This design comes from an exercise in tuning for small area and a short achievable clock period on the open sky130 flow, not from production work.
Where RTL was checked, it was by simulation tests only, not by an equivalence proof against the original.
Some runs may be left out. An edit can pass the tests and still lose a function that they never use.
Only the layout flow was run in runs 2 to 5; the RTL was not checked for function there.

--- design/flow/config.mk ---
export PLATFORM = sky130hd
export DESIGN_NAME = iir_variable_filter
export DESIGN_NICKNAME = iir_variable_filter
export VERILOG_FILES = /design/flow/design.v
export SDC_FILE = /design/flow/constraint.sdc
export NUM_CORES = 4
export LEC_CHECK = 0
export CAP_MARGIN = 20
export CORE_MARGIN = 2
export CORE_UTILIZATION = 40
export SLEW_MARGIN = 20
--- design/flow/constraint.sdc ---
create_clock -name core_clock -period 15.0 [get_ports {clk}]
set_input_delay 3.0000 -clock core_clock [delete_from_list [all_inputs] [get_ports {clk}]]
set_output_delay 3.0000 -clock core_clock [all_outputs]
set_load 0.01 [all_outputs]
--- design/flow/design.v ---
module coeff_selector #(
    parameter TAP_WIDTH      = 32,
    parameter FF_TAP_COUNT   = 4,
    parameter FB_TAP_COUNT   = 3,
    parameter NUM_LP_FILTERS   = 20
)
(
    input  logic [8:0]           filter_index,   
    output logic [FF_TAP_COUNT*TAP_WIDTH-1:0]   B_flat,        
    output logic [FB_TAP_COUNT*TAP_WIDTH-1:0]   A_flat         
);
    logic signed [TAP_WIDTH-1:0] mem [0:NUM_LP_FILTERS*2*FF_TAP_COUNT-1];
    initial begin
        mem[0*8+0*4+0] = 2;
        mem[0*8+0*4+1] = 6;
        mem[0*8+0*4+2] = 6;
        mem[0*8+0*4+3] = 2;
        mem[0*8+1*4+0] = -22432;
        mem[0*8+1*4+1] = 20560;
        mem[0*8+1*4+2] = -6303;
        mem[0*8+1*4+3] = 0;
        mem[1*8+0*4+0] = 14;
        mem[1*8+0*4+1] = 43;
        mem[1*8+0*4+2] = 43;
        mem[1*8+0*4+3] = 14;
        mem[1*8+1*4+0] = -20298;
        mem[1*8+1*4+1] = 17066;
        mem[1*8+1*4+2] = -4845;
        mem[1*8+1*4+3] = 0;
        mem[2*8+0*4+0] = 43;
        mem[2*8+0*4+1] = 130;
        mem[2*8+0*4+2] = 130;
        mem[2*8+0*4+3] = 43;
        mem[2*8+1*4+0] = -18179;
        mem[2*8+1*4+1] = 14050;
        mem[2*8+1*4+2] = -3715;
        mem[2*8+1*4+3] = 0;
        mem[3*8+0*4+0] = 92;
        mem[3*8+0*4+1] = 278;
        mem[3*8+0*4+2] = 278;
        mem[3*8+0*4+3] = 92;
        mem[3*8+1*4+0] = -16080;
        mem[3*8+1*4+1] = 11468;
        mem[3*8+1*4+2] = -2837;
        mem[3*8+1*4+3] = 0;
        mem[4*8+0*4+0] = 164;
        mem[4*8+0*4+1] = 493;
        mem[4*8+0*4+2] = 493;
        mem[4*8+0*4+3] = 164;
        mem[4*8+1*4+0] = -14004;
        mem[4*8+1*4+1] = 9282;
        mem[4*8+1*4+2] = -2154;
        mem[4*8+1*4+3] = 0;
        mem[5*8+0*4+0] = 259;
        mem[5*8+0*4+1] = 778;
        mem[5*8+0*4+2] = 778;
        mem[5*8+0*4+3] = 259;
        mem[5*8+1*4+0] = -11952;
        mem[5*8+1*4+1] = 7457;
        mem[5*8+1*4+2] = -1620;
        mem[5*8+1*4+3] = 0;
        mem[6*8+0*4+0] = 378;
        mem[6*8+0*4+1] = 1136;
        mem[6*8+0*4+2] = 1136;
        mem[6*8+0*4+3] = 378;
        mem[6*8+1*4+0] = -9922;
        mem[6*8+1*4+1] = 5962;
        mem[6*8+1*4+2] = -1201;
        mem[6*8+1*4+3] = 0;
        mem[7*8+0*4+0] = 523;
        mem[7*8+0*4+1] = 1569;
        mem[7*8+0*4+2] = 1569;
        mem[7*8+0*4+3] = 523;
        mem[7*8+1*4+0] = -7911;
        mem[7*8+1*4+1] = 4773;
        mem[7*8+1*4+2] = -868;
        mem[7*8+1*4+3] = 0;
        mem[8*8+0*4+0] = 692;
        mem[8*8+0*4+1] = 2078;
        mem[8*8+0*4+2] = 2078;
        mem[8*8+0*4+3] = 692;
        mem[8*8+1*4+0] = -5918;
        mem[8*8+1*4+1] = 3868;
        mem[8*8+1*4+2] = -599;
        mem[8*8+1*4+3] = 0;
        mem[9*8+0*4+0] = 888;
        mem[9*8+0*4+1] = 2666;
        mem[9*8+0*4+2] = 2666;
        mem[9*8+0*4+3] = 888;
        mem[9*8+1*4+0] = -3937;
        mem[9*8+1*4+1] = 3232;
        mem[9*8+1*4+2] = -376;
        mem[9*8+1*4+3] = 0;
        mem[10*8+0*4+0] = 1112;
        mem[10*8+0*4+1] = 3337;
        mem[10*8+0*4+2] = 3337;
        mem[10*8+0*4+3] = 1112;
        mem[10*8+1*4+0] = -1966;
        mem[10*8+1*4+1] = 2855;
        mem[10*8+1*4+2] = -181;
        mem[10*8+1*4+3] = 0;
        mem[11*8+0*4+0] = 1365;
        mem[11*8+0*4+1] = 4095;
        mem[11*8+0*4+2] = 4095;
        mem[11*8+0*4+3] = 1365;
        mem[11*8+1*4+0] = -0;
        mem[11*8+1*4+1] = 2730;
        mem[11*8+1*4+2] = -0;
        mem[11*8+1*4+3] = 0;
        mem[12*8+0*4+0] = 1649;
        mem[12*8+0*4+1] = 4948;
        mem[12*8+0*4+2] = 4948;
        mem[12*8+0*4+3] = 1649;
        mem[12*8+1*4+0] = 1966;
        mem[12*8+1*4+1] = 2855;
        mem[12*8+1*4+2] = 181;
        mem[12*8+1*4+3] = 0;
        mem[13*8+0*4+0] = 1967;
        mem[13*8+0*4+1] = 5901;
        mem[13*8+0*4+2] = 5901;
        mem[13*8+0*4+3] = 1967;
        mem[13*8+1*4+0] = 3937;
        mem[13*8+1*4+1] = 3232;
        mem[13*8+1*4+2] = 376;
        mem[13*8+1*4+3] = 0;
        mem[14*8+0*4+0] = 2322;
        mem[14*8+0*4+1] = 6966;
        mem[14*8+0*4+2] = 6966;
        mem[14*8+0*4+3] = 2322;
        mem[14*8+1*4+0] = 5918;
        mem[14*8+1*4+1] = 3868;
        mem[14*8+1*4+2] = 599;
        mem[14*8+1*4+3] = 0;
        mem[15*8+0*4+0] = 2718;
        mem[15*8+0*4+1] = 8154;
        mem[15*8+0*4+2] = 8154;
        mem[15*8+0*4+3] = 2718;
        mem[15*8+1*4+0] = 7911;
        mem[15*8+1*4+1] = 4773;
        mem[15*8+1*4+2] = 868;
        mem[15*8+1*4+3] = 0;
        mem[16*8+0*4+0] = 3159;
        mem[16*8+0*4+1] = 9479;
        mem[16*8+0*4+2] = 9479;
        mem[16*8+0*4+3] = 3159;
        mem[16*8+1*4+0] = 9922;
        mem[16*8+1*4+1] = 5962;
        mem[16*8+1*4+2] = 1201;
        mem[16*8+1*4+3] = 0;
        mem[17*8+0*4+0] = 3652;
        mem[17*8+0*4+1] = 10958;
        mem[17*8+0*4+2] = 10958;
        mem[17*8+0*4+3] = 3652;
        mem[17*8+1*4+0] = 11952;
        mem[17*8+1*4+1] = 7457;
        mem[17*8+1*4+2] = 1620;
        mem[17*8+1*4+3] = 0;
        mem[18*8+0*4+0] = 4204;
        mem[18*8+0*4+1] = 12612;
        mem[18*8+0*4+2] = 12612;
        mem[18*8+0*4+3] = 4204;
        mem[18*8+1*4+0] = 14004;
        mem[18*8+1*4+1] = 9282;
        mem[18*8+1*4+2] = 2154;
        mem[18*8+1*4+3] = 0;
        mem[19*8+0*4+0] = 4822;
        mem[19*8+0*4+1] = 14467;
        mem[19*8+0*4+2] = 14467;
        mem[19*8+0*4+3] = 4822;
        mem[19*8+1*4+0] = 16080;
        mem[19*8+1*4+1] = 11468;
        mem[19*8+1*4+2] = 2837;
        mem[19*8+1*4+3] = 0;
    end
    always_comb begin
        B_flat = '0;
        A_flat = '0;
        if (filter_index < NUM_LP_FILTERS) begin
            B_flat[0*TAP_WIDTH +: TAP_WIDTH] = mem[filter_index*8+0*4+0];
            B_flat[1*TAP_WIDTH +: TAP_WIDTH] = mem[filter_index*8+0*4+1];
            B_flat[2*TAP_WIDTH +: TAP_WIDTH] = mem[filter_index*8+0*4+2];
            B_flat[3*TAP_WIDTH +: TAP_WIDTH] = mem[filter_index*8+0*4+3];
            A_flat[0*TAP_WIDTH +: TAP_WIDTH] = mem[filter_index*8+1*4+0];
            A_flat[1*TAP_WIDTH +: TAP_WIDTH] = mem[filter_index*8+1*4+1];
            A_flat[2*TAP_WIDTH +: TAP_WIDTH] = mem[filter_index*8+1*4+2];
        end
    end
endmodule
module iir_filter 
#(
    parameter DATA_IN_WIDTH  = 16,
    parameter DATA_OUT_WIDTH = 32,
    parameter TAP_WIDTH      = 16,
    parameter FF_TAP_COUNT   = 4,
    parameter FB_TAP_COUNT   = 3
)
(
    input  wire                               clk,
    input  wire                               reset_n,
    input  wire   signed [DATA_IN_WIDTH-1:0]  data_in,
    output wire    signed [DATA_OUT_WIDTH-1:0] data_out,
    input  wire   [FF_TAP_COUNT*TAP_WIDTH-1:0] B_flat,
    input  wire   [FB_TAP_COUNT*TAP_WIDTH-1:0] A_flat
);
    reg signed [DATA_IN_WIDTH-1:0] x_delay [0:FF_TAP_COUNT-2];
    reg signed [DATA_OUT_WIDTH-1:0] y_delay [0:FF_TAP_COUNT-2];
    wire signed [DATA_OUT_WIDTH-1:0] w_product_a [0:FB_TAP_COUNT-1];
    wire signed [DATA_OUT_WIDTH-1:0] w_product_b [0:FF_TAP_COUNT-1];
    integer i, j;
    wire signed [DATA_OUT_WIDTH-1:0] sum;
    reg signed [DATA_IN_WIDTH-1:0] r_x;
    reg signed [DATA_OUT_WIDTH-1:0] data_out_reg;
    wire signed [TAP_WIDTH-1:0] B [0:FF_TAP_COUNT-1] ;
    wire signed [TAP_WIDTH-1:0] A [0:FB_TAP_COUNT-1] ;
    generate
        genvar k;
        for (k = 0; k < FF_TAP_COUNT; k = k + 1) begin : b_unpack
            assign B[k] = B_flat[k*TAP_WIDTH +: TAP_WIDTH];
        end
        for (k = 0; k < FB_TAP_COUNT; k = k + 1) begin : a_unpack
            assign A[k] = A_flat[k*TAP_WIDTH +: TAP_WIDTH];
        end
    endgenerate
    always @(posedge clk or negedge reset_n) begin
        if (!reset_n) begin
            for (i = 0; i < FF_TAP_COUNT-1; i = i + 1)
                x_delay[i] <= 0;
            for (j = 0; j < FF_TAP_COUNT-1; j = j + 1)
                y_delay[j] <= 0;
            r_x <= 0;
            data_out_reg <= 0;
        end else begin
            r_x <= data_in;
            for (i = 1; i < FF_TAP_COUNT-1; i = i + 1)
                x_delay[i] <= x_delay[i-1];
            x_delay[0] <= r_x;
            for (j = 1; j < FF_TAP_COUNT-1; j = j + 1)
                y_delay[j] <= y_delay[j-1];
            y_delay[0] <= sum >>> TAP_WIDTH-3;
            data_out_reg <= sum >>> TAP_WIDTH-3;
        end
    end
    generate
		 genvar o;
		 for (o = 0; o < FB_TAP_COUNT; o = o + 1) begin : a_loop
		 assign w_product_a[o] = (-(A[o]) * y_delay[o]);
		 end
    endgenerate
    generate
		 genvar c;
		 for (c = 1; c < FF_TAP_COUNT; c = c + 1) begin : b_loop
		 assign w_product_b[c] = B[c] * x_delay[c-1];
		 end
    endgenerate
    assign w_product_b[0] = B[0] * r_x;
    wire signed [DATA_OUT_WIDTH-1:0] sum_a = w_product_a[0]+w_product_a[1]+w_product_a[2];
    wire signed [DATA_OUT_WIDTH-1:0] sum_b = w_product_b[0]+w_product_b[1]+w_product_b[2]+w_product_b[3];
    assign sum = sum_a + sum_b;
    assign data_out = data_out_reg;
endmodule
module iir_variable_filter
#(
    parameter DATA_IN_WIDTH  = 16,
    parameter DATA_OUT_WIDTH = 32,
    parameter TAP_WIDTH      = 16,
    parameter FF_TAP_COUNT   = 4,
    parameter FB_TAP_COUNT   = 3,
    parameter NUM_LP_FILTERS = 20
)
(
    input  wire                               clk,
    input  wire                               reset_n,
    input  wire        [8:0]                  filter_index,
    input  wire signed [DATA_IN_WIDTH-1:0]    data_in,
    output wire signed [DATA_OUT_WIDTH-1:0]   data_out
);
    wire [FF_TAP_COUNT*TAP_WIDTH-1:0] B_flat;
    wire [FB_TAP_COUNT*TAP_WIDTH-1:0] A_flat;
    coeff_selector #(
        .TAP_WIDTH(TAP_WIDTH),
        .FF_TAP_COUNT(FF_TAP_COUNT),
        .FB_TAP_COUNT(FB_TAP_COUNT),
        .NUM_LP_FILTERS(NUM_LP_FILTERS)
    ) coeff_sel (
        .filter_index(filter_index),
        .B_flat(B_flat),
        .A_flat(A_flat)
    );
    iir_filter #(
        .DATA_IN_WIDTH(DATA_IN_WIDTH),
        .DATA_OUT_WIDTH(DATA_OUT_WIDTH),
        .TAP_WIDTH(TAP_WIDTH),
        .FF_TAP_COUNT(FF_TAP_COUNT),
        .FB_TAP_COUNT(FB_TAP_COUNT)
    ) IIR (
        .clk(clk),
        .reset_n(reset_n),
        .data_in(data_in),
        .data_out(data_out),
        .B_flat(B_flat),
        .A_flat(A_flat)
    );
endmodule
--- design/flow/run.sh ---
#!/bin/bash
# synth_recipe.tcl (not shown) runs the flow's synth.tcl, then flattens the netlist and writes it again
# the make line also repeats each setting of config.mk as NAME=value (left out here)
make -C /OpenROAD-flow-scripts/flow DESIGN_CONFIG=/design/flow/config.mk WORK_HOME=/design/flow/orfs CLKGATE_MAP_FILE= SYNTH_SCRIPT=/design/flow/synth_recipe.tcl finish
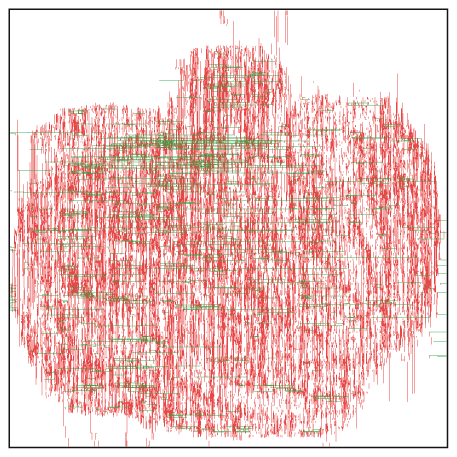
(run_1/layers.png)
Drawn at 1 px/µm. Two of the layers only.
| colour | layer | wire length |
|---|---|---|
| red | M2 | 115 mm |
| green | M3 | 15300 µm |

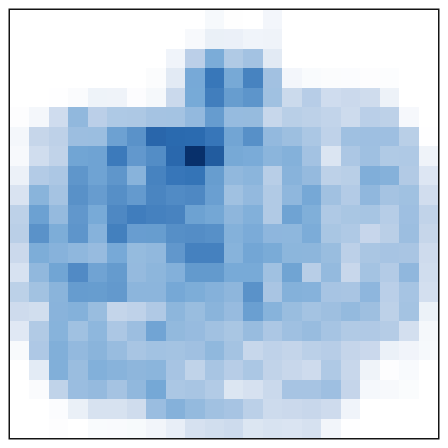
(run_1/route_heat.png)
22 x 22 tiles, from white (low) to dark blue (high), scaled to the fullest tile. Values are wire area over tile area, all layers added.
mean over tiles: 0.21
fullest tile: 0.70
tiles over half the peak: 17%

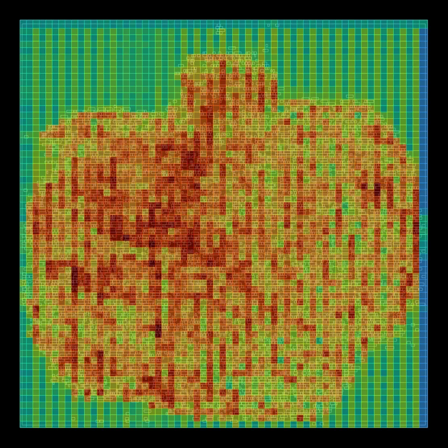
(run_1/congestion_map.png)
fin util: 0.4383
M1 GR Usage: 0.3449
met2 Usage GRT: 0.4340
wire per inst: 22.74 µm

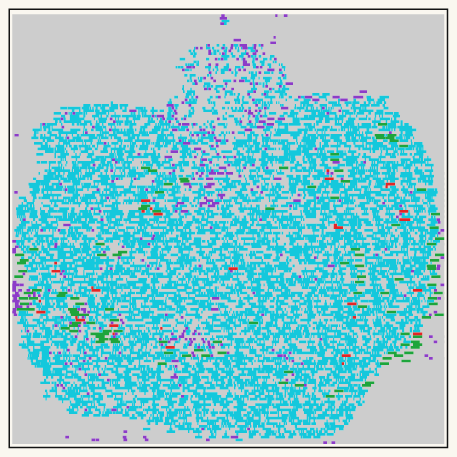
(run_1/class_map.png)
Drawn at 1 px/µm. Fill, decap, tap and diode cells in grey.
| colour | class | cells |
|---|---|---|
| purple | remaining buffers and delay cells | 448 |
| red | clock drivers and dummy loads | 31 |
| green | registers | 121 |
| cyan | remaining logic cells | 7537 |

==> metrics.cfg, run 1 <==
[yosys]
synthTopCellsByArea = fa_1 54%, inv_1 12%, ha_1 9.7%
syn_inst = 8047
syn_nets = 10660
synth-simple-area-share = 0.1471
postSynthAreaPerCell_um2 = 9.306
synth_mux_area_frac = 0.001988
synth-seq-cells = 121
yosys_warnings = 4
synth_compound_area_frac = 0.02037
synth_top_family_by_area = adder cells
yosys.area.top_type_share = 0.5363
synth_top_area_cell = fa_1
synth_fa_ha_area_frac = 0.6333
ys_seq_area_frac = 0.04043
synth-edff-count = 0
synth-xor-area-share = 0.01931

[critical_path]
required_ps = 15420
critPathLaunchType = primary input
end_kind = register
critPathMaxFanout = 20
crit_top_cell = fa_1
path_class = in2reg
cp_data_arrival_time_ps = 14980
max_stage_delay_ps = 730
cp_slowest_cell = or4_1

[detailed_routing]
wl_mm = 241.5
ant_nets = 0
dr.pass1.iters = 6
dr_wl_met3_mm = 15.32
vias = 53120
drt_iter0_drc = 3565
wl_met1_mm = 98.15
drc = 0
avgViaCountPerCell = 5.002
topRoutingLayerUsed = met5

[grt]
grt_pass1_vias = 59982
grt_max_degree = 52
grt.total_usage = 0.2644
grt_first_pass_wirelength_mm = 375.1
grt_overflow = 0

[placed_design]
hpwlAfterDp_mm = 205.4
place.gp.congestion = 0.9963
portBuffers = 58
place_worst_setup_slack_ps = -261.7

[die]
die-area_um2 = 190700
die_height_um = 436.7
io_pins = 59
core_area_um2 = 185600
initial_core_util = 0.4034
rows = 158
die_w_um = 436.7

[clock_network]
cts_htree_levels = 4
clock_path_buffers = 2
clk_pin_slew_ps = 70
cts_tree = built
insertion_delay_ps = 550
numCtsBuffers = 17
clock_sinks = 121

[cells_and_area]
nFillCells = 18044
syn2layout_area_growth_pct = 8.641
final_cell_mix = 2311 x inv_1, 2006 x fa_1, 1106 x nand2_1
seq_area_um2 = 3034
multi_input_area_um2 = 61830
nNetsFinal = 10738
layout_commonest_cell = inv_1

[timing]
rsz0062_at_grt = no
max_freq_mhz = 68.66
setup_viol = 0
worst_pin_slew_ps = 1200
slew_headroom = 0.1999
min_period_ps = 14570
slew_violations = 0
fin_crit_sh = 0.9710

[min_path]
hold_class = reg2reg

[job]
drv_cap = 0

[outcome]
run_status = complete, no violations

-- run 1: worst paths after layout --
| check | startpoint | cells past startpoint | endpoint | slack [ps] |
|---|---|---|---|---|
| hold reg to reg | IIR.y_delay[0][13] | 0 | IIR.y_delay[1][13] | 360 |
| setup / recovery | filter_index[5] | 39 | IIR.y_delay[0][18] | 430 |
| setup reg to reg | IIR.y_delay[2][2] | 31 | IIR.y_delay[0][18] | 5060 |
| max in group asynchronous | reset_n | 2 | IIR.x_delay[0][6] | 11340 |
| min in group asynchronous | reset_n | 1 | IIR.y_delay[0][18] | 2490 |
| hold / removal | IIR.y_delay[0][13] | 0 | IIR.y_delay[1][13] | 360 |
-- run 1: Yosys cell counts, types with 6 or more instances --
| library cell | count |
|---|---|
| a211oi_1 | 11 |
| a21o_1 | 6 |
| a21oi_1 | 54 |
| a31oi_1 | 9 |
| and2_1 | 776 |
| and3_1 | 28 |
| buf_2 | 6 |
| buf_4 | 19 |
| buf_6 | 8 |
| clkbuf_1 | 350 |
| dfrtp_1 | 121 |
| fa_1 | 2006 |
| ha_1 | 580 |
| inv_1 | 2311 |
| mux2i_1 | 7 |
| nand2_1 | 1106 |
| nand2b_1 | 93 |
| nand3_1 | 14 |
| nor2_1 | 108 |
| nor2b_1 | 59 |
| nor3_1 | 16 |
| o211ai_1 | 8 |
| o21a_1 | 11 |
| o21ai_0 | 39 |
| o21ai_1 | 6 |
| o22ai_1 | 7 |
| o31a_1 | 7 |
| o31ai_1 | 6 |
| or2_2 | 9 |
| xnor2_1 | 124 |
| xor2_1 | 29 |
-- run 1: worst max-delay path: cells and delay by family --
kind / cells / cell delay [ps]
AO/OA/AOI/OAI: 3 / 750
XOR/XNOR: 10 / 2480
adder cells (fa/ha/maj): 11 / 5590
buffers and inverters: 12 / 1890
AND/OR/NAND/NOR: 3 / 1240
-- run 1: through the flow --
stage               instances  setup TNS, ps  hold slack, ps  area, µm²
floorplan                8047              0           351.9      74890
global placement        10583         -293.7           356.8      80710
detailed placement      10583         -324.6           370.2      80710
CTS                     10614              0           365.9      81250
global route            10617              0           369.2      81350
finish                  10620              0           364.3      81360
-- run 1: state kept, by name, summed over array words and instances (netlist names) --
register	flops
IIR.y_delay	57
IIR.x_delay	48
IIR.r_x	16
-- run 1: cells by family (layout without fill, tap and decap cells) --
kind of cell	after synthesis	after routing
buffers and inverters	2705	2795
xor gates and xnor gates	158	158
DFF	121	121
other	0	3
adders and majority gates	2587	2587
muxes	13	13
AOI/OAI and AO/OA	221	221
and+or+nand+nor	2242	2242
-- run 1: what timing repair did --
item,CTS,global route
setup endpoints to repair,0,6
buffers inserted,0,3
hold buffers,0,0
gates resized for setup,0,22
-- run 1: metal layers --
layer	GRT usage	up-vias
li1	-	22708
met1	0.3449	28296
met2	0.4340	1672
met3	0.04297	440
met4	0.1170	4
met5	0	-
-- run 1: layout make-up --
class / instances / area share
sequential: 121 / 0.03729
multi-input combinational: 5221 / 0.7600
tap: 2480 / 0.03814
clock buffer: 19 / 0.005321
clock inverter: 12 / 0.001276
inverter: 2316 / 0.1069
timing repair buffer: 448 / 0.05104
antenna: 3 / 0.00009227
## Run 2: large edit since run 1, in outline
design/flow/design.v: 303 -> 1987 lines; modules unchanged: 0
  coeff_selector: edited, 188 -> 43 lines
  iir_filter: edited, 72 -> 1924 lines
  iir_fa: new, 4 lines
  iir_ha: new, 4 lines
  iir_variable_filter: edited, 43 -> 12 lines
==> module iir_variable_filter as of run 2 <==
module iir_variable_filter (
    input  wire               clk,
    input  wire               reset_n,
    input  wire        [8:0]  filter_index,
    input  wire signed [15:0] data_in,
    output wire signed [31:0] data_out
);
    wire [83:0] cw;
    wire valid;
    coeff_selector coeff_sel (.filter_index(filter_index), .cw(cw), .valid(valid));
    iir_filter IIR (.clk(clk), .reset_n(reset_n), .data_in(data_in), .data_out(data_out), .cw(cw), .valid(valid));
endmodule
==> module coeff_selector as of run 2 <==
module coeff_selector (
    input  logic [8:0] filter_index,
    output logic [83:0] cw,
    output logic       valid
);
    always_comb begin
        case (filter_index[4:0])
            5'd0: cw = 84'b110110000100010101001000000110011001101101010100110100000011101000000010000010011001;
            5'd1: cw = 84'b000000011101110011110000011101111001100001000001111111000010011010000010000100010001;
            5'd2: cw = 84'b000100010100110111101010101110100000101011010000101001100011001010000000001111000111;
            5'd3: cw = 84'b000000011101110111000000000111111100010101000000101110000011011100001000001010010011;
            5'd4: cw = 84'b010100110001100110111100001101010000101011010000111111001011101010001000011010001100;
            5'd5: cw = 84'b011000000011100010000100100001110011011011000000111110001011101010000000010011001101;
            5'd6: cw = 84'b000000001111010001100010011010111001101101110001101101001011101100010010010010000111;
            5'd7: cw = 84'b000110001100100010100000100011110111100011100110001000100011101000100000100111011011;
            5'd8: cw = 84'b001001001011010010001000100010100101001100010101011000000010001100000000111110011100;
            5'd9: cw = 84'b000101000100000000110001100011100001010101001100011000100010110100010100110000010110;
            5'd10: cw = 84'b000000000111110101100000110011110011001010010001000110000011101010001100101000000010;
            5'd11: cw = 84'b000000000000000100010000011011111001000001000000000000000011110000000000111111000000;
            5'd12: cw = 84'b000000000111110010011000110011110011001010010001000111001100001011110000000101010100;
            5'd13: cw = 84'b000101000101000011010001100011100001010111001100011000101101011001000000001101011111;
            5'd14: cw = 84'b001001001011010101110000100010100101101100010101011001001101101001000011010110100001;
            5'd15: cw = 84'b000110001100100101010000100011110111100011100110001000101101010000011011110000111001;
            5'd16: cw = 84'b000000001111011110001010011010111001101101110001101100010100111100000101101101110001;
            5'd17: cw = 84'b011000000011101101111100100001110011011001000000111110010100011100100001001010110001;
            5'd18: cw = 84'b010101110001001011001100001101010000101011010000111111010100011000010001000110000111;
            5'd19: cw = 84'b000000011101111001111000000111111100010101000000101110010100111010000111111100011001;
            5'd20: cw = 84'b000000110011101110111110011001111000101011110001101111011100101110001101111011100100;
            5'd21: cw = 84'b011000000011101111101100100001110011011011000000111110011100101100100001011011100101;
            5'd22: cw = 84'b010001101011001011111100011001011001101101110001111101011100101100010011010010000101;
            5'd23: cw = 84'b000110001101101001101000000011110111100011100010001000010100101010100111111111011001;
            5'd24: cw = 84'b001001001011011110001010101010111101001100110001001000010100011100010101111101110100;
            5'd25: cw = 84'b001101000011001101111101100011110011011101001000011000010100110100110101111010110110;
            5'd26: cw = 84'b000001100011001111001100011011010011001010010001010110010100111000001101101000000010;
            5'd27: cw = 84'b000000000001001101111000001011111001000001000000000000010100110010010111111101001000;
            5'd28: cw = 84'b000000000111111110011010111011111011001010110001000111011100011111110101101101110100;
            5'd29: cw = 84'b001101000011001111111101100011110011011111001000011000011100011101100001001011110111;
            5'd30: cw = 84'b001001101011001111011100001011010101101100010001011001011100111001000011010110100001;
            5'd31: cw = 84'b000110001101101101111000000011110111100011100010001000011100110010011111111000111001;
        endcase
    end
    assign valid = filter_index < 9'd20;
endmodule
==> module iir_ha as of run 2 <==
module iir_ha (input wire a, input wire b, output wire s, output wire co);
    assign s = a ^ b;
    assign co = a & b;
endmodule
==> module iir_fa as of run 2 <==
module iir_fa (input wire a, input wire b, input wire c, output wire s, output wire co);
    assign s = a ^ b ^ c;
    assign co = (a & b) | (a & c) | (b & c);
endmodule
--- a/design/flow/config.mk
+++ b/design/flow/config.mk
@@ -9,3 +9,5 @@
 export CORE_MARGIN = 2
 export CORE_UTILIZATION = 40
+export SETUP_SLACK_MARGIN = 5
 export SLEW_MARGIN = 20
+export SYNTH_HIERARCHICAL = 1
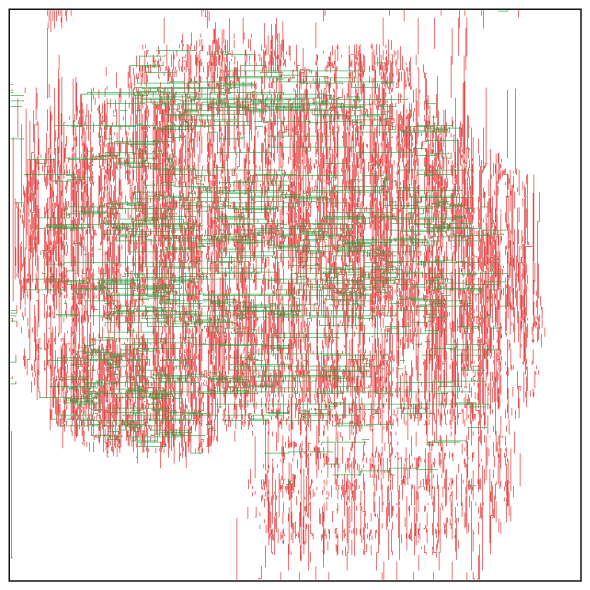
(run_2/layers.png)
Drawn at 2 px/µm. Two of the layers only.
Routed Wire Length: 120.2 mm
Total GRT Usage: 0.2961

==> run 2 against run 1 <==
Net effect:
- worst setup slack improved by 4500 ps
- global-route usage increased by 3.2 points
- routed wire length decreased by 50%
- largest cell class unchanged
- highest routed layer is now met4
- fmax increased by 44%
- final area decreased by 55%
- clock skew decreased by 1.8 ps
- non-clock buffer count decreased by 156
- cell count decreased by 61%
- hold slack improved by 17 ps
- utilization increased by 2.5 points
==> metrics.cfg, run 2 <==
[timing]
fin_crit_sh = 0.6725  ; -0.2986
max_freq_mhz = 99.14  ; +44%
rsz0062_at_grt = yes
min_period_ps = 10090  ; -4478 ps
setup_tns_ps = 0  ; unchanged
slew_headroom = 0.2637  ; +0.06382
setup_viol = 0  ; unchanged

[placed_design]
dpl.cell_count = 3948  ; -63%
portBuffers = 58  ; unchanged
place_area_um2 = 33220  ; -59%
place.gp.congestion = 0.9444  ; -5.2%
hpwlAfterDp_mm = 83.23  ; -59%

[yosys]
syn_inst = 3061  ; -62%
ys_seq_area_frac = 0.09814  ; +0.05771
synth_top_area_cell = fa_1
synth-seq-cells = 124  ; +2.5%
postSynthAreaPerCell_um2 = 10.33  ; +11%
syn_nets = 3823  ; -64%
synth_top_cells_by_count = 607 x fa_1, 557 x xnor2_1, 437 x a22oi_1
yosysMostFrequentCell = fa_1
synthTopCellsByArea = fa_1 38%, xnor2_1 15%, a22oi_1 10%
synth-edff-count = 0  ; unchanged

[critical_path]
cp_data_arrival_time_ps = 10480  ; -4500 ps
r2r-start = IIR.x1[0]
cp_slowest_cell = fa_2
crit_start = filter_index[1]
critPathMaxFanout = 7  ; -65%
critPathLaunchType = primary input
crit_top_cell = fa_2
path_buf_inv = 8  ; -4
path_class = in2reg

[detailed_routing]
drc = 0  ; unchanged
wl_per_cell_um = 29.14  ; +28%
ant_nets = 0  ; unchanged
drt_iter0_drc = 3331  ; -6.6%
dr.pass1.iters = 8  ; +2
avgViaCountPerCell = 6.318  ; +26%

[cells_and_area]
nNetsFinal = 3825  ; -64%
layout_commonest_cell = fa_1
final_cell_mix = 547 x fa_1, 546 x xnor2_1, 406 x a22oi_1
seq_area_um2 = 3103  ; +2.3%
stdcell_area_um2 = 36400  ; -55%
fin_cells = 4126  ; -61%
multi_input_area_um2 = 28350  ; -54%
syn2layout_area_growth_pct = 15.13
diodes = 0  ; -3

[clock_network]
numCtsBuffers = 17  ; unchanged
clock_sinks = 124  ; +2.5%
insertion_delay_ps = 490  ; -60 ps
clock_path_buffers = 2  ; unchanged

[grt]
grt_max_degree = 68  ; +31%
grt_first_pass_wirelength_mm = 178.5  ; -52%

[job]
drv_cap = 0  ; unchanged

[die]
io_pins = 59  ; unchanged
rows = 103  ; -35%
die-area_um2 = 81310  ; -57%
die_height_um = 285.1  ; -35%
core_area_um2 = 78610  ; -58%
initial_core_util = 0.4022  ; -0.001238

[min_path]
hold_class = reg2reg
min_from = IIR.r_x[0]

[outcome]
run_status = complete, no violations

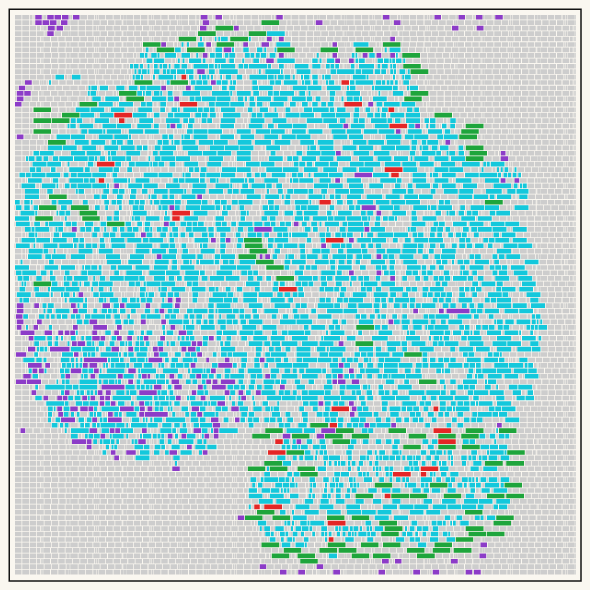
(run_2/class_map.png)
Drawn at 2 px/µm. Fill, decap, tap and diode cells in grey.
| colour | class | cells |
|---|---|---|
| red | clock drivers and dummy loads | 32 |
| purple | remaining buffers and delay cells | 292 |
| green | registers | 124 |
| cyan | remaining logic cells | 2628 |

## run 2: cell types whose count changed after synthesis, sizes merged, moves of 34 or more
cell | previous run | this run
inv | 2312 | 52
fa | 2006 | 607
nand2 | 1107 | 188
and2 | 779 | 27
ha | 580 | 128
a22oi | 2 | 437
xnor2 | 125 | 557
clkbuf | 353 | 225
nand2b | 93 | 24
buf | 36 | 87
nor2 | 108 | 65
o21ai | 45 | 82
nor2b | 59 | 25
## run 2: Yosys stat by module, one instance, submodules excluded, a selection
module / times used / cell area [µm²] / flip-flops and latches / cells
iir_fa: 604 / 20.02 / 0 / 1
iir_filter: 1 / 16850 / 124 / 2075
iir_ha: 27 / 12.51 / 0 / 1
coeff_selector: 1 / 2337 / 0 / 355
## run 2: kinds of logic after synthesis
| kind of cell | count (synthesis) | share of synthesized area |
|---|---|---|
| buf+inv | 367 | 0.04959 |
| compound gates | 801 | 0.1820 |
| mux | 11 | 0.004472 |
| flops | 124 | 0.09814 |
| xor+xnor | 613 | 0.1698 |
| simple gates | 410 | 0.06098 |
| fa+ha+maj | 735 | 0.4350 |
## run 2: worst paths after layout
check                      cells past startpoint  slack [ps]          to
max                                           30        4910  IIR.y0[18]
max in group asynchronous                      2       11130   IIR.x2[9]
min                                            0         380   IIR.x1[0]
max reg2reg                                   27        6480  IIR.y0[15]
min reg2reg                                    0         380   IIR.x1[0]
min in group asynchronous                      1        2520   IIR.y0[2]
## run 2: what timing repair did
item | CTS | global route
gates cloned | 11 | 5
hold buffers | 0 | 0
pin swaps | 38 | 92
buffers inserted | 68 | 62
endpoints found under the setup margin | 19 | 17
hold endpoints to repair | 0 | 0
gates resized for setup | 150 | 159
## run 2: layout make-up
class / instances / share of cell area
multi-input cells: 2572 / 0.7789
flip-flops and latches: 124 / 0.08525
repair buffers: 292 / 0.07776
well taps: 1050 / 0.03609
clock buffers: 17 / 0.01169
inverters: 55 / 0.006084
clock inverters: 15 / 0.004056
repair inverters: 1 / 0.0001375
## run 2: metrics by stage
step	hold slack, ps	utilization	setup WS [ps]
3_3_place_gp	362.8	0.4226	3047
5_1_grt	389.1	0.4630	4716
6_report	381.6	0.4630	4913
4_1_cts	379.8	0.4464	4941
2_1_floorplan	359.7	-	5004
3_5_place_dp	368.0	0.4226	2999
## run 2: layer usage
metal / vias up / share of wire / GRT usage
li1: 10522 / - / -
met4: 0 / 0.084 / 0.2016
met2: 1849 / 0.44 / 0.4489
met5: - / 0 / 0.001744
met3: 492 / 0.11 / 0.05968
met1: 13204 / 0.37 / 0.3824
==> run 3, diff against run 2 <==
==> design/flow/flow/run.sh (new file) <==
#!/bin/bash
set -euo pipefail
bash standard.sh SETUP_SLACK_MARGIN=6.5 finish > flow_make.log 2>&1
==> design/flow/standard.sh (new file) <==
#!/bin/bash
# synth_recipe.tcl (not shown) runs the flow's synth.tcl, then flattens the netlist and writes it again
# the make line also repeats each setting of config.mk as NAME=value (left out here)
make -C /OpenROAD-flow-scripts/flow DESIGN_CONFIG=/design/flow/config.mk WORK_HOME=/design/flow/orfs CLKGATE_MAP_FILE= SYNTH_SCRIPT=/design/flow/synth_recipe.tcl "${@:-finish}"
--- a/design/flow/config.mk
+++ b/design/flow/config.mk
@@ -7,7 +7,7 @@
 export LEC_CHECK = 0
 export CAP_MARGIN = 20
 export CORE_MARGIN = 2
-export CORE_UTILIZATION = 40
+export CORE_UTILIZATION = 60
 export SETUP_SLACK_MARGIN = 5
 export SLEW_MARGIN = 20
 export SYNTH_HIERARCHICAL = 1
removed: design/flow/run.sh
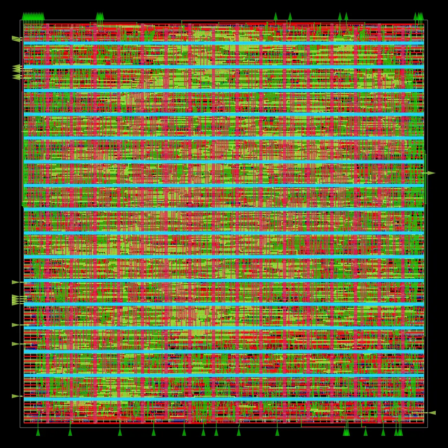
(run_3/top_view.png)
Die Ht: 233.6 µm
I/O Pins: 59

==> run 3 against run 2 <==
Net effect:
- critical path depth decreased by 3
- clock skew is 4.3 ps lower
- critical path type unchanged
- non-clock buffer count grew 29
==> metrics.cfg, run 3 <==
[cells_and_area]
syn2layout_area_growth_pct = 16.60
nNetsFinal = 3856  ; +0.81%
layout_commonest_cell = xnor2_1
final_cell_mix = 541 x xnor2_1, 536 x fa_1, 396 x a22oi_1

[detailed_routing]
drt_iter0_drc = 3980  ; +19%
ant_nets = 0  ; unchanged
drc = 0  ; unchanged
avgViaCountPerCell = 7.275  ; +15%
dr.pass1.iters = 9  ; +1

[job]
drv_cap = 0  ; unchanged

[yosys]
synth-seq-cells = 124  ; unchanged
syn_inst = 3061  ; unchanged
synth-edff-count = 0  ; unchanged
synthTopCellsByArea = fa_1 38%, xnor2_1 15%, a22oi_1 10%
ys_seq_area_frac = 0.09814  ; unchanged
ys.flop_type = dfrtp_1
synth-simple-area-share = 0.06098  ; unchanged
synth_mux_area_frac = 0.004472  ; unchanged
synth_top_cells_by_count = 607 x fa_1, 557 x xnor2_1, 437 x a22oi_1
syn_nets = 3823  ; unchanged
yosys_warnings = 8
synth_fa_ha_area_frac = 0.4350  ; unchanged
synth_top_family_by_area = adder cells
synth-xor-area-share = 0.1698  ; unchanged
synth_top_area_cell = fa_1
postSynthAreaPerCell_um2 = 10.33  ; unchanged
synth_compound_area_frac = 0.1820  ; unchanged
yosysMostFrequentCell = fa_1

[timing]
setup_viol = 0  ; unchanged
hold_ws_ps = 373.7  ; -7.912 ps
rsz0062_at_grt = yes
setup_tns_ps = 0  ; unchanged
slew_headroom = 0.1544  ; -0.1093
min_period_ps = 10190  ; +103.5 ps
fin_crit_sh = 0.6794  ; +0.006901
max_freq_mhz = 98.13  ; -1.0%

[die]
die-area_um2 = 54550  ; -33%
core_area_um2 = 52340  ; -33%
initial_core_util = 0.6041  ; +0.2019
rows = 84  ; -18%

[placed_design]
place.gp.congestion = 1.013  ; +7.3%
portBuffers = 58  ; unchanged
hpwlAfterDp_mm = 86.06  ; +3.4%

[clock_network]
insertion_delay_ps = 480  ; about the same
numCtsBuffers = 17  ; unchanged
cts_root_buf = clkbuf_16
clock_path_buffers = 2  ; unchanged
clock_sinks = 124  ; unchanged

[critical_path]
critPathMaxFanout = 10  ; +3
critPathLaunchType = primary input
crit_top_cell = fa_1
cp_slowest_cell = fa_2
cp_data_arrival_time_ps = 10540  ; +60 ps
path_class = in2reg

[min_path]
hold_class = reg2reg

[grt]
grt_overflow = 0
grt_max_degree = 87  ; +28%
grt_first_pass_wirelength_mm = 193.1  ; +8.1%

[outcome]
run_status = complete, no violations

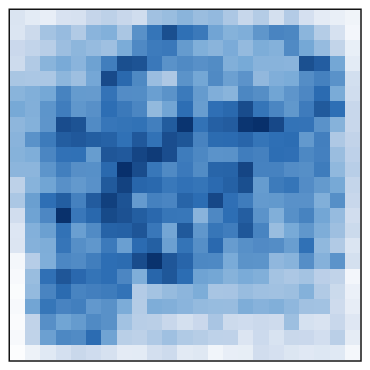
(run_3/route_heat.png)
Drawn at 1.5 px/µm. 23 x 23 tiles, from white (low) to dark blue (high), scaled to the fullest tile. Values are wire area over tile area, all layers added.
Routed Wire Length: 131.7 mm
DR vias: 27638
Total GRT Usage: 0.4948
wire per inst: 34.67 µm

-- run 3: cell counts after synthesis --
No cell type changed its count.
-- run 3: layout make-up --
class | count | area [µm²]
sequential | 124 | 3103
inverter | 55 | 222.7
tap | 688 | 860.8
fill | 3895 | 15480
multi-input combinational | 2575 | 28730
clock inverter | 15 | 175.2
timing repair buffer | 321 | 3339
clock buffer | 17 | 425.4
antenna | 4 | 10.01
-- run 3: layer usage --
layer  global-route usage  wire, µm
met1               0.6072     44140
met4               0.3794     12680
met2               0.7096     55720
met3               0.1787     19170
met5             0.003676         0
-- run 3: critical path: cells and delay by family --
| kind | cells | cell delay (ps) |
|---|---|---|
| adder cells (fa/ha/maj) | 9 | 4020 |
| AND/OR/NAND/NOR | 5 | 910 |
| buffers and inverters | 5 | 640 |
| AO/OA/AOI/OAI | 6 | 1600 |
| XOR/XNOR | 2 | 340 |
-- run 3: per-stage QoR --
| stage | instances | utilization | cell area, µm² | setup slack, ps |
|---|---|---|---|---|
| 2_1_floorplan | 3061 | - | 32170 | 5076 |
| 3_3_place_gp | 3582 | 0.6296 | 32950 | 2558 |
| 3_5_place_dp | 3582 | 0.6296 | 32950 | 2532 |
| 4_1_cts | 3757 | 0.6889 | 36060 | 4973 |
| 5_1_grt | 3795 | 0.7041 | 36850 | 4747 |
| 6_report | 3799 | 0.7043 | 36860 | 4809 |
-- run 3: final timing paths --
check	startpoint	end	slack (ps)	depth (start not counted)
setup / recovery	filter_index[0]	IIR.y0[12]	4810	27
hold reg to reg	IIR.r_x[9]	IIR.x1[9]	370	0
hold / removal	IIR.r_x[9]	IIR.x1[9]	370	0
max in group asynchronous	reset_n	IIR.y1[11]	11250	2
min in group asynchronous	reset_n	IIR.r_x[1]	2580	1
setup reg to reg	IIR.x1[0]	IIR.y0[15]	6420	27
-- run 3: logic make-up (layout without fill, tap and decap cells) --
logic type	Yosys count	after routing
AO/OA/AOI/OAI	801	805
adder cells (fa/ha/maj)	735	735
XOR/XNOR	613	613
AND/OR/NAND/NOR	410	411
buffers and inverters	367	408
flip-flops	124	124
multiplexers	11	11
other	0	4
-- run 3: Yosys stat by module, one instance, submodules excluded, a selection --
module,cell area [µm²],times used,flops+latches,cells inside
coeff_selector,2337,1,0,355
iir_fa,20.02,604,0,1
iir_filter,16850,1,124,2075
iir_ha,12.51,27,0,1
-- run 3: what timing repair did --
action,CTS,global route
buffers inserted,124,34
hold buffers,0,0
setup endpoints to repair,19,19
resized for setup,260,93
pin swaps,98,94
cloned,19,4
==> run 4, diff against run 3 <==
--- a/design/flow/design.v
+++ b/design/flow/design.v
@@ -3,42 +3,119 @@
     output logic [83:0] cw,
     output logic       valid
 );
+    wire [4:0] f = filter_index[4:0];
+    logic [83:0] rf, rlo, rhi;
     always_comb begin
-        case (filter_index[4:0])
-            5'd0: cw = 84'b110110000100010101001000000110011001101101010100110100000011101000000010000010011001;
-            5'd1: cw = 84'b000000011101110011110000011101111001100001000001111111000010011010000010000100010001;
-            5'd2: cw = 84'b000100010100110111101010101110100000101011010000101001100011001010000000001111000111;
-            5'd3: cw = 84'b000000011101110111000000000111111100010101000000101110000011011100001000001010010011;
-            5'd4: cw = 84'b010100110001100110111100001101010000101011010000111111001011101010001000011010001100;
-            5'd5: cw = 84'b011000000011100010000100100001110011011011000000111110001011101010000000010011001101;
-            5'd6: cw = 84'b000000001111010001100010011010111001101101110001101101001011101100010010010010000111;
-            5'd7: cw = 84'b000110001100100010100000100011110111100011100110001000100011101000100000100111011011;
-            5'd8: cw = 84'b001001001011010010001000100010100101001100010101011000000010001100000000111110011100;
-            5'd9: cw = 84'b000101000100000000110001100011100001010101001100011000100010110100010100110000010110;
-            5'd10: cw = 84'b000000000111110101100000110011110011001010010001000110000011101010001100101000000010;
-            5'd11: cw = 84'b000000000000000100010000011011111001000001000000000000000011110000000000111111000000;
-            5'd12: cw = 84'b000000000111110010011000110011110011001010010001000111001100001011110000000101010100;
-            5'd13: cw = 84'b000101000101000011010001100011100001010111001100011000101101011001000000001101011111;
-            5'd14: cw = 84'b001001001011010101110000100010100101101100010101011001001101101001000011010110100001;
-            5'd15: cw = 84'b000110001100100101010000100011110111100011100110001000101101010000011011110000111001;
-            5'd16: cw = 84'b000000001111011110001010011010111001101101110001101100010100111100000101101101110001;
-            5'd17: cw = 84'b011000000011101101111100100001110011011001000000111110010100011100100001001010110001;
-            5'd18: cw = 84'b010101110001001011001100001101010000101011010000111111010100011000010001000110000111;
-            5'd19: cw = 84'b000000011101111001111000000111111100010101000000101110010100111010000111111100011001;
-            5'd20: cw = 84'b000000110011101110111110011001111000101011110001101111011100101110001101111011100100;
-            5'd21: cw = 84'b011000000011101111101100100001110011011011000000111110011100101100100001011011100101;
-            5'd22: cw = 84'b010001101011001011111100011001011001101101110001111101011100101100010011010010000101;
-            5'd23: cw = 84'b000110001101101001101000000011110111100011100010001000010100101010100111111111011001;
-            5'd24: cw = 84'b001001001011011110001010101010111101001100110001001000010100011100010101111101110100;
-            5'd25: cw = 84'b001101000011001101111101100011110011011101001000011000010100110100110101111010110110;
-            5'd26: cw = 84'b000001100011001111001100011011010011001010010001010110010100111000001101101000000010;
-            5'd27: cw = 84'b000000000001001101111000001011111001000001000000000000010100110010010111111101001000;
-            5'd28: cw = 84'b000000000111111110011010111011111011001010110001000111011100011111110101101101110100;
-            5'd29: cw = 84'b001101000011001111111101100011110011011111001000011000011100011101100001001011110111;
-            5'd30: cw = 84'b001001101011001111011100001011010101101100010001011001011100111001000011010110100001;
-            5'd31: cw = 84'b000110001101101101111000000011110111100011100010001000011100110010011111111000111001;
+        case (f[3:0])
+            4'd0: rlo = 84'b110110000100010101001000000110011001101101010100110100000011101000000010000010001101;
+            4'd1: rlo = 84'b000000011101110011110000011101111001100001000001111111000010011010000010000100001011;
+            4'd2: rlo = 84'b000100010100110111101010101110100000101011010000101001100011101010000000001111000111;
+            4'd3: rlo = 84'b000000011101110111000000000111111100010101000000101110000011011100001000001010000011;
+            4'd4: rlo = 84'b010100110001100110111100001101010000101011010000111111001011101010001000011010001101;
+            4'd5: rlo = 84'b011000000011100010000100100001110011011011000000111110001011101010000000010011001001;
+            4'd6: rlo = 84'b000000001111010001110010011010111001101101110001101101001011101100010010010010000111;
+            4'd7: rlo = 84'b000110001100100010100000100011110111100011100110001000100011101000100000100111011011;
+            4'd8: rlo = 84'b001001001011010010001000100010100101001100010101011000000010001100000000111110011100;
+            4'd9: rlo = 84'b000101000100000000110001100011100001010101001100011000100010110100010100110000010110;
+            4'd10: rlo = 84'b000000000111110101100000110011110011001010010001000110000011101010001100101000000010;
+            4'd11: rlo = 84'b000000000000000100000000011011111001000001000000000000000011110000000000111111000000;
+            4'd12: rlo = 84'b000000000111110010011000110011110011001010010001000111001100001011110000000101010100;
+            4'd13: rlo = 84'b000101000101000011010001100011100001010111001100011000101101011001000000001101011101;
+            4'd14: rlo = 84'b001001001011010101110000100010100101101100010101011001001101101001000011010110100001;
+            4'd15: rlo = 84'b000110001100100101010000100011110111100011100110001000101101010000011011110000111001;
+        endcase
+        case (f[1:0])
+            2'd0: rhi = 84'b000000001111011110001010011010111001101101110001101100010100011100000101101101110001;
+            2'd1: rhi = 84'b011000000011101101111100100001110011011001000000111110010100011100100001001010110001;
+            2'd2: rhi = 84'b010101110001001011001100001101010000101101010000111111010100011000010001000110010111;
+            2'd3: rhi = 84'b000000011101111001111000000111111100010101000000101110010100111010000111111100011001;
         endcase
     end
+    assign rf = f[4] ? rhi : rlo;
+    assign cw[0] = rf[0];
+    assign cw[1] = rf[1];
+    assign cw[2] = rf[2];
+    assign cw[3] = rf[3];
+    assign cw[4] = rf[4];
+    assign cw[5] = rf[5];
+    assign cw[6] = rf[6];
+    assign cw[7] = rf[7];
+    assign cw[8] = rf[8];
+    assign cw[9] = rf[9];
+    assign cw[10] = rf[10];
+    assign cw[11] = rf[11];
+    assign cw[12] = rf[12];
+    assign cw[13] = rf[13];
+    assign cw[14] = rf[14];
+    assign cw[15] = rf[15];
+    assign cw[16] = rf[16];
+    assign cw[17] = rf[17];
+    assign cw[18] = rf[18];
+    assign cw[19] = rf[19];
+    assign cw[20] = rf[20];
+    assign cw[21] = rf[21];
+    assign cw[22] = rf[22];
+    assign cw[23] = rf[23];
+    assign cw[24] = rf[24];
+    assign cw[25] = rf[25];
+    assign cw[26] = rf[26];
+    assign cw[27] = rf[27];
+    assign cw[28] = rf[28];
+    assign cw[29] = rf[29];
+    assign cw[30] = rf[30];
+    assign cw[31] = rf[31];
+    assign cw[32] = rf[32];
+    assign cw[33] = rf[33];
+    assign cw[34] = rf[34];
+    assign cw[35] = rf[35];
+    assign cw[36] = rf[36];
+    assign cw[37] = rf[37];
+    assign cw[38] = rf[38];
+    assign cw[39] = rf[39];
+    assign cw[40] = rf[40];
+    assign cw[41] = rf[41];
+    assign cw[42] = rf[42];
+    assign cw[43] = rf[43];
+    assign cw[44] = rf[44];
+    assign cw[45] = rf[45];
+    assign cw[46] = rf[46];
+    assign cw[47] = rf[47];
+    assign cw[48] = rf[48];
+    assign cw[49] = rf[49];
+    assign cw[50] = rf[50];
+    assign cw[51] = rf[51];
+    assign cw[52] = rf[52];
+    assign cw[53] = rf[53];
+    assign cw[54] = rf[54];
+    assign cw[55] = rf[55];
+    assign cw[56] = rf[56];
+    assign cw[57] = rf[57];
+    assign cw[58] = rf[58];
+    assign cw[59] = rf[59];
+    assign cw[60] = rf[60];
+    assign cw[61] = rf[61];
+    assign cw[62] = rf[62];
+    assign cw[63] = rf[63];
+    assign cw[64] = rf[64];
+    assign cw[65] = rf[65];
+    assign cw[66] = rf[66];
+    assign cw[67] = rf[67];
+    assign cw[68] = rf[68];
+    assign cw[69] = rf[69];
+    assign cw[70] = rf[70];
+    assign cw[71] = rf[71];
+    assign cw[72] = rf[72];
+    assign cw[73] = rf[73];
+    assign cw[74] = rf[74];
+    assign cw[75] = rf[75];
+    assign cw[76] = rf[76];
+    assign cw[77] = rf[77];
+    assign cw[78] = rf[78];
+    assign cw[79] = rf[79];
+    assign cw[80] = rf[80];
+    assign cw[81] = rf[81];
+    assign cw[82] = rf[82];
+    assign cw[83] = rf[83];
     assign valid = filter_index < 9'd20;
 endmodule
 module iir_filter (
==> design/flow/run.sh (new file) <==
#!/bin/bash
# synth_recipe.tcl (not shown) runs the flow's synth.tcl, then flattens the netlist and writes it again
# the make line also repeats each setting of config.mk as NAME=value (left out here)
make -C /OpenROAD-flow-scripts/flow DESIGN_CONFIG=/design/flow/config.mk WORK_HOME=/design/flow/orfs CLKGATE_MAP_FILE= SYNTH_SCRIPT=/design/flow/synth_recipe.tcl finish
--- a/design/flow/config.mk
+++ b/design/flow/config.mk
@@ -7,7 +7,7 @@
 export LEC_CHECK = 0
 export CAP_MARGIN = 20
 export CORE_MARGIN = 2
-export CORE_UTILIZATION = 60
+export CORE_UTILIZATION = 50
 export SETUP_SLACK_MARGIN = 5
 export SLEW_MARGIN = 20
 export SYNTH_HIERARCHICAL = 1
removed: design/flow/flow/run.sh
removed: design/flow/standard.sh
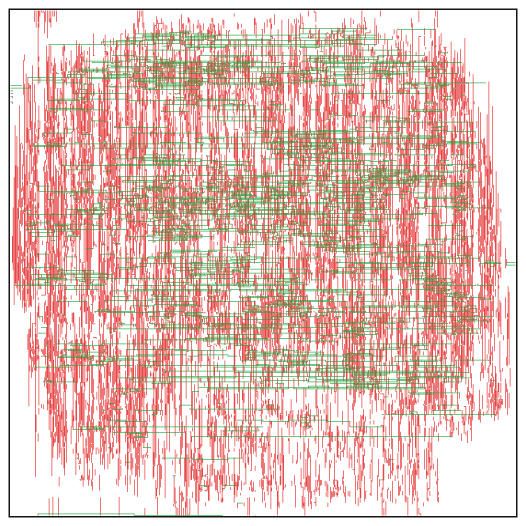
(run_4/layers.png)
Drawn at 2 px/µm. Two of the layers only.
| colour | layer | wire length |
|---|---|---|
| red | M2 | 55.1 mm |
| green | M3 | 16100 µm |

==> run 4 against run 3 <==
Net effect:
- final area down 4.7%
- routed wire length down 2.5%
- non-clock buffer count down 59
- worst setup slack better by 240 ps
- still clean
- die area up 17%
- flip-flop and latch count unchanged
- sequential share of layout area up 0.42 points
- largest cell class unchanged
- register-to-register slack better by 320 ps
==> metrics.cfg, run 4 <==
[outcome]
run_status = complete, no violations

[critical_path]
reg2reg_to = IIR.y0[18]
r2r-start = IIR.x1[0]
reg2reg_setup_slack_ps = 6740  ; +320 ps
worst-r2r-cell-count = 25  ; -7.4%
path_class = in2reg
critPathLaunchType = primary input
critPathMaxFanout = 19  ; +9

[detailed_routing]
ant_nets = 0  ; unchanged
vias = 26019  ; -5.9%
drt_iter0_drc = 3258  ; -18%
avgViaCountPerCell = 6.902  ; -5.1%
wl_per_cell_um = 34.06  ; -1.8%
wl_mm = 128.4  ; -2.5%
dr.pass1.iters = 6  ; -3

[die]
die-area_um2 = 63990  ; +17%
die_height_um = 253.0  ; +8.3%
initial_core_util = 0.5041  ; -0.09999

[yosys]
synthTopCellsByArea = fa_1 39%, xnor2_1 16%, a22oi_1 11%
synth_top_area_cell = fa_1
synth-seq-cells = 124  ; unchanged
ys.flop_type = dfrtp_1
synth-edff-count = 0  ; unchanged
syn_inst = 2979  ; -2.7%
yosys_warnings = 8  ; unchanged
yosysMostFrequentCell = fa_1

[timing]
min_period_ps = 9947  ; -243.9 ps
setup_tns_ps = 0  ; unchanged
slew_headroom = 0.1725  ; +0.01809
max_freq_mhz = 100.5  ; +2.5%
rsz0062_at_grt = yes
setup_viol = 0  ; unchanged

[clock_network]
clock_path_buffers = 2  ; unchanged

[cells_and_area]
layout_commonest_cell = fa_1
syn2layout_area_growth_pct = 13.35
nNetsFinal = 3723  ; -3.4%

[placed_design]
hpwlAfterDp_mm = 88.53  ; +2.9%
place.gp.congestion = 0.9882  ; -2.5%
portBuffers = 58  ; unchanged

[min_path]
holdPathStages = 0  ; unchanged

[grt]
grt_overflow = 0  ; unchanged

[job]
drv_cap = 0  ; unchanged

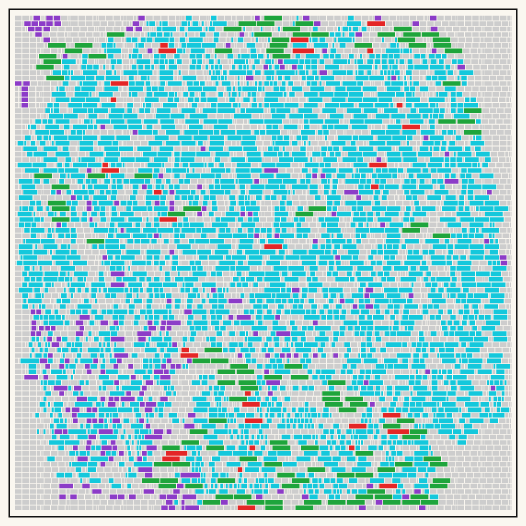
(run_4/class_map.png)
Drawn at 2 px/µm. Fill, decap, tap and diode cells in grey.
Rows: 91
fin util: 0.5714
fin area: 35130 µm²
sequential cell area share: 0.08833
core area: 61480 µm²

-- run 4: changes by cell type after synthesis, moves of 4 or more --
cell      delta
ha_1         -5
nand2b_1    -13
nor2b_1      -5
or2_2        -6
o21ai_1      +5
nand2_1      -6
a21oi_1     -15
o21ai_0     +10
buf_2       -12
buf_6        -4
a31oi_1     -11
-- run 4: cell families after synthesis --
group | count (synthesis) | synth area share
compound gates | 765 | 0.1761
xor+xnor | 612 | 0.1730
fa+ha+maj | 730 | 0.4417
buf+inv | 347 | 0.04631
flops | 124 | 0.1001
mux | 9 | 0.002947
simple gates | 392 | 0.05987
-- run 4: worst max-delay path, cell delays in order --
cell,delay (ps)
buf_16,110
clkinvlp_4,180
buf_4,200
ha_4,200
and2_4,210
nor3_2,170
nor3_2,60
buf_6,200
a22oi_1,270
xnor2_1,200
fa_1,470
fa_1,530
fa_1,470
fa_1,540
fa_2,380
fa_1,480
fa_1,520
ha_4,310
nand4_1,180
or3_4,440
o22a_4,280
nand4_4,170
a31oi_4,150
buf_6,160
o31ai_4,170
xnor2_1,170
nor2_1,60
-- run 4: worst min path at each step --
stage	slack, ps	startpoint	endpoint
final	380	IIR.r_x[6]	IIR.x1[6]
after global routing	400	IIR.r_x[10]	IIR.x1[10]
after CTS	390	IIR.r_x[11]	IIR.x1[11]
after detailed placement	370	IIR.r_x[7]	IIR.x1[7]
after global placement	370	IIR.r_x[9]	IIR.x1[9]
after floorplan	360	IIR.r_x[0]	IIR.x1[0]
-- run 4: metal layers --
metal | vias up | global-route usage | routed length, µm
met5 | - | 0 | 12
met1 | 13252 | 0.5100 | 45460
met4 | 2 | 0.2962 | 11710
li1 | 10165 | - | -
met2 | 2006 | 0.6043 | 55110
met3 | 594 | 0.1276 | 16120
-- run 4: what timing repair did --
action / CTS / global route
gates cloned: 4 / 5
hold endpoints to repair: 0 / 0
resized for setup: 139 / 176
setup buffers: 55 / 54
setup endpoints to repair: 19 / 17
pin swaps: 31 / 83
hold buffers: 0 / 0
-- run 4: modules after synthesis, one instance, submodules excluded, a selection --
module,copies in the design,flops+latches,cells inside,cell area [µm²]
iir_filter,1,124,2075,16850
coeff_selector,1,0,273,1713
iir_fa,604,0,1,20.02
iir_ha,27,0,1,12.51
-- run 4: area by class of cell --
class	instances	area share
Clock buffer	17	0.01211
Antenna cell	1	0.00007123
Inverter	52	0.005948
Sequential cell	124	0.08833
Multi-Input combinational cell	2509	0.7861
Tap cell	790	0.02814
Timing Repair Buffer	262	0.07351
Clock inverter	15	0.005805
-- run 4: stage by stage --
step | setup WS, ps | cells | utilization
detailed placement | 2328 | 3619 | 0.5236
global placement | 2428 | 3619 | 0.5236
CTS | 4986 | 3710 | 0.5507
global route | 4891 | 3769 | 0.5713
floorplan | 4962 | 2979 | -
finish | 5053 | 3770 | 0.5714
==> run 5, diff against run 4 <==
--- a/design/flow/design.v
+++ b/design/flow/design.v
@@ -129,8 +129,16 @@
     reg signed [15:0] r_x, x1, x2;
     reg signed [18:0] s;         
     reg signed [18:0] y0, y1, y2;    
-    wire signed [16:0] q = x1 + x2;
-    wire signed [16:0] qn = r_x + x1;    
+    reg  signed [16:0] q;        
+    wire [16:0] qn;
+    wire [16:0] qc;
+    iir_ha u_qa0 (.a(r_x[0]), .b(x1[0]), .s(qn[0]), .co(qc[1]));
+    genvar gi;
+    generate for (gi = 1; gi < 16; gi = gi + 1) begin : qrip
+        iir_fa u_qa (.a(r_x[gi]), .b(x1[gi]), .c(qc[gi]), .s(qn[gi]), .co(qc[gi+1]));
+    end endgenerate
+    assign qn[16] = r_x[15] ^ x1[15] ^ qc[16];
+    assign qc[0] = 1'b0;
     wire shs0, shc0;
     iir_ha u_sh0 (.a(x2[1]), .b(qn[1]), .s(shs0), .co(shc0));
     wire ss0, sc0;
@@ -2033,10 +2041,10 @@
     wire [31:0] sum = sa + sb;
     always @(posedge clk or negedge reset_n) begin
         if (!reset_n) begin
-            r_x <= 0; x1 <= 0; x2 <= 0; s <= 0;
+            r_x <= 0; x1 <= 0; x2 <= 0; s <= 0; q <= 0;
             y0 <= 0; y1 <= 0; y2 <= 0;
         end else begin
-            r_x <= data_in; x1 <= r_x; x2 <= x1; s <= s_next;
+            r_x <= data_in; x1 <= r_x; x2 <= x1; s <= s_next; q <= qn;
             y0 <= sum[31:13] & {19{valid}}; y1 <= y0; y2 <= y1;
         end
     end
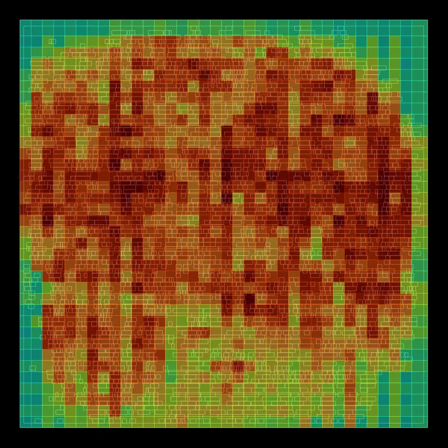
(run_5/congestion_map.png)
met2 Usage GRT: 0.6078
Top Usage Layer GRT: met2
fin util: 0.5760
wire per inst: 34.48 µm
met3 Track Usage GR: 0.1088

==> run 5 against run 4 <==
Net effect:
- register-to-register slack lost 520 ps
- clock skew grew 8.3 ps
==> metrics.cfg, run 5 <==
[outcome]
run_status = complete, no violations

[cells_and_area]
final_cell_mix = 585 x fa_1, 522 x xnor2_1, 409 x a22oi_1
layout_commonest_cell = fa_1
nFillCells = 5100
nNetsFinal = 3598  ; -3.4%
syn2layout_area_growth_pct = 13.71
drive_gt1_frac = 0.1633

[timing]
min_period_ps = 9968  ; +21.19 ps
slew_violations = 0
setup_viol = 0  ; unchanged
fin_crit_sh = 0.6645
rsz0062_at_grt = yes
setup_tns_ps = 0  ; unchanged
slew_headroom = 0.1770  ; +0.004513
max_freq_mhz = 100.3  ; -0.21%

[placed_design]
hpwlAfterDp_mm = 86.59  ; -2.2%
portBuffers = 58  ; unchanged
place.gp.congestion = 0.9435  ; -4.5%

[detailed_routing]
dr.pass1.iters = 6  ; unchanged
avgViaCountPerCell = 6.943  ; +0.60%
drt_iter0_drc = 3393  ; +4.1%
vias = 25397  ; -2.4%
wl_mm = 126.1  ; -1.8%
ant_nets = 0  ; unchanged

[yosys]
yosysMostFrequentCell = fa_1
synthTopCellsByArea = fa_1 41%, xnor2_1 15%, dfrtp_1 12%
ys_seq_area_frac = 0.1154
postSynthAreaPerCell_um2 = 10.62
synth-seq-cells = 141  ; +14%
yosys_warnings = 8  ; unchanged
synth-edff-count = 0  ; unchanged
ys_async_sr_fraction = 1.000
syn_inst = 2879  ; -3.4%
synth_top_area_cell = fa_1
ys.flop_type = dfrtp_1
synth_top_cells_by_count = 620 x fa_1, 533 x xnor2_1, 434 x a22oi_1

[grt]
grt_max_degree = 86
grt_overflow = 0  ; unchanged
grt_first_pass_wirelength_mm = 183.8

[die]
initial_core_util = 0.5065  ; +0.002460
die_height_um = 251.3  ; -0.67%
rows = 90  ; -1.1%
die-area_um2 = 63140  ; -1.3%
io_pins = 59
core_area_um2 = 60360  ; -1.8%

[critical_path]
path_class = in2reg
cp_data_arrival_time_ps = 10360
critPathLaunchType = primary input
r2r-start = IIR.r_x[0]
reg2reg_to = IIR.s[18]
reg2reg_setup_slack_ps = 6220  ; -520 ps
critPathMaxFanout = 7  ; -12
worst-r2r-cell-count = 24  ; -4.0%

[job]
drv_cap = 0  ; unchanged

[clock_network]
clock_path_buffers = 2  ; unchanged
cts_tree = built
cts_htree_levels = 4

[min_path]
min_from = IIR.x1[0]
min_to = IIR.x2[0]
holdPathStages = 0  ; unchanged
hold_class = reg2reg

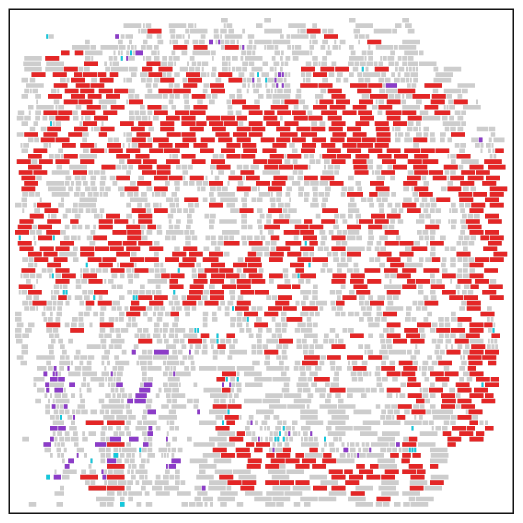
(run_5/gates.png)
Drawn at 2 px/µm.
| colour | family | cells | most used |
|---|---|---|---|
| red | fa/ha/maj cells | 712 | fa_1 |
| cyan | inv cells | 49 | inv_1 |
| purple | nor cells | 74 | nor2_1 |

==> run 5: cell types whose count changed after synthesis, moves of 9 or more <==
cell     previous run  this run
nand2_1           180       190
o21a_1             23        12
xor2_1             55        45
fa_1              607       620
a21o_1             29        18
dfrtp_1           124       141
xnor2_1           557       533
and2_1             26        35
nor2_1             65        35
ha_1              123        92
==> run 5: timing repair <==
action                     4_1_cts  5_1_grt
buffers inserted                55       48
hold buffers                     0        0
cloned                           7        8
gates resized for setup        175      171
setup endpoints to repair       19       16
pin swaps                       50       97
==> run 5: layer usage <==
layer	share of wire	global-route usage	wire length [µm]
met4	0.096	0.2861	12050
met1	0.35	0.5094	44400
met3	0.12	0.1088	15580
met5	0.00029	0	37
met2	0.43	0.6078	54060
==> run 5: stage by stage <==
stage                     setup WS, ps  instance area, µm²  std cells
final                             5032               34770       3658
after global routing              4955               34760       3654
after CTS                         5016               33530       3598
after detailed placement          2144               31680       3504
after global placement            2094               31660       3504
after floorplan                   5015               30600       2879
==> run 5: worst max-delay path, cell delays in order <==
cell and delay, ps:
buf_6 70, buf_8 120, clkinvlp_4 190, buf_6 180, ha_4 190, clkbuf_4 200, buf_4 170, o21ai_4 190
o211ai_1 140, buf_4 190, buf_2 200, a22oi_2 220, xnor2_2 120, fa_2 600, fa_2 430, fa_1 560
fa_1 460, fa_1 400, fa_2 540, fa_1 450, ha_4 330, a21oi_2 60, o21bai_1 240, a21oi_1 140
o221a_2 240, o31a_1 170, o21ai_1 170, mux2_1 330
==> run 5: final cells by class <==
| class | count | area (µm²) | area share |
|---|---|---|---|
| Tap cell | 782 | 978.4 | 0.02814 |
| Multi-Input combinational cell | 2392 | 26940 | 0.7750 |
| Antenna cell | 4 | 10.01 | 0.0002879 |
| Clock buffer | 18 | 439.2 | 0.01263 |
| Clock inverter | 14 | 187.7 | 0.005398 |
| Inverter | 49 | 193.9 | 0.005578 |
| Sequential cell | 141 | 3528 | 0.1015 |
| Timing Repair Buffer | 258 | 2485 | 0.07147 |
==> run 5: per-module statistics from Yosys, one instance, submodules excluded, excerpt <==
module	cells	flops+latches	times used	area, µm²
iir_ha	1	0	28	12.51
coeff_selector	273	0	1	1713
iir_filter	1959	141	1	16120
iir_fa	1	0	619	20.02
==> run 5: worst max-delay path by stage <==
| stage | to | slack (ps) | from |
|---|---|---|---|
| 5_1_grt | IIR.y0[18] | 4960 | filter_index[0] |
| 2_1_floorplan | IIR.y0[18] | 5020 | filter_index[0] |
| 4_1_cts | IIR.y0[18] | 5020 | filter_index[1] |
| 3_5_place_dp | IIR.y0[9] | 2140 | filter_index[0] |
| 6_report | IIR.y0[18] | 5030 | filter_index[0] |
| 3_3_place_gp | IIR.y0[9] | 2090 | filter_index[0] |
==> run 5: logic make-up (layout without fill, tap and decap cells) <==
family                     count (synthesis)  count (layout)  share of synthesized area
AOI/OAI and AO/OA                        715             716                     0.1652
xor gates and xnor gates                 578             578                     0.1656
adders and majority gates                712             712                     0.4436
buffers and inverters                    349             339                    0.04727
DFF                                      141             141                     0.1154
muxes                                     18              18                   0.005975
other                                      0               4                          0
and+or+nand+nor                          366             368                    0.05697
==> run 6, diff against run 5 <==
--- a/design/flow/design.v
+++ b/design/flow/design.v
@@ -1,144 +1,45 @@
 module coeff_selector (
     input  logic [8:0] filter_index,
-    output logic [83:0] cw,
-    output logic       valid
+    output logic [83:0] cw
 );
-    wire [4:0] f = filter_index[4:0];
-    logic [83:0] rf, rlo, rhi;
     always_comb begin
-        case (f[3:0])
-            4'd0: rlo = 84'b110110000100010101001000000110011001101101010100110100000011101000000010000010001101;
-            4'd1: rlo = 84'b000000011101110011110000011101111001100001000001111111000010011010000010000100001011;
-            4'd2: rlo = 84'b000100010100110111101010101110100000101011010000101001100011101010000000001111000111;
-            4'd3: rlo = 84'b000000011101110111000000000111111100010101000000101110000011011100001000001010000011;
-            4'd4: rlo = 84'b010100110001100110111100001101010000101011010000111111001011101010001000011010001101;
-            4'd5: rlo = 84'b011000000011100010000100100001110011011011000000111110001011101010000000010011001001;
-            4'd6: rlo = 84'b000000001111010001110010011010111001101101110001101101001011101100010010010010000111;
-            4'd7: rlo = 84'b000110001100100010100000100011110111100011100110001000100011101000100000100111011011;
-            4'd8: rlo = 84'b001001001011010010001000100010100101001100010101011000000010001100000000111110011100;
-            4'd9: rlo = 84'b000101000100000000110001100011100001010101001100011000100010110100010100110000010110;
-            4'd10: rlo = 84'b000000000111110101100000110011110011001010010001000110000011101010001100101000000010;
-            4'd11: rlo = 84'b000000000000000100000000011011111001000001000000000000000011110000000000111111000000;
-            4'd12: rlo = 84'b000000000111110010011000110011110011001010010001000111001100001011110000000101010100;
-            4'd13: rlo = 84'b000101000101000011010001100011100001010111001100011000101101011001000000001101011101;
-            4'd14: rlo = 84'b001001001011010101110000100010100101101100010101011001001101101001000011010110100001;
-            4'd15: rlo = 84'b000110001100100101010000100011110111100011100110001000101101010000011011110000111001;
-        endcase
-        case (f[1:0])
-            2'd0: rhi = 84'b000000001111011110001010011010111001101101110001101100010100011100000101101101110001;
-            2'd1: rhi = 84'b011000000011101101111100100001110011011001000000111110010100011100100001001010110001;
-            2'd2: rhi = 84'b010101110001001011001100001101010000101101010000111111010100011000010001000110010111;
-            2'd3: rhi = 84'b000000011101111001111000000111111100010101000000101110010100111010000111111100011001;
+        case (filter_index)
+            9'd0: cw = 84'b110110000100010101001000000110011001001100010100110100000001100000000010000010000001;
+            9'd1: cw = 84'b000000011101110010110000011101111000100001000001111111000010011010000010000100000001;
+            9'd2: cw = 84'b000100010100110011001010101110100000100001010000101001100010001010000000001111000111;
+            9'd3: cw = 84'b000000011101110110000000000111111100010100000000101110000011000100001000001010000010;
+            9'd4: cw = 84'b010100110001100100111100001101010000101001010000111111001011100010001000011010001100;
+            9'd5: cw = 84'b011000000011100010000100100001110011011001000000111110001011100010000000010011000001;
+            9'd6: cw = 84'b000000001111010001100010011010111001101101110001101101001011001100010010010010000011;
+            9'd7: cw = 84'b000110001100100010100000100011110111100011100110001000100010101000100000100111010011;
+            9'd8: cw = 84'b001001001011010010001000100010100101000100010101011000000010001100000000111110011100;
+            9'd9: cw = 84'b000101000100000000010001100011100001010100001100011000100010100100010100110000010010;
+            9'd10: cw = 84'b000000000111110001100000110011110011001010010001000110000001101010001100101000000010;
+            9'd11: cw = 84'b000000000000000000000000011011111001000001000000000000000000000000000000111111000000;
+            9'd12: cw = 84'b000000000111110010011000110011110011001010010001000111000100001011110000000101010100;
+            9'd13: cw = 84'b000101000101000011010001100011100001010100001100011000101001001001000000001101001101;
+            9'd14: cw = 84'b001001001011010101110000100010100101000100010101011001001100101001000011010110100001;
+            9'd15: cw = 84'b000110001100100101010000100011110111100011100110001000101000010000011011110000111001;
+            9'd16: cw = 84'b000000001111010110001010011010111001101101110001101100010100001100000101101101100001;
+            9'd17: cw = 84'b011000000011100101110100100001110011011001000000111110010000000100100001001010010000;
+            9'd18: cw = 84'b010101110001001001001100001101010000101001010000111111010100010000010001000110000110;
+            9'd19: cw = 84'b000000011101111000111000000111111100010100000000101110010000100010000111111100011001;
+            default: cw = '0;
         endcase
     end
-    assign rf = f[4] ? rhi : rlo;
-    assign cw[0] = rf[0];
-    assign cw[1] = rf[1];
-    assign cw[2] = rf[2];
-    assign cw[3] = rf[3];
-    assign cw[4] = rf[4];
-    assign cw[5] = rf[5];
-    assign cw[6] = rf[6];
-    assign cw[7] = rf[7];
-    assign cw[8] = rf[8];
-    assign cw[9] = rf[9];
-    assign cw[10] = rf[10];
-    assign cw[11] = rf[11];
-    assign cw[12] = rf[12];
-    assign cw[13] = rf[13];
-    assign cw[14] = rf[14];
-    assign cw[15] = rf[15];
-    assign cw[16] = rf[16];
-    assign cw[17] = rf[17];
-    assign cw[18] = rf[18];
-    assign cw[19] = rf[19];
-    assign cw[20] = rf[20];
-    assign cw[21] = rf[21];
-    assign cw[22] = rf[22];
-    assign cw[23] = rf[23];
-    assign cw[24] = rf[24];
-    assign cw[25] = rf[25];
-    assign cw[26] = rf[26];
-    assign cw[27] = rf[27];
-    assign cw[28] = rf[28];
-    assign cw[29] = rf[29];
-    assign cw[30] = rf[30];
-    assign cw[31] = rf[31];
-    assign cw[32] = rf[32];
-    assign cw[33] = rf[33];
-    assign cw[34] = rf[34];
-    assign cw[35] = rf[35];
-    assign cw[36] = rf[36];
-    assign cw[37] = rf[37];
-    assign cw[38] = rf[38];
-    assign cw[39] = rf[39];
-    assign cw[40] = rf[40];
-    assign cw[41] = rf[41];
-    assign cw[42] = rf[42];
-    assign cw[43] = rf[43];
-    assign cw[44] = rf[44];
-    assign cw[45] = rf[45];
-    assign cw[46] = rf[46];
-    assign cw[47] = rf[47];
-    assign cw[48] = rf[48];
-    assign cw[49] = rf[49];
-    assign cw[50] = rf[50];
-    assign cw[51] = rf[51];
-    assign cw[52] = rf[52];
-    assign cw[53] = rf[53];
-    assign cw[54] = rf[54];
-    assign cw[55] = rf[55];
-    assign cw[56] = rf[56];
-    assign cw[57] = rf[57];
-    assign cw[58] = rf[58];
-    assign cw[59] = rf[59];
-    assign cw[60] = rf[60];
-    assign cw[61] = rf[61];
-    assign cw[62] = rf[62];
-    assign cw[63] = rf[63];
-    assign cw[64] = rf[64];
-    assign cw[65] = rf[65];
-    assign cw[66] = rf[66];
-    assign cw[67] = rf[67];
-    assign cw[68] = rf[68];
-    assign cw[69] = rf[69];
-    assign cw[70] = rf[70];
-    assign cw[71] = rf[71];
-    assign cw[72] = rf[72];
-    assign cw[73] = rf[73];
-    assign cw[74] = rf[74];
-    assign cw[75] = rf[75];
-    assign cw[76] = rf[76];
-    assign cw[77] = rf[77];
-    assign cw[78] = rf[78];
-    assign cw[79] = rf[79];
-    assign cw[80] = rf[80];
-    assign cw[81] = rf[81];
-    assign cw[82] = rf[82];
-    assign cw[83] = rf[83];
-    assign valid = filter_index < 9'd20;
 endmodule
 module iir_filter (
     input  wire               clk,
     input  wire               reset_n,
     input  wire signed [15:0] data_in,
     output wire signed [31:0] data_out,
-    input  wire [83:0] cw,     
-    input  wire        valid   
+    input  wire [83:0] cw      
 );
     reg signed [15:0] r_x, x1, x2;
     reg signed [18:0] s;         
     reg signed [18:0] y0, y1, y2;    
-    reg  signed [16:0] q;        
-    wire [16:0] qn;
-    wire [16:0] qc;
-    iir_ha u_qa0 (.a(r_x[0]), .b(x1[0]), .s(qn[0]), .co(qc[1]));
-    genvar gi;
-    generate for (gi = 1; gi < 16; gi = gi + 1) begin : qrip
-        iir_fa u_qa (.a(r_x[gi]), .b(x1[gi]), .c(qc[gi]), .s(qn[gi]), .co(qc[gi+1]));
-    end endgenerate
-    assign qn[16] = r_x[15] ^ x1[15] ^ qc[16];
-    assign qc[0] = 1'b0;
+    wire signed [16:0] q = x1 + x2;
+    wire signed [16:0] qn = r_x + x1;    
     wire shs0, shc0;
     iir_ha u_sh0 (.a(x2[1]), .b(qn[1]), .s(shs0), .co(shc0));
     wire ss0, sc0;
@@ -2041,11 +1942,11 @@
     wire [31:0] sum = sa + sb;
     always @(posedge clk or negedge reset_n) begin
         if (!reset_n) begin
-            r_x <= 0; x1 <= 0; x2 <= 0; s <= 0; q <= 0;
+            r_x <= 0; x1 <= 0; x2 <= 0; s <= 0;
             y0 <= 0; y1 <= 0; y2 <= 0;
         end else begin
-            r_x <= data_in; x1 <= r_x; x2 <= x1; s <= s_next; q <= qn;
-            y0 <= sum[31:13] & {19{valid}}; y1 <= y0; y2 <= y1;
+            r_x <= data_in; x1 <= r_x; x2 <= x1; s <= s_next;
+            y0 <= sum[31:13]; y1 <= y0; y2 <= y1;
         end
     end
     assign data_out = {{13{y0[18]}}, y0};
@@ -2066,7 +1967,6 @@
     output wire signed [31:0] data_out
 );
     wire [83:0] cw;
-    wire valid;
-    coeff_selector coeff_sel (.filter_index(filter_index), .cw(cw), .valid(valid));
-    iir_filter IIR (.clk(clk), .reset_n(reset_n), .data_in(data_in), .data_out(data_out), .cw(cw), .valid(valid));
+    coeff_selector coeff_sel (.filter_index(filter_index), .cw(cw));
+    iir_filter IIR (.clk(clk), .reset_n(reset_n), .data_in(data_in), .data_out(data_out), .cw(cw));
 endmodule
--- a/design/flow/config.mk
+++ b/design/flow/config.mk
@@ -7,7 +7,6 @@
 export LEC_CHECK = 0
 export CAP_MARGIN = 20
 export CORE_MARGIN = 2
-export CORE_UTILIZATION = 50
-export SETUP_SLACK_MARGIN = 5
+export CORE_UTILIZATION = 40
 export SLEW_MARGIN = 20
 export SYNTH_HIERARCHICAL = 1
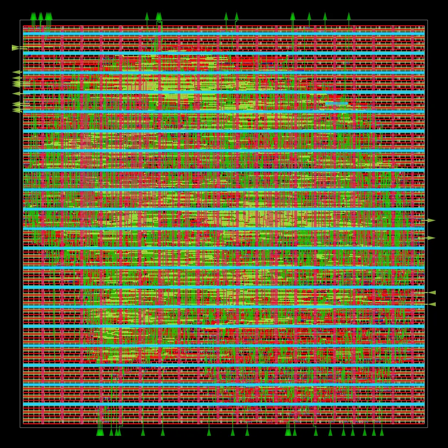
(run_6/top_view.png)
Routed Wire Length: 120.5 mm
fin area: 33780 µm²
DIE WIDTH: 284.2 µm
die area: 80790 µm²
Rows: 102

==> run 6 against run 5 <==
Net effect:
- worst setup slack worse by 2700 ps
- utilization is 14 points lower
- via count is 0.35% higher
- synthesized cell count is 7.4% higher
- non-clock buffer count is 90 lower
- final area is 2.8% lower
- critical path depth is 2 lower
- routed wire length is 4.5% lower
- largest cell class unchanged
==> metrics.cfg, run 6 <==
[grt]
grt_max_degree = 78  ; -9.3%
grt_overflow = 0  ; unchanged
grt_first_pass_wirelength_mm = 179.9  ; -2.1%
grt_pass1_vias = 26683
antenna_found_initial = 1

[job]
drv_cap = 0  ; unchanged

[yosys]
synth_top_area_cell = fa_1
syn_nets = 3848
ys.flop_type = dfrtp_1
yosys_warnings = 8  ; unchanged
syn_inst = 3091  ; +7.4%
synth-seq-cells = 124  ; -12%
ys_async_sr_fraction = 1.000  ; unchanged
synth_top_cells_by_count = 607 x fa_1, 552 x xnor2_1, 435 x a22oi_1
ys_seq_area_frac = 0.09878  ; -0.01663
yosys.area.top_type_share = 0.3868
synthDistinctLibCells = 75
syn_area_um2 = 31410
yosysMostFrequentCell = fa_1
postSynthAreaPerCell_um2 = 10.16  ; -4.3%
synthTopCellsByArea = fa_1 39%, xnor2_1 15%, a22oi_1 10%
synth-edff-count = 0  ; unchanged

[min_path]
min_to = IIR.x1[0]
holdPathStages = 0  ; unchanged
min_from = IIR.r_x[0]
hold_class = reg2reg

[clock_network]
post-cts-setup-buffers = 0  ; -100%
clock_path_buffers = 2  ; unchanged
cts_root_buf = clkbuf_16
clk_pin_slew_ps = 70
numCtsBuffers = 17
clock_sinks = 124
cts_htree_levels = 4  ; unchanged
hold_buffers = 0  ; unchanged
insertion_delay_ps = 490
cts_tree = built
cts_resized = 0  ; -100%

[detailed_routing]
drc = 0
wl_per_cell_um = 29.92  ; -13%
vias = 25486  ; +0.35%
ant_nets = 0  ; unchanged
drt_iter0_drc = 3526  ; +3.9%
dr.pass1.iters = 9  ; +3
avgViaCountPerCell = 6.327  ; -8.9%

[timing]
setup_ws_ps = 2326  ; -2706 ps
max_freq_mhz = 78.90  ; -21%
setup_tns_ps = 0  ; unchanged
min_period_ps = 12670  ; +2706 ps
setup_viol = 0  ; unchanged
worst_pin_slew_ps = 1128
clock_skew_ps = 14.88
slew_violations = 0  ; unchanged
slew_headroom = 0.2481  ; +0.07106
fin_crit_sh = 0.8449  ; +0.1804
rsz0062_at_grt = no
hold_violations = 0

[cells_and_area]
layout_commonest_cell = fa_1
nNetsFinal = 3732  ; +3.7%
diodes = 0  ; -4
syn2layout_area_growth_pct = 7.536
final_cell_mix = 607 x fa_1, 552 x xnor2_1, 435 x a22oi_1
drive_gt1_frac = 0.07195  ; -0.09135

[critical_path]
critPathMaxFanout = 19  ; +12
cp_data_arrival_time_ps = 13030  ; +2670 ps
required_ps = 15360
path_class = in2reg
worst-r2r-cell-count = 24  ; unchanged
end_kind = register
critPathLaunchType = primary input
r2r-start = IIR.x1[1]
reg2reg_setup_slack_ps = 6420  ; +200 ps
reg2reg_to = IIR.y0[14]

[die]
core_area_um2 = 77590  ; +29%
initial_core_util = 0.4048  ; -0.1017
io_pins = 59  ; unchanged

[placed_design]
place_worst_setup_slack_ps = 2219  ; +74.48 ps
hpwlAfterDp_mm = 88.67  ; +2.4%
portBuffers = 58  ; unchanged
place.gp.congestion = 1.008  ; +6.8%
place_area_um2 = 33230  ; +4.9%

[outcome]
run_status = complete, no violations

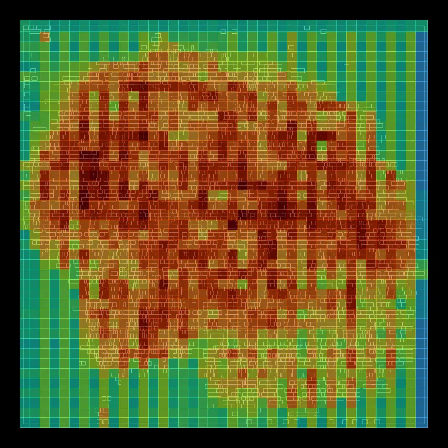
(run_6/congestion_map.png)
fin util: 0.4353
met3 Track Usage GR: 0.07464
met2 Usage GRT: 0.4652
Total GRT Usage: 0.3030

[run 6: stage by stage]
| stage | instances | hold WS, ps | util |
|---|---|---|---|
| global placement | 3996 | 363.5 | 0.4282 |
| CTS | 4028 | 385.3 | 0.4353 |
| finish | 4028 | 382.5 | 0.4353 |
| detailed placement | 3996 | 366.8 | 0.4282 |
| global route | 4028 | 393.1 | 0.4353 |
| floorplan | 3091 | 359.7 | - |
[run 6: layer usage]
layer	up-vias	wire length, µm	global-route usage
met2	1739	53640	0.4652
met1	12977	44440	0.3832
met5	-	13	0.001190
met4	2	9154	0.1907
met3	422	13270	0.07464
li1	10346	-	-
[run 6: Yosys stat by module (local to each module, per instance), a selection]
module          flops+latches  area (µm²)  times used
iir_filter                124       16780           1
coeff_selector              0        2202           1
iir_fa                      0       20.02         604
iir_ha                      0       12.51          27
[run 6: worst max-delay path by stage]
stage	from	cells after the start	slack, ps	endpoint
final	filter_index[1]	26	2330	IIR.y0[17]
after global placement	filter_index[1]	26	2350	IIR.y0[17]
after floorplan	filter_index[0]	28	4340	IIR.y0[13]
after global routing	filter_index[1]	26	1970	IIR.y0[13]
after detailed placement	filter_index[1]	26	2220	IIR.y0[17]
after CTS	filter_index[1]	26	2710	IIR.y0[17]
[run 6: cell families (layout without fill, tap and decap cells)]
logic type                 after synthesis  count (layout)  synth area share
AOI/OAI and AO/OA                      818             818            0.1826
xor gates and xnor gates               612             612            0.1706
and+or+nand+nor                        447             447           0.06481
adders and majority gates              730             730            0.4358
muxes                                    2               2          0.001036
DFF                                    124             124           0.09878
buffers and inverters                  358             255           0.04628
[run 6: final cells by class]
type	count	area, µm²
Clock buffer	19	442.9
Clock inverter	13	107.6
Fill cell	7532	43810
Inverter	55	206.4
Multi-Input combinational cell	2609	27220
Sequential cell	124	3103
Tap cell	1040	1301
Timing Repair Buffer	168	1396
[run 6: worst max-delay path, cell delays in order]
cell and delay [ps]:
clkdlybuf4s50_1 730, clkinv_1 460, ha_1 920, nand2_1 270, a21oi_1 220, nor3_1 90, a2111oi_4 710, buf_4 350
a22oi_1 130, xnor2_1 240, fa_1 470, fa_1 440, fa_1 600, fa_1 470, fa_1 410, fa_1 520
fa_1 420, ha_1 380, nand4_1 220, o22ai_1 330, o211ai_1 200, o211ai_1 180, a21boi_0 580, a41o_1 330
a41oi_1 150, xnor2_1 160
## Run 7: large edit since run 6, in outline
design/flow/design.v: 1972 -> 2336 lines; modules unchanged: 2
  coeff_selector: edited, 30 -> 120 lines
  iir_filter: edited, 1923 -> 2196 lines
  iir_variable_filter: edited, 11 -> 12 lines
==> module iir_variable_filter as of run 7 <==
module iir_variable_filter (
    input  wire               clk,
    input  wire               reset_n,
    input  wire        [8:0]  filter_index,
    input  wire signed [15:0] data_in,
    output wire signed [31:0] data_out
);
    wire [83:0] cw;
    wire valid;
    coeff_selector coeff_sel (.filter_index(filter_index), .cw(cw), .valid(valid));
    iir_filter IIR (.clk(clk), .reset_n(reset_n), .data_in(data_in), .data_out(data_out), .cw(cw), .valid(valid));
endmodule
==> module coeff_selector as of run 7 <==
module coeff_selector (
    input  logic [8:0] filter_index,
    output logic [83:0] cw,
    output logic       valid
);
    wire [4:0] f = filter_index[4:0];
    logic [83:0] rf, rlo, rhi;
    always_comb begin
        case (f[3:0])
            4'd0: rlo = 84'b110110000100010101001000000110011001101101010100110100000011101000000010000010001101;
            4'd1: rlo = 84'b000000011101110011110000011101111001100001000001111111000010011010000010000100001011;
            4'd2: rlo = 84'b000100010100110111101010101110100000101011010000101001100011101010000000001111000111;
            4'd3: rlo = 84'b000000011101110111000000000111111100010101000000101110000011011100001000001010000011;
            4'd4: rlo = 84'b010100110001100110111100001101010000101011010000111111001011101010001000011010001101;
            4'd5: rlo = 84'b011000000011100010000100100001110011011011000000111110001011101010000000010011001001;
            4'd6: rlo = 84'b000000001111010001110010011010111001101101110001101101001011101100010010010010000111;
            4'd7: rlo = 84'b000110001100100010100000100011110111100011100110001000100011101000100000100111011011;
            4'd8: rlo = 84'b001001001011010010001000100010100101001100010101011000000010001100000000111110011100;
            4'd9: rlo = 84'b000101000100000000110001100011100001010101001100011000100010110100010100110000010110;
            4'd10: rlo = 84'b000000000111110101100000110011110011001010010001000110000011101010001100101000000010;
            4'd11: rlo = 84'b000000000000000100000000011011111001000001000000000000000011110000000000111111000000;
            4'd12: rlo = 84'b000000000111110010011000110011110011001010010001000111001100001011110000000101010100;
            4'd13: rlo = 84'b000101000101000011010001100011100001010111001100011000101101011001000000001101011101;
            4'd14: rlo = 84'b001001001011010101110000100010100101101100010101011001001101101001000011010110100001;
            4'd15: rlo = 84'b000110001100100101010000100011110111100011100110001000101101010000011011110000111001;
        endcase
        case (f[1:0])
            2'd0: rhi = 84'b000000001111011110001010011010111001101101110001101100010100011100000101101101110001;
            2'd1: rhi = 84'b011000000011101101111100100001110011011001000000111110010100011100100001001010110001;
            2'd2: rhi = 84'b010101110001001011001100001101010000101101010000111111010100011000010001000110010111;
            2'd3: rhi = 84'b000000011101111001111000000111111100010101000000101110010100111010000111111100011001;
        endcase
    end
    assign rf = f[4] ? rhi : rlo;
    assign cw[0] = rf[0];
    assign cw[1] = rf[1];
    assign cw[2] = rf[2];
    assign cw[3] = rf[3];
    assign cw[4] = rf[4];
    assign cw[5] = rf[5];
    assign cw[6] = rf[6];
    assign cw[7] = rf[7];
    assign cw[8] = rf[8];
    assign cw[9] = rf[9];
    assign cw[10] = rf[10];
    assign cw[11] = rf[11];
    assign cw[12] = rf[12];
    assign cw[13] = rf[13];
    assign cw[14] = rf[14];
    assign cw[15] = rf[15];
    assign cw[16] = rf[16];
    assign cw[17] = rf[17];
    assign cw[18] = rf[18];
    assign cw[19] = rf[19];
    assign cw[20] = rf[20];
    assign cw[21] = rf[21];
    assign cw[22] = rf[22];
    assign cw[23] = rf[23];
    assign cw[24] = rf[24];
    assign cw[25] = rf[25];
    assign cw[26] = rf[26];
    assign cw[27] = rf[27];
    assign cw[28] = rf[28];
    assign cw[29] = rf[29];
    assign cw[30] = rf[30];
    assign cw[31] = rf[31];
    assign cw[32] = rf[32];
    assign cw[33] = rf[33];
    assign cw[34] = rf[34];
    assign cw[35] = rf[35];
    assign cw[36] = rf[36];
    assign cw[37] = rf[37];
    assign cw[38] = rf[38];
    assign cw[39] = rf[39];
    assign cw[40] = rf[40];
    assign cw[41] = rf[41];
    assign cw[42] = rf[42];
    assign cw[43] = rf[43];
    assign cw[44] = rf[44];
    assign cw[45] = rf[45];
    assign cw[46] = rf[46];
    assign cw[47] = rf[47];
    assign cw[48] = rf[48];
    assign cw[49] = rf[49];
    assign cw[50] = rf[50];
    assign cw[51] = rf[51];
    assign cw[52] = rf[52];
    assign cw[53] = rf[53];
    assign cw[54] = rf[54];
    assign cw[55] = rf[55];
    assign cw[56] = rf[56];
    assign cw[57] = rf[57];
    assign cw[58] = rf[58];
    assign cw[59] = rf[59];
    assign cw[60] = rf[60];
    assign cw[61] = rf[61];
    assign cw[62] = rf[62];
    assign cw[63] = rf[63];
    assign cw[64] = rf[64];
    assign cw[65] = rf[65];
    assign cw[66] = rf[66];
    assign cw[67] = rf[67];
    assign cw[68] = rf[68];
    assign cw[69] = rf[69];
    assign cw[70] = rf[70];
    assign cw[71] = rf[71];
    assign cw[72] = rf[72];
    assign cw[73] = rf[73];
    assign cw[74] = rf[74];
    assign cw[75] = rf[75];
    assign cw[76] = rf[76];
    assign cw[77] = rf[77];
    assign cw[78] = rf[78];
    assign cw[79] = rf[79];
    assign cw[80] = rf[80];
    assign cw[81] = rf[81];
    assign cw[82] = rf[82];
    assign cw[83] = rf[83];
    assign valid = filter_index < 9'd20;
endmodule
--- a/design/flow/config.mk
+++ b/design/flow/config.mk
@@ -8,5 +8,7 @@
 export CAP_MARGIN = 20
 export CORE_MARGIN = 2
-export CORE_UTILIZATION = 40
+export CORE_UTILIZATION = 50
+export CTS_BUF_LIST = sky130_fd_sc_hd__clkbuf_4 sky130_fd_sc_hd__clkbuf_8
+export SETUP_SLACK_MARGIN = 5
 export SLEW_MARGIN = 20
 export SYNTH_HIERARCHICAL = 1
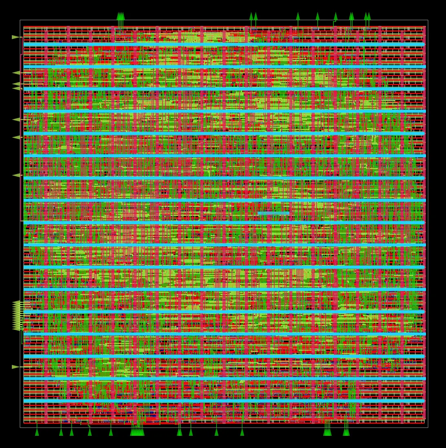
(run_7/top_view.png)
fin area: 33390 µm²
die area: 61900 µm²
fin util: 0.5647

==> run 7 against run 6 <==
Net effect:
- still clean on timing, DRC and antenna
- first-iteration DRC count decreased by 16%
- synthesized area decreased by 4.6%
- critical endpoint is now IIR.y0[13]
==> metrics.cfg, run 7 <==
[critical_path]
critPathMaxFanout = 21  ; +2
max_stage_delay_ps = 590  ; -330 ps
end_kind = register
path_class = in2reg
cpLargestDelayFamily = adder cells
r2r-start = IIR.x1[0]
cp_slowest_cell = fa_1
cp_data_arrival_time_ps = 10450  ; -2580 ps
required_ps = 15450  ; +90 ps
reg2reg_to = IIR.s[17]

[yosys]
ys_seq_area_frac = 0.1178  ; +0.01897
synth-seq-cells = 141  ; +14%
syn_nets = 3493  ; -9.2%
syn_inst = 2750  ; -11%
synthDistinctLibCells = 74  ; -1.3%
ys.flop_type = dfrtp_1
ys_async_sr_fraction = 1.000  ; unchanged
postSynthAreaPerCell_um2 = 10.90  ; +7.2%
yosys_warnings = 8  ; unchanged
synthTopCellsByArea = fa_1 42%, xnor2_1 16%, dfrtp_1 12%

[timing]
slew_headroom = 0.1852  ; -0.06283
fin_crit_sh = 0.6666  ; -0.1783
rsz0062_at_grt = yes
setup_tns_ps = 0  ; unchanged
max_freq_mhz = 100.0  ; +27%

[cells_and_area]
layout_commonest_cell = fa_1
nNetsFinal = 3451  ; -7.5%
syn2layout_area_growth_pct = 11.43
fin_cells = 3497  ; -13%
nFillCells = 5035  ; -33%
final_cell_mix = 589 x fa_1, 534 x xnor2_1, 422 x a22oi_1

[detailed_routing]
wl_per_cell_um = 34.52  ; +15%
vias = 24027  ; -5.7%
avgViaCountPerCell = 6.871  ; +8.6%
dr.pass1.iters = 6  ; -3
ant_nets = 0  ; unchanged

[min_path]
min_from = IIR.r_x[0]
hold_class = reg2reg

[clock_network]
cts_root_buf = clkbuf_8
clk_pin_slew_ps = 120  ; +50 ps
cts_htree_levels = 4  ; unchanged
clock_sinks = 141  ; +14%
clock_path_buffers = 2  ; unchanged
insertion_delay_ps = 560  ; +70 ps

[grt]
antenna_found_initial = 4  ; +3
grt.total_usage = 0.3937  ; +0.09075
grt_pass1_vias = 26108  ; -2.2%
grt_overflow = 0  ; unchanged

[outcome]
run_status = complete, no violations

[die]
initial_core_util = 0.5068  ; +0.1019
die_w_um = 248.8  ; -12%
io_pins = 59  ; unchanged
rows = 89  ; -13%

[placed_design]
portBuffers = 58  ; unchanged

[job]
drv_cap = 0  ; unchanged

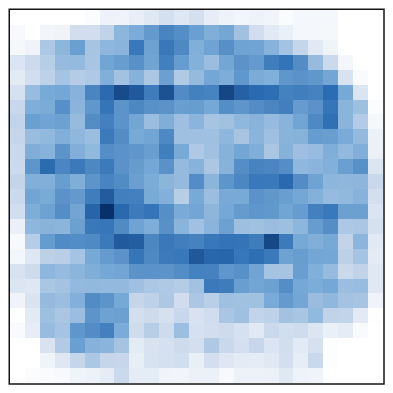
(run_7/route_heat.png)
Drawn at 1.5 px/µm. 25 x 25 tiles, from white (low) to dark blue (high), scaled to the fullest tile. Values are wire area over tile area, all layers added.
tiles over half the peak: 38%
emptiest ninth of the die: bottom right
nearly empty tiles: 6.6%

==> run 7: cell types whose count changed after synthesis, sizes merged, moves of 15 or more <==
| cell | before | now |
|---|---|---|
| xnor2 | 552 | 535 |
| ha | 123 | 91 |
| a21oi | 126 | 41 |
| o21ai | 91 | 74 |
| clkbuf | 233 | 217 |
| a21o | 33 | 14 |
| nand2 | 221 | 165 |
| fa | 607 | 625 |
| nor2 | 86 | 37 |
| dfrtp | 124 | 141 |
| and2 | 26 | 41 |
==> run 7: worst max-delay path by stage <==
stage / start / endpoint / slack (ps)
6_report: filter_index[1] / IIR.y0[13] / 5000
5_1_grt: filter_index[1] / IIR.y0[13] / 4920
4_1_cts: filter_index[1] / IIR.y0[15] / 5000
3_5_place_dp: filter_index[0] / IIR.y0[18] / 2630
3_3_place_gp: filter_index[0] / IIR.y0[13] / 2770
2_1_floorplan: filter_index[0] / IIR.y0[13] / 5000
==> run 7: per-module statistics from Yosys (local to each module, per instance), a selection <==
module / copies in the design / cells inside / flip-flops and latches / cell area (µm²)
iir_ha: 28 / 1 / 0 / 12.51
iir_fa: 619 / 1 / 0 / 20.02
iir_filter: 1 / 1830 / 141 / 15510
coeff_selector: 1 / 273 / 0 / 1713
==> run 7: layout make-up <==
type                       count  area, µm²  area share
multi-input combinational   2276      26030      0.7796
sequential                   141       3528      0.1057
timing repair buffer         225       2262     0.06775
tap                          773      967.2     0.02897
clock buffer                  17      234.0    0.007007
inverter                      47      186.4    0.005583
clock inverter                15      175.2    0.005246
antenna                        3      7.507   0.0002248
==> run 7: per-layer routing <==
layer  GRT usage  share of wire  vias up
met4      0.3003          0.090        2
met3      0.1186           0.12      563
met2      0.5980           0.44     1867
met1      0.4723           0.35    12404
li1            -              -     9191
met5           0        0.00014        -
==> run 7: logic make-up after synthesis <==
logic type / synth area share
adders and majority gates: 0.4556
AOI/OAI and AO/OA: 0.1543
xor gates and xnor gates: 0.1701
buffers and inverters: 0.04664
and+or+nand+nor: 0.05257
DFF: 0.1178
muxes: 0.003048
==> run 7: through the flow <==
stage	setup slack (ps)	hold slack (ps)	util
floorplan	5001	357.4	-
global placement	2773	368.2	0.5281
detailed placement	2632	374.4	0.5281
CTS	5003	373.1	0.5549
global route	4920	385.8	0.5646
finish	5000	378.6	0.5647
==> run 7: what timing repair did <==
item / CTS / global route
setup buffers: 49 / 31
cloned: 10 / 2
setup endpoints to repair: 19 / 13
pin swaps: 27 / 40
gates resized for setup: 147 / 75
==> run 8, diff against run 7 <==
--- a/design/flow/config.mk
+++ b/design/flow/config.mk
@@ -8,7 +8,6 @@
 export CAP_MARGIN = 20
 export CORE_MARGIN = 2
 export CORE_UTILIZATION = 50
-export CTS_BUF_LIST = sky130_fd_sc_hd__clkbuf_4 sky130_fd_sc_hd__clkbuf_8
 export SETUP_SLACK_MARGIN = 5
 export SLEW_MARGIN = 20
 export SYNTH_HIERARCHICAL = 1
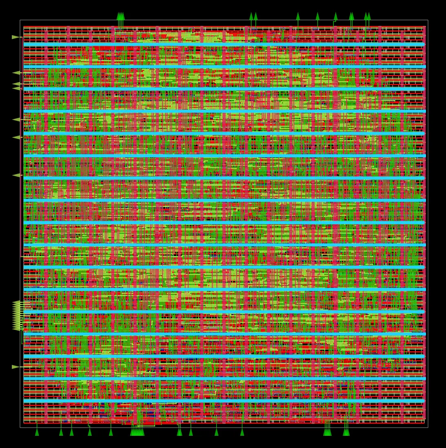
(run_8/top_view.png)
Rows: 89
Cell Count, Final, Fillers Out: 3520
Routed Wire Length: 121.7 mm

==> run 8 against run 7 <==
Net effect:
- critical endpoint is now IIR.y0[17]
- sequential share of layout area shrank 0.21 points
- critical path type unchanged
- hold slack gained 3.2 ps
==> metrics.cfg, run 8 <==
[outcome]
run_status = complete, no violations

[grt]
grt_use_met2 = 0.6035  ; +0.005522
grt.total_usage = 0.3960  ; +0.002303
use_met1 = 0.4756  ; +0.003341
antenna_found_initial = 2  ; -2
grt_pass1_vias = 26219  ; +0.43%
grt_overflow = 0  ; unchanged
grt.busiest_layer = met2
grtUsageMet3 = 0.1171  ; -0.001463

[job]
drv_cap = 0  ; unchanged

[die]
die-area_um2 = 61900  ; unchanged
initial_core_util = 0.5068  ; unchanged
die_w_um = 248.8  ; unchanged
io_pins = 59  ; unchanged

[clock_network]
clk_pin_slew_ps = 80  ; -40 ps
cts_root_buf = clkbuf_16
clock_path_buffers = 2  ; unchanged
cts_htree_levels = 4  ; unchanged
insertion_delay_ps = 490  ; -70 ps
clock_sinks = 141  ; unchanged

[cells_and_area]
final_cell_mix = 575 x fa_1, 529 x xnor2_1, 420 x a22oi_1
nNetsFinal = 3476  ; +0.72%
nFillCells = 4962  ; -1.4%
syn2layout_area_growth_pct = 13.73
layout_commonest_cell = fa_1

[timing]
max_freq_mhz = 100.0  ; about the same
hold_ws_ps = 381.8  ; +3.187 ps
rsz0062_at_grt = yes
slew_headroom = 0.1904  ; +0.005165
fin_crit_sh = 0.6665  ; about the same

[critical_path]
path_class = in2reg
cpLargestDelayFamily = adder cells
cp_slowest_cell = fa_1
critPathLaunchType = primary input
cp_data_arrival_time_ps = 10400  ; -50 ps
max_stage_delay_ps = 570  ; -20 ps
critPathMaxFanout = 6  ; -71%
required_ps = 15400  ; -50 ps

[detailed_routing]
avgViaCountPerCell = 6.866  ; about the same
ant_nets = 0  ; unchanged
dr.pass1.iters = 7  ; +1
wl_per_cell_um = 34.57  ; +0.15%
vias = 24168  ; +0.59%

[yosys]
synthTopCellsByArea = fa_1 42%, xnor2_1 16%, dfrtp_1 12%
syn_nets = 3493  ; unchanged
postSynthAreaPerCell_um2 = 10.90  ; unchanged
syn_inst = 2750  ; unchanged
synth-seq-cells = 141  ; unchanged
yosys_warnings = 8  ; unchanged
synth_fa_ha_area_frac = 0.4556  ; unchanged
synth_top_family_by_area = adder cells
synth_mux_area_frac = 0.003048  ; unchanged
ys.flop_type = dfrtp_1
synth_compound_area_frac = 0.1543  ; unchanged
synth-xor-area-share = 0.1701  ; unchanged
synthDistinctLibCells = 74  ; unchanged
synth-simple-area-share = 0.05257  ; unchanged
ys_async_sr_fraction = 1.000  ; unchanged
synth-edff-count = 0

[min_path]
hold_class = reg2reg

[placed_design]
portBuffers = 58  ; unchanged

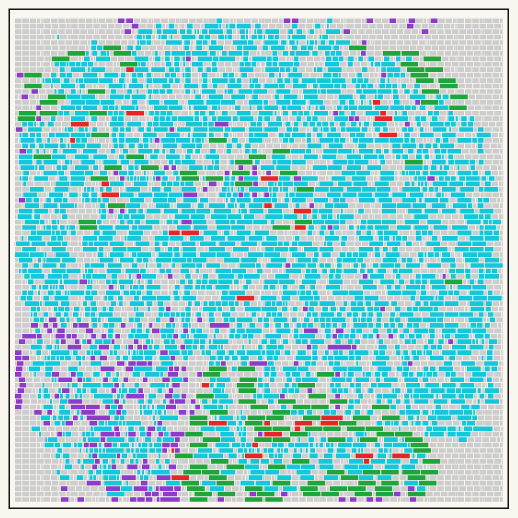
(run_8/class_map.png)
Drawn at 2 px/µm. Fill, decap, tap and diode cells in grey.
| colour | class | cells |
|---|---|---|
| red | clock drivers and dummy loads | 32 |
| cyan | remaining logic cells | 2322 |
| green | registers | 141 |
| purple | remaining buffers and delay cells | 251 |

[run 8: cell counts after synthesis]
Identical to the previous run, type by type.
[run 8: timing repair]
item	4_1_cts	5_1_grt
hold endpoints to repair	0	0
buffers inserted	63	39
gates cloned	11	4
resized for setup	183	98
endpoints found under the setup margin	19	13
pin swaps	52	71
[run 8: metrics by stage]
step	utilization	instances	setup slack, ps
floorplan	-	2750	5001
global placement	0.5281	3370	2773
detailed placement	0.5281	3370	2632
CTS	0.5631	3476	5004
global route	0.5763	3519	4837
finish	0.5763	3520	5002
[run 8: worst paths after layout]
kind / to / slack (ps) / depth (start not counted) / startpoint
max: IIR.y0[17] / 5000 / 29 / filter_index[1]
min in group asynchronous: IIR.r_x[4] / 2460 / 1 / reset_n
max reg2reg: IIR.s[17] / 5940 / 24 / IIR.x1[0]
max in group asynchronous: IIR.y2[16] / 10790 / 3 / reset_n
min reg2reg: IIR.x1[0] / 380 / 0 / IIR.r_x[0]
min: IIR.x1[0] / 380 / 0 / IIR.r_x[0]
[run 8: kinds of logic (layout without fill, tap and decap cells)]
logic type	count (synthesis)	in the layout
AO/OA/AOI/OAI	639	641
XOR/XNOR	582	582
adder cells (fa/ha/maj)	716	716
buffers and inverters	337	330
flip-flops	141	141
multiplexers	9	9
other	0	1
AND/OR/NAND/NOR	326	327
[run 8: per-module statistics from Yosys (local to each module, per instance), excerpt]
module / cells inside / flops+latches / copies in the design
iir_fa: 1 / 0 / 619
iir_filter: 1830 / 141 / 1
iir_ha: 1 / 0 / 28
coeff_selector: 273 / 0 / 1
[run 8: routing by layer]
metal  vias up  wire length, µm
met4         0            11200
met2      1939            53740
met1     12413            42070
met5         -                0
met3       574            14670
li1       9242                -
[run 8: layout make-up]
type                       instances  area (µm²)  area share
tap                              773       967.2     0.02838
inverter                          47       191.4    0.005618
clock buffer                      17       425.4     0.01248
clock inverter                    15       175.2    0.005140
timing repair buffer             251        2566     0.07530
multi-input combinational       2275       26220      0.7695
sequential                       141        3528      0.1035
antenna                            1       2.502  0.00007343
## Run 9: large edit since run 8, in outline
design/flow/design.v: 2336 -> 2324 lines; modules unchanged: 4
  iir_filter: edited, 2196 -> 2184 lines
==> design/flow/flow/run.sh (new file) <==
#!/bin/bash
# The standard layout (standard.sh: the standard flow's synthesis and ORFS flow, unchanged), except that the
# port buffers are the platform's smallest buffer (buffer_ports -buffer_cell) instead of the
# delay cell the resizer picks by default. make's full output goes to flow_make.log; ORFS keeps
# each step's own log under orfs/logs/.
set -euo pipefail
bash standard.sh "BUFFER_PORTS_ARGS=-buffer_cell sky130_fd_sc_hd__buf_1" finish > flow_make.log 2>&1
==> design/flow/standard.sh (new file) <==
#!/bin/bash
# synth_recipe.tcl (not shown) runs the flow's synth.tcl, then flattens the netlist and writes it again
# the make line also repeats each setting of config.mk as NAME=value (left out here)
make -C /OpenROAD-flow-scripts/flow DESIGN_CONFIG=/design/flow/config.mk WORK_HOME=/design/flow/orfs CLKGATE_MAP_FILE= SYNTH_SCRIPT=/design/flow/synth_recipe.tcl "${@:-finish}"
--- a/design/flow/config.mk
+++ b/design/flow/config.mk
@@ -9,4 +9,5 @@
 export CORE_MARGIN = 2
 export CORE_UTILIZATION = 50
+export CTS_BUF_LIST = sky130_fd_sc_hd__clkbuf_8
 export SETUP_SLACK_MARGIN = 5
 export SLEW_MARGIN = 20
removed: design/flow/run.sh
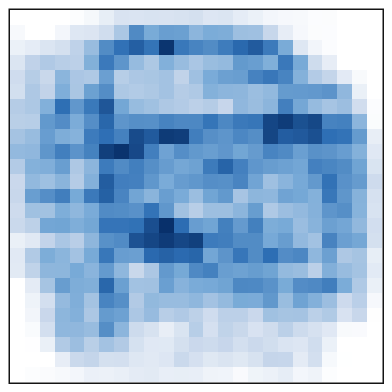
(run_9/route_heat.png)
Drawn at 1.5 px/µm. 25 x 25 tiles, from white (low) to dark blue (high), scaled to the fullest tile. Values are wire area over tile area, all layers added.
densest ninth of the die: middle
mean over tiles: 0.35
nearly empty tiles: 7.8%

==> run 9 against run 8 <==
Net effect:
- final area fell by 3.6%
- global-route usage rose by 0.35 points
- clock skew rose by 13 ps
- non-clock buffer count fell by 10
- critical endpoint is now IIR.y0[18]
- utilization fell by 2.0 points
- cell count fell by 0.34%
==> metrics.cfg, run 9 <==
[clock_network]
cts_htree_levels = 4  ; unchanged
cts_root_buf = clkbuf_8
clk_pin_slew_ps = 110  ; +30 ps
cts_tree = built
clock_sinks = 141  ; unchanged
clock_path_buffers = 2  ; unchanged
insertion_delay_ps = 610  ; +120 ps

[grt]
grt_max_degree = 55
grt_pass1_vias = 26106  ; -0.43%
grt_overflow = 0  ; unchanged
grt.total_usage = 0.3995  ; +0.003476
antenna_found_initial = 6  ; +4
grt_first_pass_wirelength_mm = 175.3

[cells_and_area]
final_cell_mix = 599 x fa_1, 527 x xnor2_1, 421 x a22oi_1
nNetsFinal = 3455  ; -0.60%
syn2layout_area_growth_pct = 10.08
layout_commonest_cell = fa_1

[placed_design]
place_worst_setup_slack_ps = 3395  ; +763.5 ps
portBuffers = 58  ; unchanged

[critical_path]
end_kind = register
required_ps = 15500  ; +100 ps
critPathMaxFanout = 8  ; +2
cp_data_arrival_time_ps = 10530  ; +130 ps
critPathLaunchType = primary input
path_class = in2reg

[die]
io_pins = 59  ; unchanged
core_area_um2 = 59020
die_w_um = 248.3  ; -0.20%
initial_core_util = 0.5057  ; -0.001079
die-area_um2 = 61660  ; -0.39%
rows = 89  ; unchanged
die_height_um = 248.3

[yosys]
syn_area_um2 = 29840
synth-seq-cells = 141  ; unchanged
synth_top_family_by_area = adder cells
synth-simple-area-share = 0.05253  ; about the same
synth-xor-area-share = 0.1687  ; -0.001370
synth_mux_area_frac = 0.003396  ; +0.0003477
synthDistinctLibCells = 79  ; +6.8%
yosys_warnings = 8  ; unchanged
synth-edff-count = 0  ; unchanged
ys_async_sr_fraction = 1.000  ; unchanged
synth_fa_ha_area_frac = 0.4546  ; -0.0009335
postSynthAreaPerCell_um2 = 10.86  ; -0.33%
yosys.area.top_type_share = 0.4186
synthTopCellsByArea = fa_1 42%, xnor2_1 16%, dfrtp_1 12%
syn_inst = 2748  ; -0.073%
ys.flop_type = dfrtp_1
synth_compound_area_frac = 0.1553  ; +0.0009565
syn_nets = 3485  ; -0.23%

[timing]
rsz0062_at_grt = yes
slew_headroom = 0.2618  ; +0.07146
hold_violations = 0
max_freq_mhz = 99.68  ; -0.34%
fin_crit_sh = 0.6688  ; +0.002271
hold_ws_ps = 397.7  ; +15.93 ps
setup_ws_ps = 4968  ; -34.07 ps

[detailed_routing]
dr.pass1.iters = 7  ; unchanged
wl_per_cell_um = 34.15  ; -1.2%
wl_mm = 119.8  ; -1.6%
vias = 24151  ; -0.070%
avgViaCountPerCell = 6.885  ; +0.27%
ant_nets = 0  ; unchanged

[outcome]
run_status = complete, no violations

[job]
drv_cap = 0  ; unchanged

[min_path]
hold_class = reg2reg

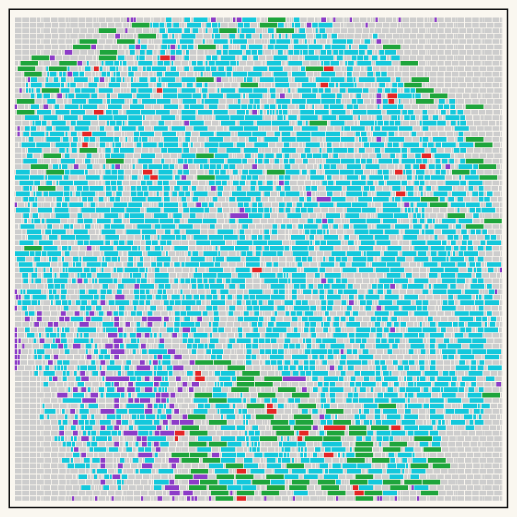
(run_9/class_map.png)
Drawn at 2 px/µm. Fill, decap, tap and diode cells in grey.
| colour | class | cells |
|---|---|---|
| red | clock drivers and dummy loads | 32 |
| purple | remaining buffers and delay cells | 241 |
| cyan | remaining logic cells | 2317 |
| green | registers | 141 |

## run 9: changes by cell type after synthesis, moves of 3 or more
cell,change
and2_1,-15
nor2_1,+16
nor3_1,+7
ha_1,-5
o21a_1,+3
o21ai_0,+4
xnor2_1,-5
inv_1,+3
nor2b_1,-3
a21o_1,-4
## run 9: cell families after synthesis
group                    Yosys count
adder cells (fa/ha/maj)          710
AO/OA/AOI/OAI                    640
XOR/XNOR                         575
buffers and inverters            340
AND/OR/NAND/NOR                  332
flip-flops                       141
multiplexers                      10
## run 9: path summary, 6_finish.rpt
path	startpoint	end	slack (ps)	depth (start not counted)
min reg2reg	IIR.x1[1]	IIR.x2[1]	400	0
max in group asynchronous	reset_n	IIR.y0[18]	10590	3
max reg2reg	IIR.r_x[0]	IIR.s[17]	6030	23
max	filter_index[1]	IIR.y0[18]	4970	28
min in group asynchronous	reset_n	IIR.r_x[10]	2490	1
min	IIR.x1[1]	IIR.x2[1]	400	0
## run 9: modules after synthesis (local to each module, per instance), excerpt
| module | area, µm² | cells | flops+latches | times used |
|---|---|---|---|---|
| iir_fa | 20.02 | 1 | 0 | 619 |
| coeff_selector | 1713 | 273 | 0 | 1 |
| iir_ha | 12.51 | 1 | 0 | 22 |
| iir_filter | 15460 | 1834 | 141 | 1 |
## run 9: metrics by stage
stage | std cells | cell area (µm²) | utilization
final | 3508 | 32850 | 0.5566
after global routing | 3506 | 32850 | 0.5566
after CTS | 3438 | 31760 | 0.5381
after detailed placement | 3382 | 30750 | 0.5211
after global placement | 3382 | 30750 | 0.5211
after floorplan | 2748 | 29880 | -
## run 9: area by class of cell
class	instances	area, µm²
fillers	5175	26170
repair buffers	241	1979
flip-flops and latches	141	3528
well taps	773	967.2
multi-input cells	2267	25770
clock inverters	14	145.1
inverters	50	201.4
diodes	4	10.01
clock buffers	18	247.7
## run 9: critical path, stage by stage
cell and delay (ps):
buf_8 100, buf_12 130, clkinvlp_4 140, buf_6 130, ha_4 230, nor3_4 60, buf_6 150, or3_4 400
o211ai_1 150, clkbuf_8 250, buf_12 120, a22oi_2 50, xnor2_1 240, fa_1 480, fa_2 610, fa_2 460
fa_2 390, fa_1 560, fa_1 460, fa_1 540, ha_4 300, and3_4 180, nand2_2 60, o21a_4 240
o211a_4 300, nor3_4 350, a31oi_4 150, o311ai_2 260
## run 9: metal layers
| layer | GRT usage | wire length (µm) | share of wire |
|---|---|---|---|
| met5 | 0 | 13 | 0.00011 |
| met4 | 0.2551 | 9503 | 0.079 |
| met3 | 0.1258 | 15340 | 0.13 |
| met2 | 0.6056 | 53030 | 0.44 |
| met1 | 0.4958 | 41900 | 0.35 |
## run 9: what timing repair did
action | CTS | global route
setup buffers | 21 | 60
cloned | 3 | 6
pin swaps | 10 | 67
endpoints found under the setup margin | 18 | 16
gates resized for setup | 91 | 142
==> run 10, diff against run 9 <==
--- a/design/flow/config.mk
+++ b/design/flow/config.mk
@@ -12,3 +12,4 @@
 export SETUP_SLACK_MARGIN = 5
 export SLEW_MARGIN = 20
 export SYNTH_HIERARCHICAL = 1
+export TNS_END_PERCENT = 0
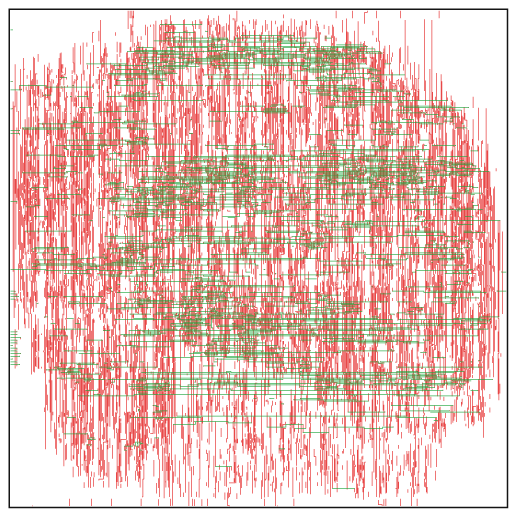
(run_10/layers.png)
Drawn at 2 px/µm. Two of the layers only.
| colour | layer | wire length |
|---|---|---|
| green | M3 | 15000 µm |
| red | M2 | 53.0 mm |

==> run 10 against run 9 <==
Net effect:
- clock skew decreased by 5.1 ps
- fmax is essentially flat
- non-clock buffer count fell by 7
- first-iteration DRC count down 0.23%
- register-to-register slack about the same
- routed wire length fell by 0.37%
==> metrics.cfg, run 10 <==
[yosys]
syn_nets = 3485  ; unchanged
ys_async_sr_fraction = 1.000  ; unchanged
postSynthAreaPerCell_um2 = 10.86  ; unchanged
syn_area_um2 = 29840  ; unchanged
synth-edff-count = 0  ; unchanged
synth-seq-cells = 141  ; unchanged
synth_compound_area_frac = 0.1553  ; unchanged
synthDistinctLibCells = 79  ; unchanged
synth_mux_area_frac = 0.003396  ; unchanged
ys.flop_type = dfrtp_1

[critical_path]
reg2reg_setup_slack_ps = 6020  ; about the same
critPathLaunchType = primary input
r2r-start = IIR.r_x[0]
worst-r2r-cell-count = 23  ; unchanged
critPathMaxFanout = 8  ; unchanged
end_kind = register

[grt]
grt_first_pass_wirelength_mm = 175.3  ; unchanged
grt.total_usage = 0.3995  ; unchanged
antenna_found_initial = 6  ; unchanged
grt_overflow = 0  ; unchanged
grt_max_degree = 55  ; unchanged

[clock_network]
clock_path_buffers = 2  ; unchanged
clock_sinks = 141  ; unchanged
cts_htree_levels = 4  ; unchanged

[timing]
slew_headroom = 0.2690  ; +0.007196
hold_violations = 0  ; unchanged
fin_crit_sh = 0.6682  ; about the same
rsz0062_at_grt = yes

[detailed_routing]
ant_nets = 0  ; unchanged
wl_per_cell_um = 34.10  ; -0.14%
avgViaCountPerCell = 6.870  ; -0.21%

[cells_and_area]
layout_commonest_cell = fa_1
syn2layout_area_growth_pct = 9.835
nNetsFinal = 3448  ; -0.20%

[die]
die_w_um = 248.3  ; unchanged
rows = 89  ; unchanged
die_height_um = 248.3  ; unchanged
io_pins = 59  ; unchanged
die-area_um2 = 61660  ; unchanged

[placed_design]
place_area_um2 = 30750  ; unchanged
place_worst_setup_slack_ps = 3395  ; unchanged

[job]
drv_cap = 0  ; unchanged

[outcome]
run_status = complete, no violations

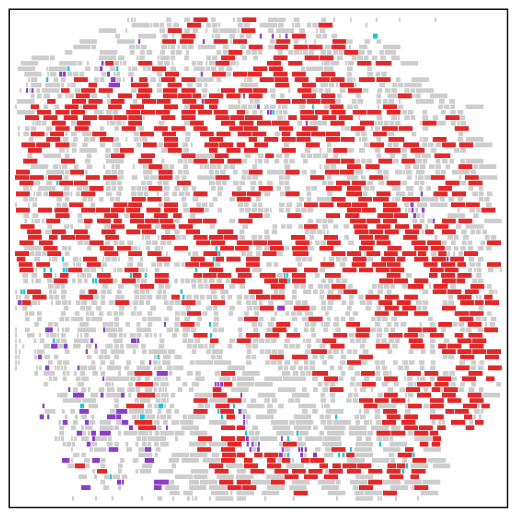
(run_10/gates.png)
Drawn at 2 px/µm.
| colour | family | cells | most used |
|---|---|---|---|
| purple | nor cells | 99 | nor2_1 |
| cyan | inv cells | 50 | inv_1 |
| red | fa/ha/maj cells | 710 | fa_1 |

## run 10: cell counts after synthesis
No cell type changed its count.
## run 10: stage by stage
step                      instances  hold WS [ps]  utilization
after CTS                      3438         400.4       0.5381
final                          3500         397.4       0.5554
after floorplan                2748         357.4            -
after global placement         3382         367.6       0.5211
after detailed placement       3382         387.2       0.5211
after global routing           3499         420.6       0.5554
## run 10: final cells by class
class | instances | area (µm²)
clock buffers | 18 | 247.7
multi-input cells | 2267 | 25770
flip-flops and latches | 141 | 3528
diodes | 3 | 7.507
inverters | 50 | 201.4
repair buffers | 234 | 1909
fillers | 5183 | 26240
well taps | 773 | 967.2
clock inverters | 14 | 145.1
## run 10: per-layer routing
metal	up-vias	GRT usage	routed length, µm
li1	9179	-	-
met1	12312	0.4958	42080
met2	1968	0.6056	52990
met3	582	0.1258	14980
met4	4	0.2551	9275
met5	-	0	25
## run 10: kinds of logic (layout without fill, tap and decap cells)
kind of cell | count (synthesis) | count (layout)
simple gates | 332 | 332
xor+xnor | 575 | 575
compound gates | 640 | 640
buf+inv | 340 | 316
mux | 10 | 10
other cells | 0 | 3
fa+ha+maj | 710 | 710
flops | 141 | 141
## run 10: how the worst min path moves through the flow
| stage | start | to | depth (start not counted) |
|---|---|---|---|
| floorplan | IIR.x1[0] | IIR.x2[0] | 0 |
| global placement | IIR.r_x[0] | IIR.x1[0] | 0 |
| detailed placement | IIR.x1[0] | IIR.x2[0] | 0 |
| CTS | IIR.x1[1] | IIR.x2[1] | 0 |
| global route | IIR.r_x[0] | IIR.x1[0] | 0 |
| finish | IIR.x1[1] | IIR.x2[1] | 0 |
## run 10: worst max-delay path, stage by stage
cell        delay [ps]
buf_8              100
buf_12             130
clkinvlp_4         140
buf_6              120
ha_4               220
nor3_4              60
buf_6              150
or3_4              400
o211ai_1           160
clkbuf_8           250
buf_12             120
a22oi_2             50
xnor2_1            240
fa_1               490
fa_2               610
fa_2               460
fa_2               390
fa_1               560
fa_1               460
fa_1               540
ha_4               300
and3_4             180
nand2_2             60
o21a_4             240
o211a_4            300
nor3_4             360
a31oi_4            150
o311ai_2           260
## run 10: modules after synthesis, one instance, submodules excluded, a selection
module	cells	area (µm²)
iir_filter	1834	15460
coeff_selector	273	1713
iir_fa	1	20.02
iir_ha	1	12.51
## run 10: repair_timing
action | in CTS | in global routing
hold endpoints to repair | 0 | 0
setup buffers | 21 | 54
gates cloned | 3 | 5
pin swaps | 10 | 64
hold buffers | 0 | 0
resized for setup | 91 | 142
endpoints found under the setup margin | 18 | 16

==> screenshots <==
Placement by cell class.
Drawn at 2 px/µm. Fill, decap, tap and diode cells in grey.
picture 1
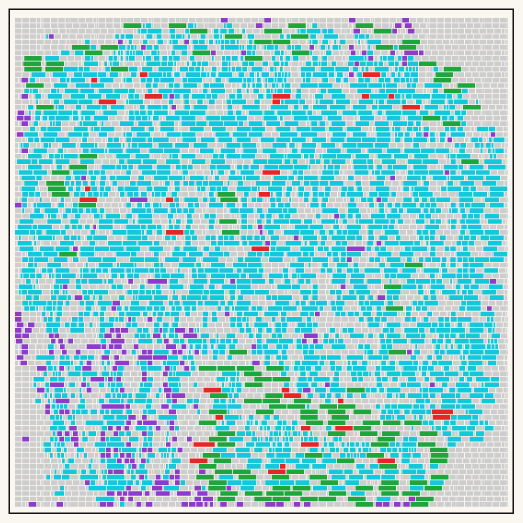
picture 2
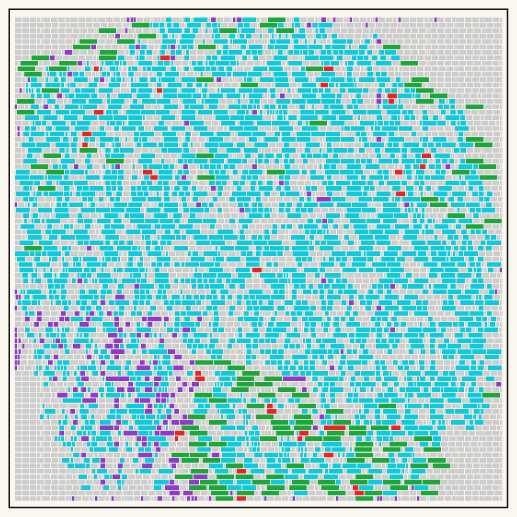
picture 3
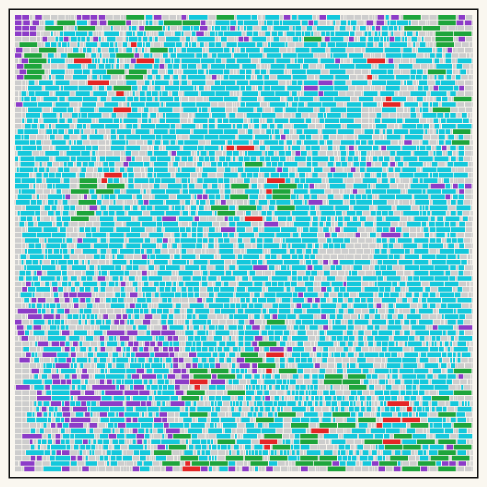
picture 4
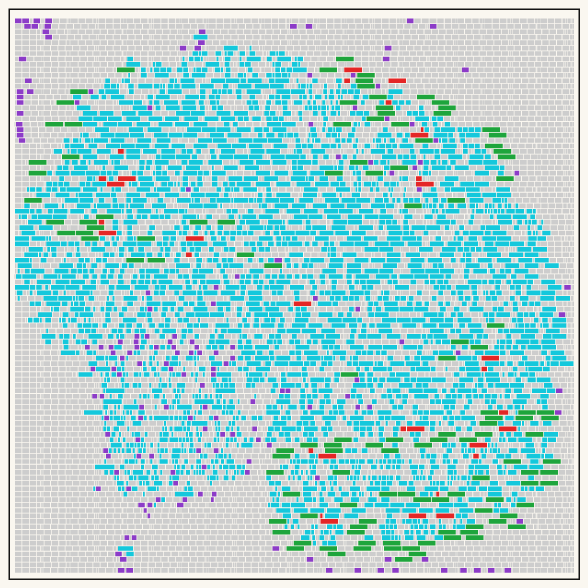
Run 10 is picture 2.
Run 3 is picture 3.
Run 6 is picture 4.
Run 5 is picture 1.
The one with the highest utilization is picture 3.

Key to picture 1:
| colour | class | cells |
|---|---|---|
| purple | remaining buffers and delay cells | 258 |
| cyan | remaining logic cells | 2441 |
| green | registers | 141 |
| red | clock drivers and dummy loads | 32 |


==> layout pictures side by side <==
The whole layout, all layers.
image #1
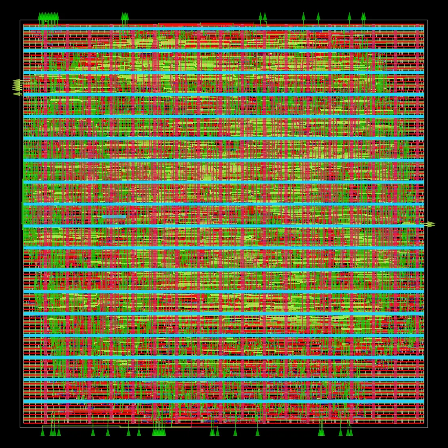
image #2
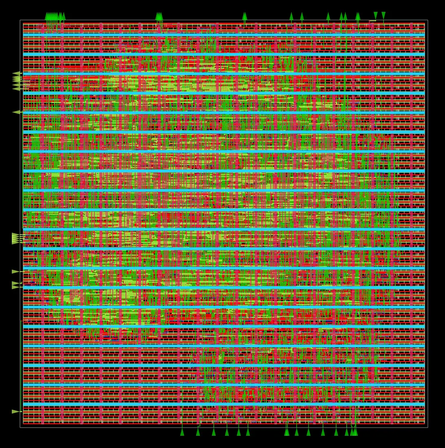
image #3
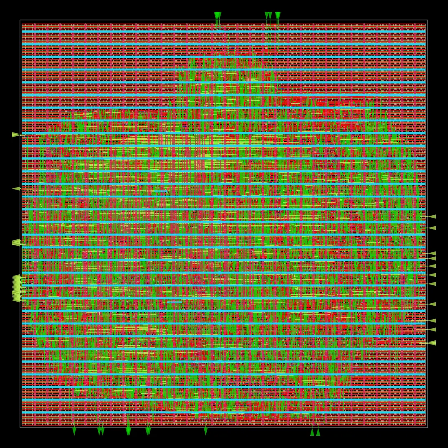
run 2: image #2
run 4: image #1
run 1: image #3
- smallest die: image #1

## afterwards: timing with drivers on the ports
The flow's constraints put no driver on any port. The routed layouts listed below were extracted and timed again, unchanged, in two steps. Step 1 assumes that a clkbuf_16 drives the clock port and a buf_2 every other input. Step 2 adds t to the input delays and takes it off the output delays; t is the mean of the earliest and latest rising clock arrival at the registers after step 1. Input paths then give back, and output paths get back, about the clock's delay inside the block. Three values: ideal ports, drivers, drivers and shift; two values: the first two.
run	shift t [ns]	setup WS [ns]	worst setup path at the end	worst register clock-pin slew, ns	pins driven straight from the clock port
run 1	0.623	0.435 / 0.501 / -0.122	input to register	0.08 / 0.08	1
run 2	0.552	4.913 / 4.932 / 4.380	input to register	0.08 / 0.08	1
run 3	0.538	4.809 / 4.833 / 4.295	input to register	0.08 / 0.08	1
run 4	0.562	5.053 / 4.945 / 4.383	input to register	0.07 / 0.07	1
run 5	0.560	5.032 / 4.978 / 4.418	input to register	0.09 / 0.09	1
run 6	0.556	2.326 / 2.358 / 1.801	input to register	0.07 / 0.07	1
run 7	0.601	5.000 / 5.010 / 4.409	input to register	0.12 / 0.12	1
run 8	0.538	5.002 / 4.990 / 4.452	input to register	0.08 / 0.08	1
run 9	0.652	4.968 / 4.969 / 4.317	input to register	0.12 / 0.12	1
run 10	0.644	4.976 / 4.978 / 4.334	input to register	0.12 / 0.12	1
With both steps, setup timing fails in run 1, where it was met with ideal ports. The setup slack of run 4, which loses most, moves by -0.108 ns with the drivers and by -0.670 ns with both steps.
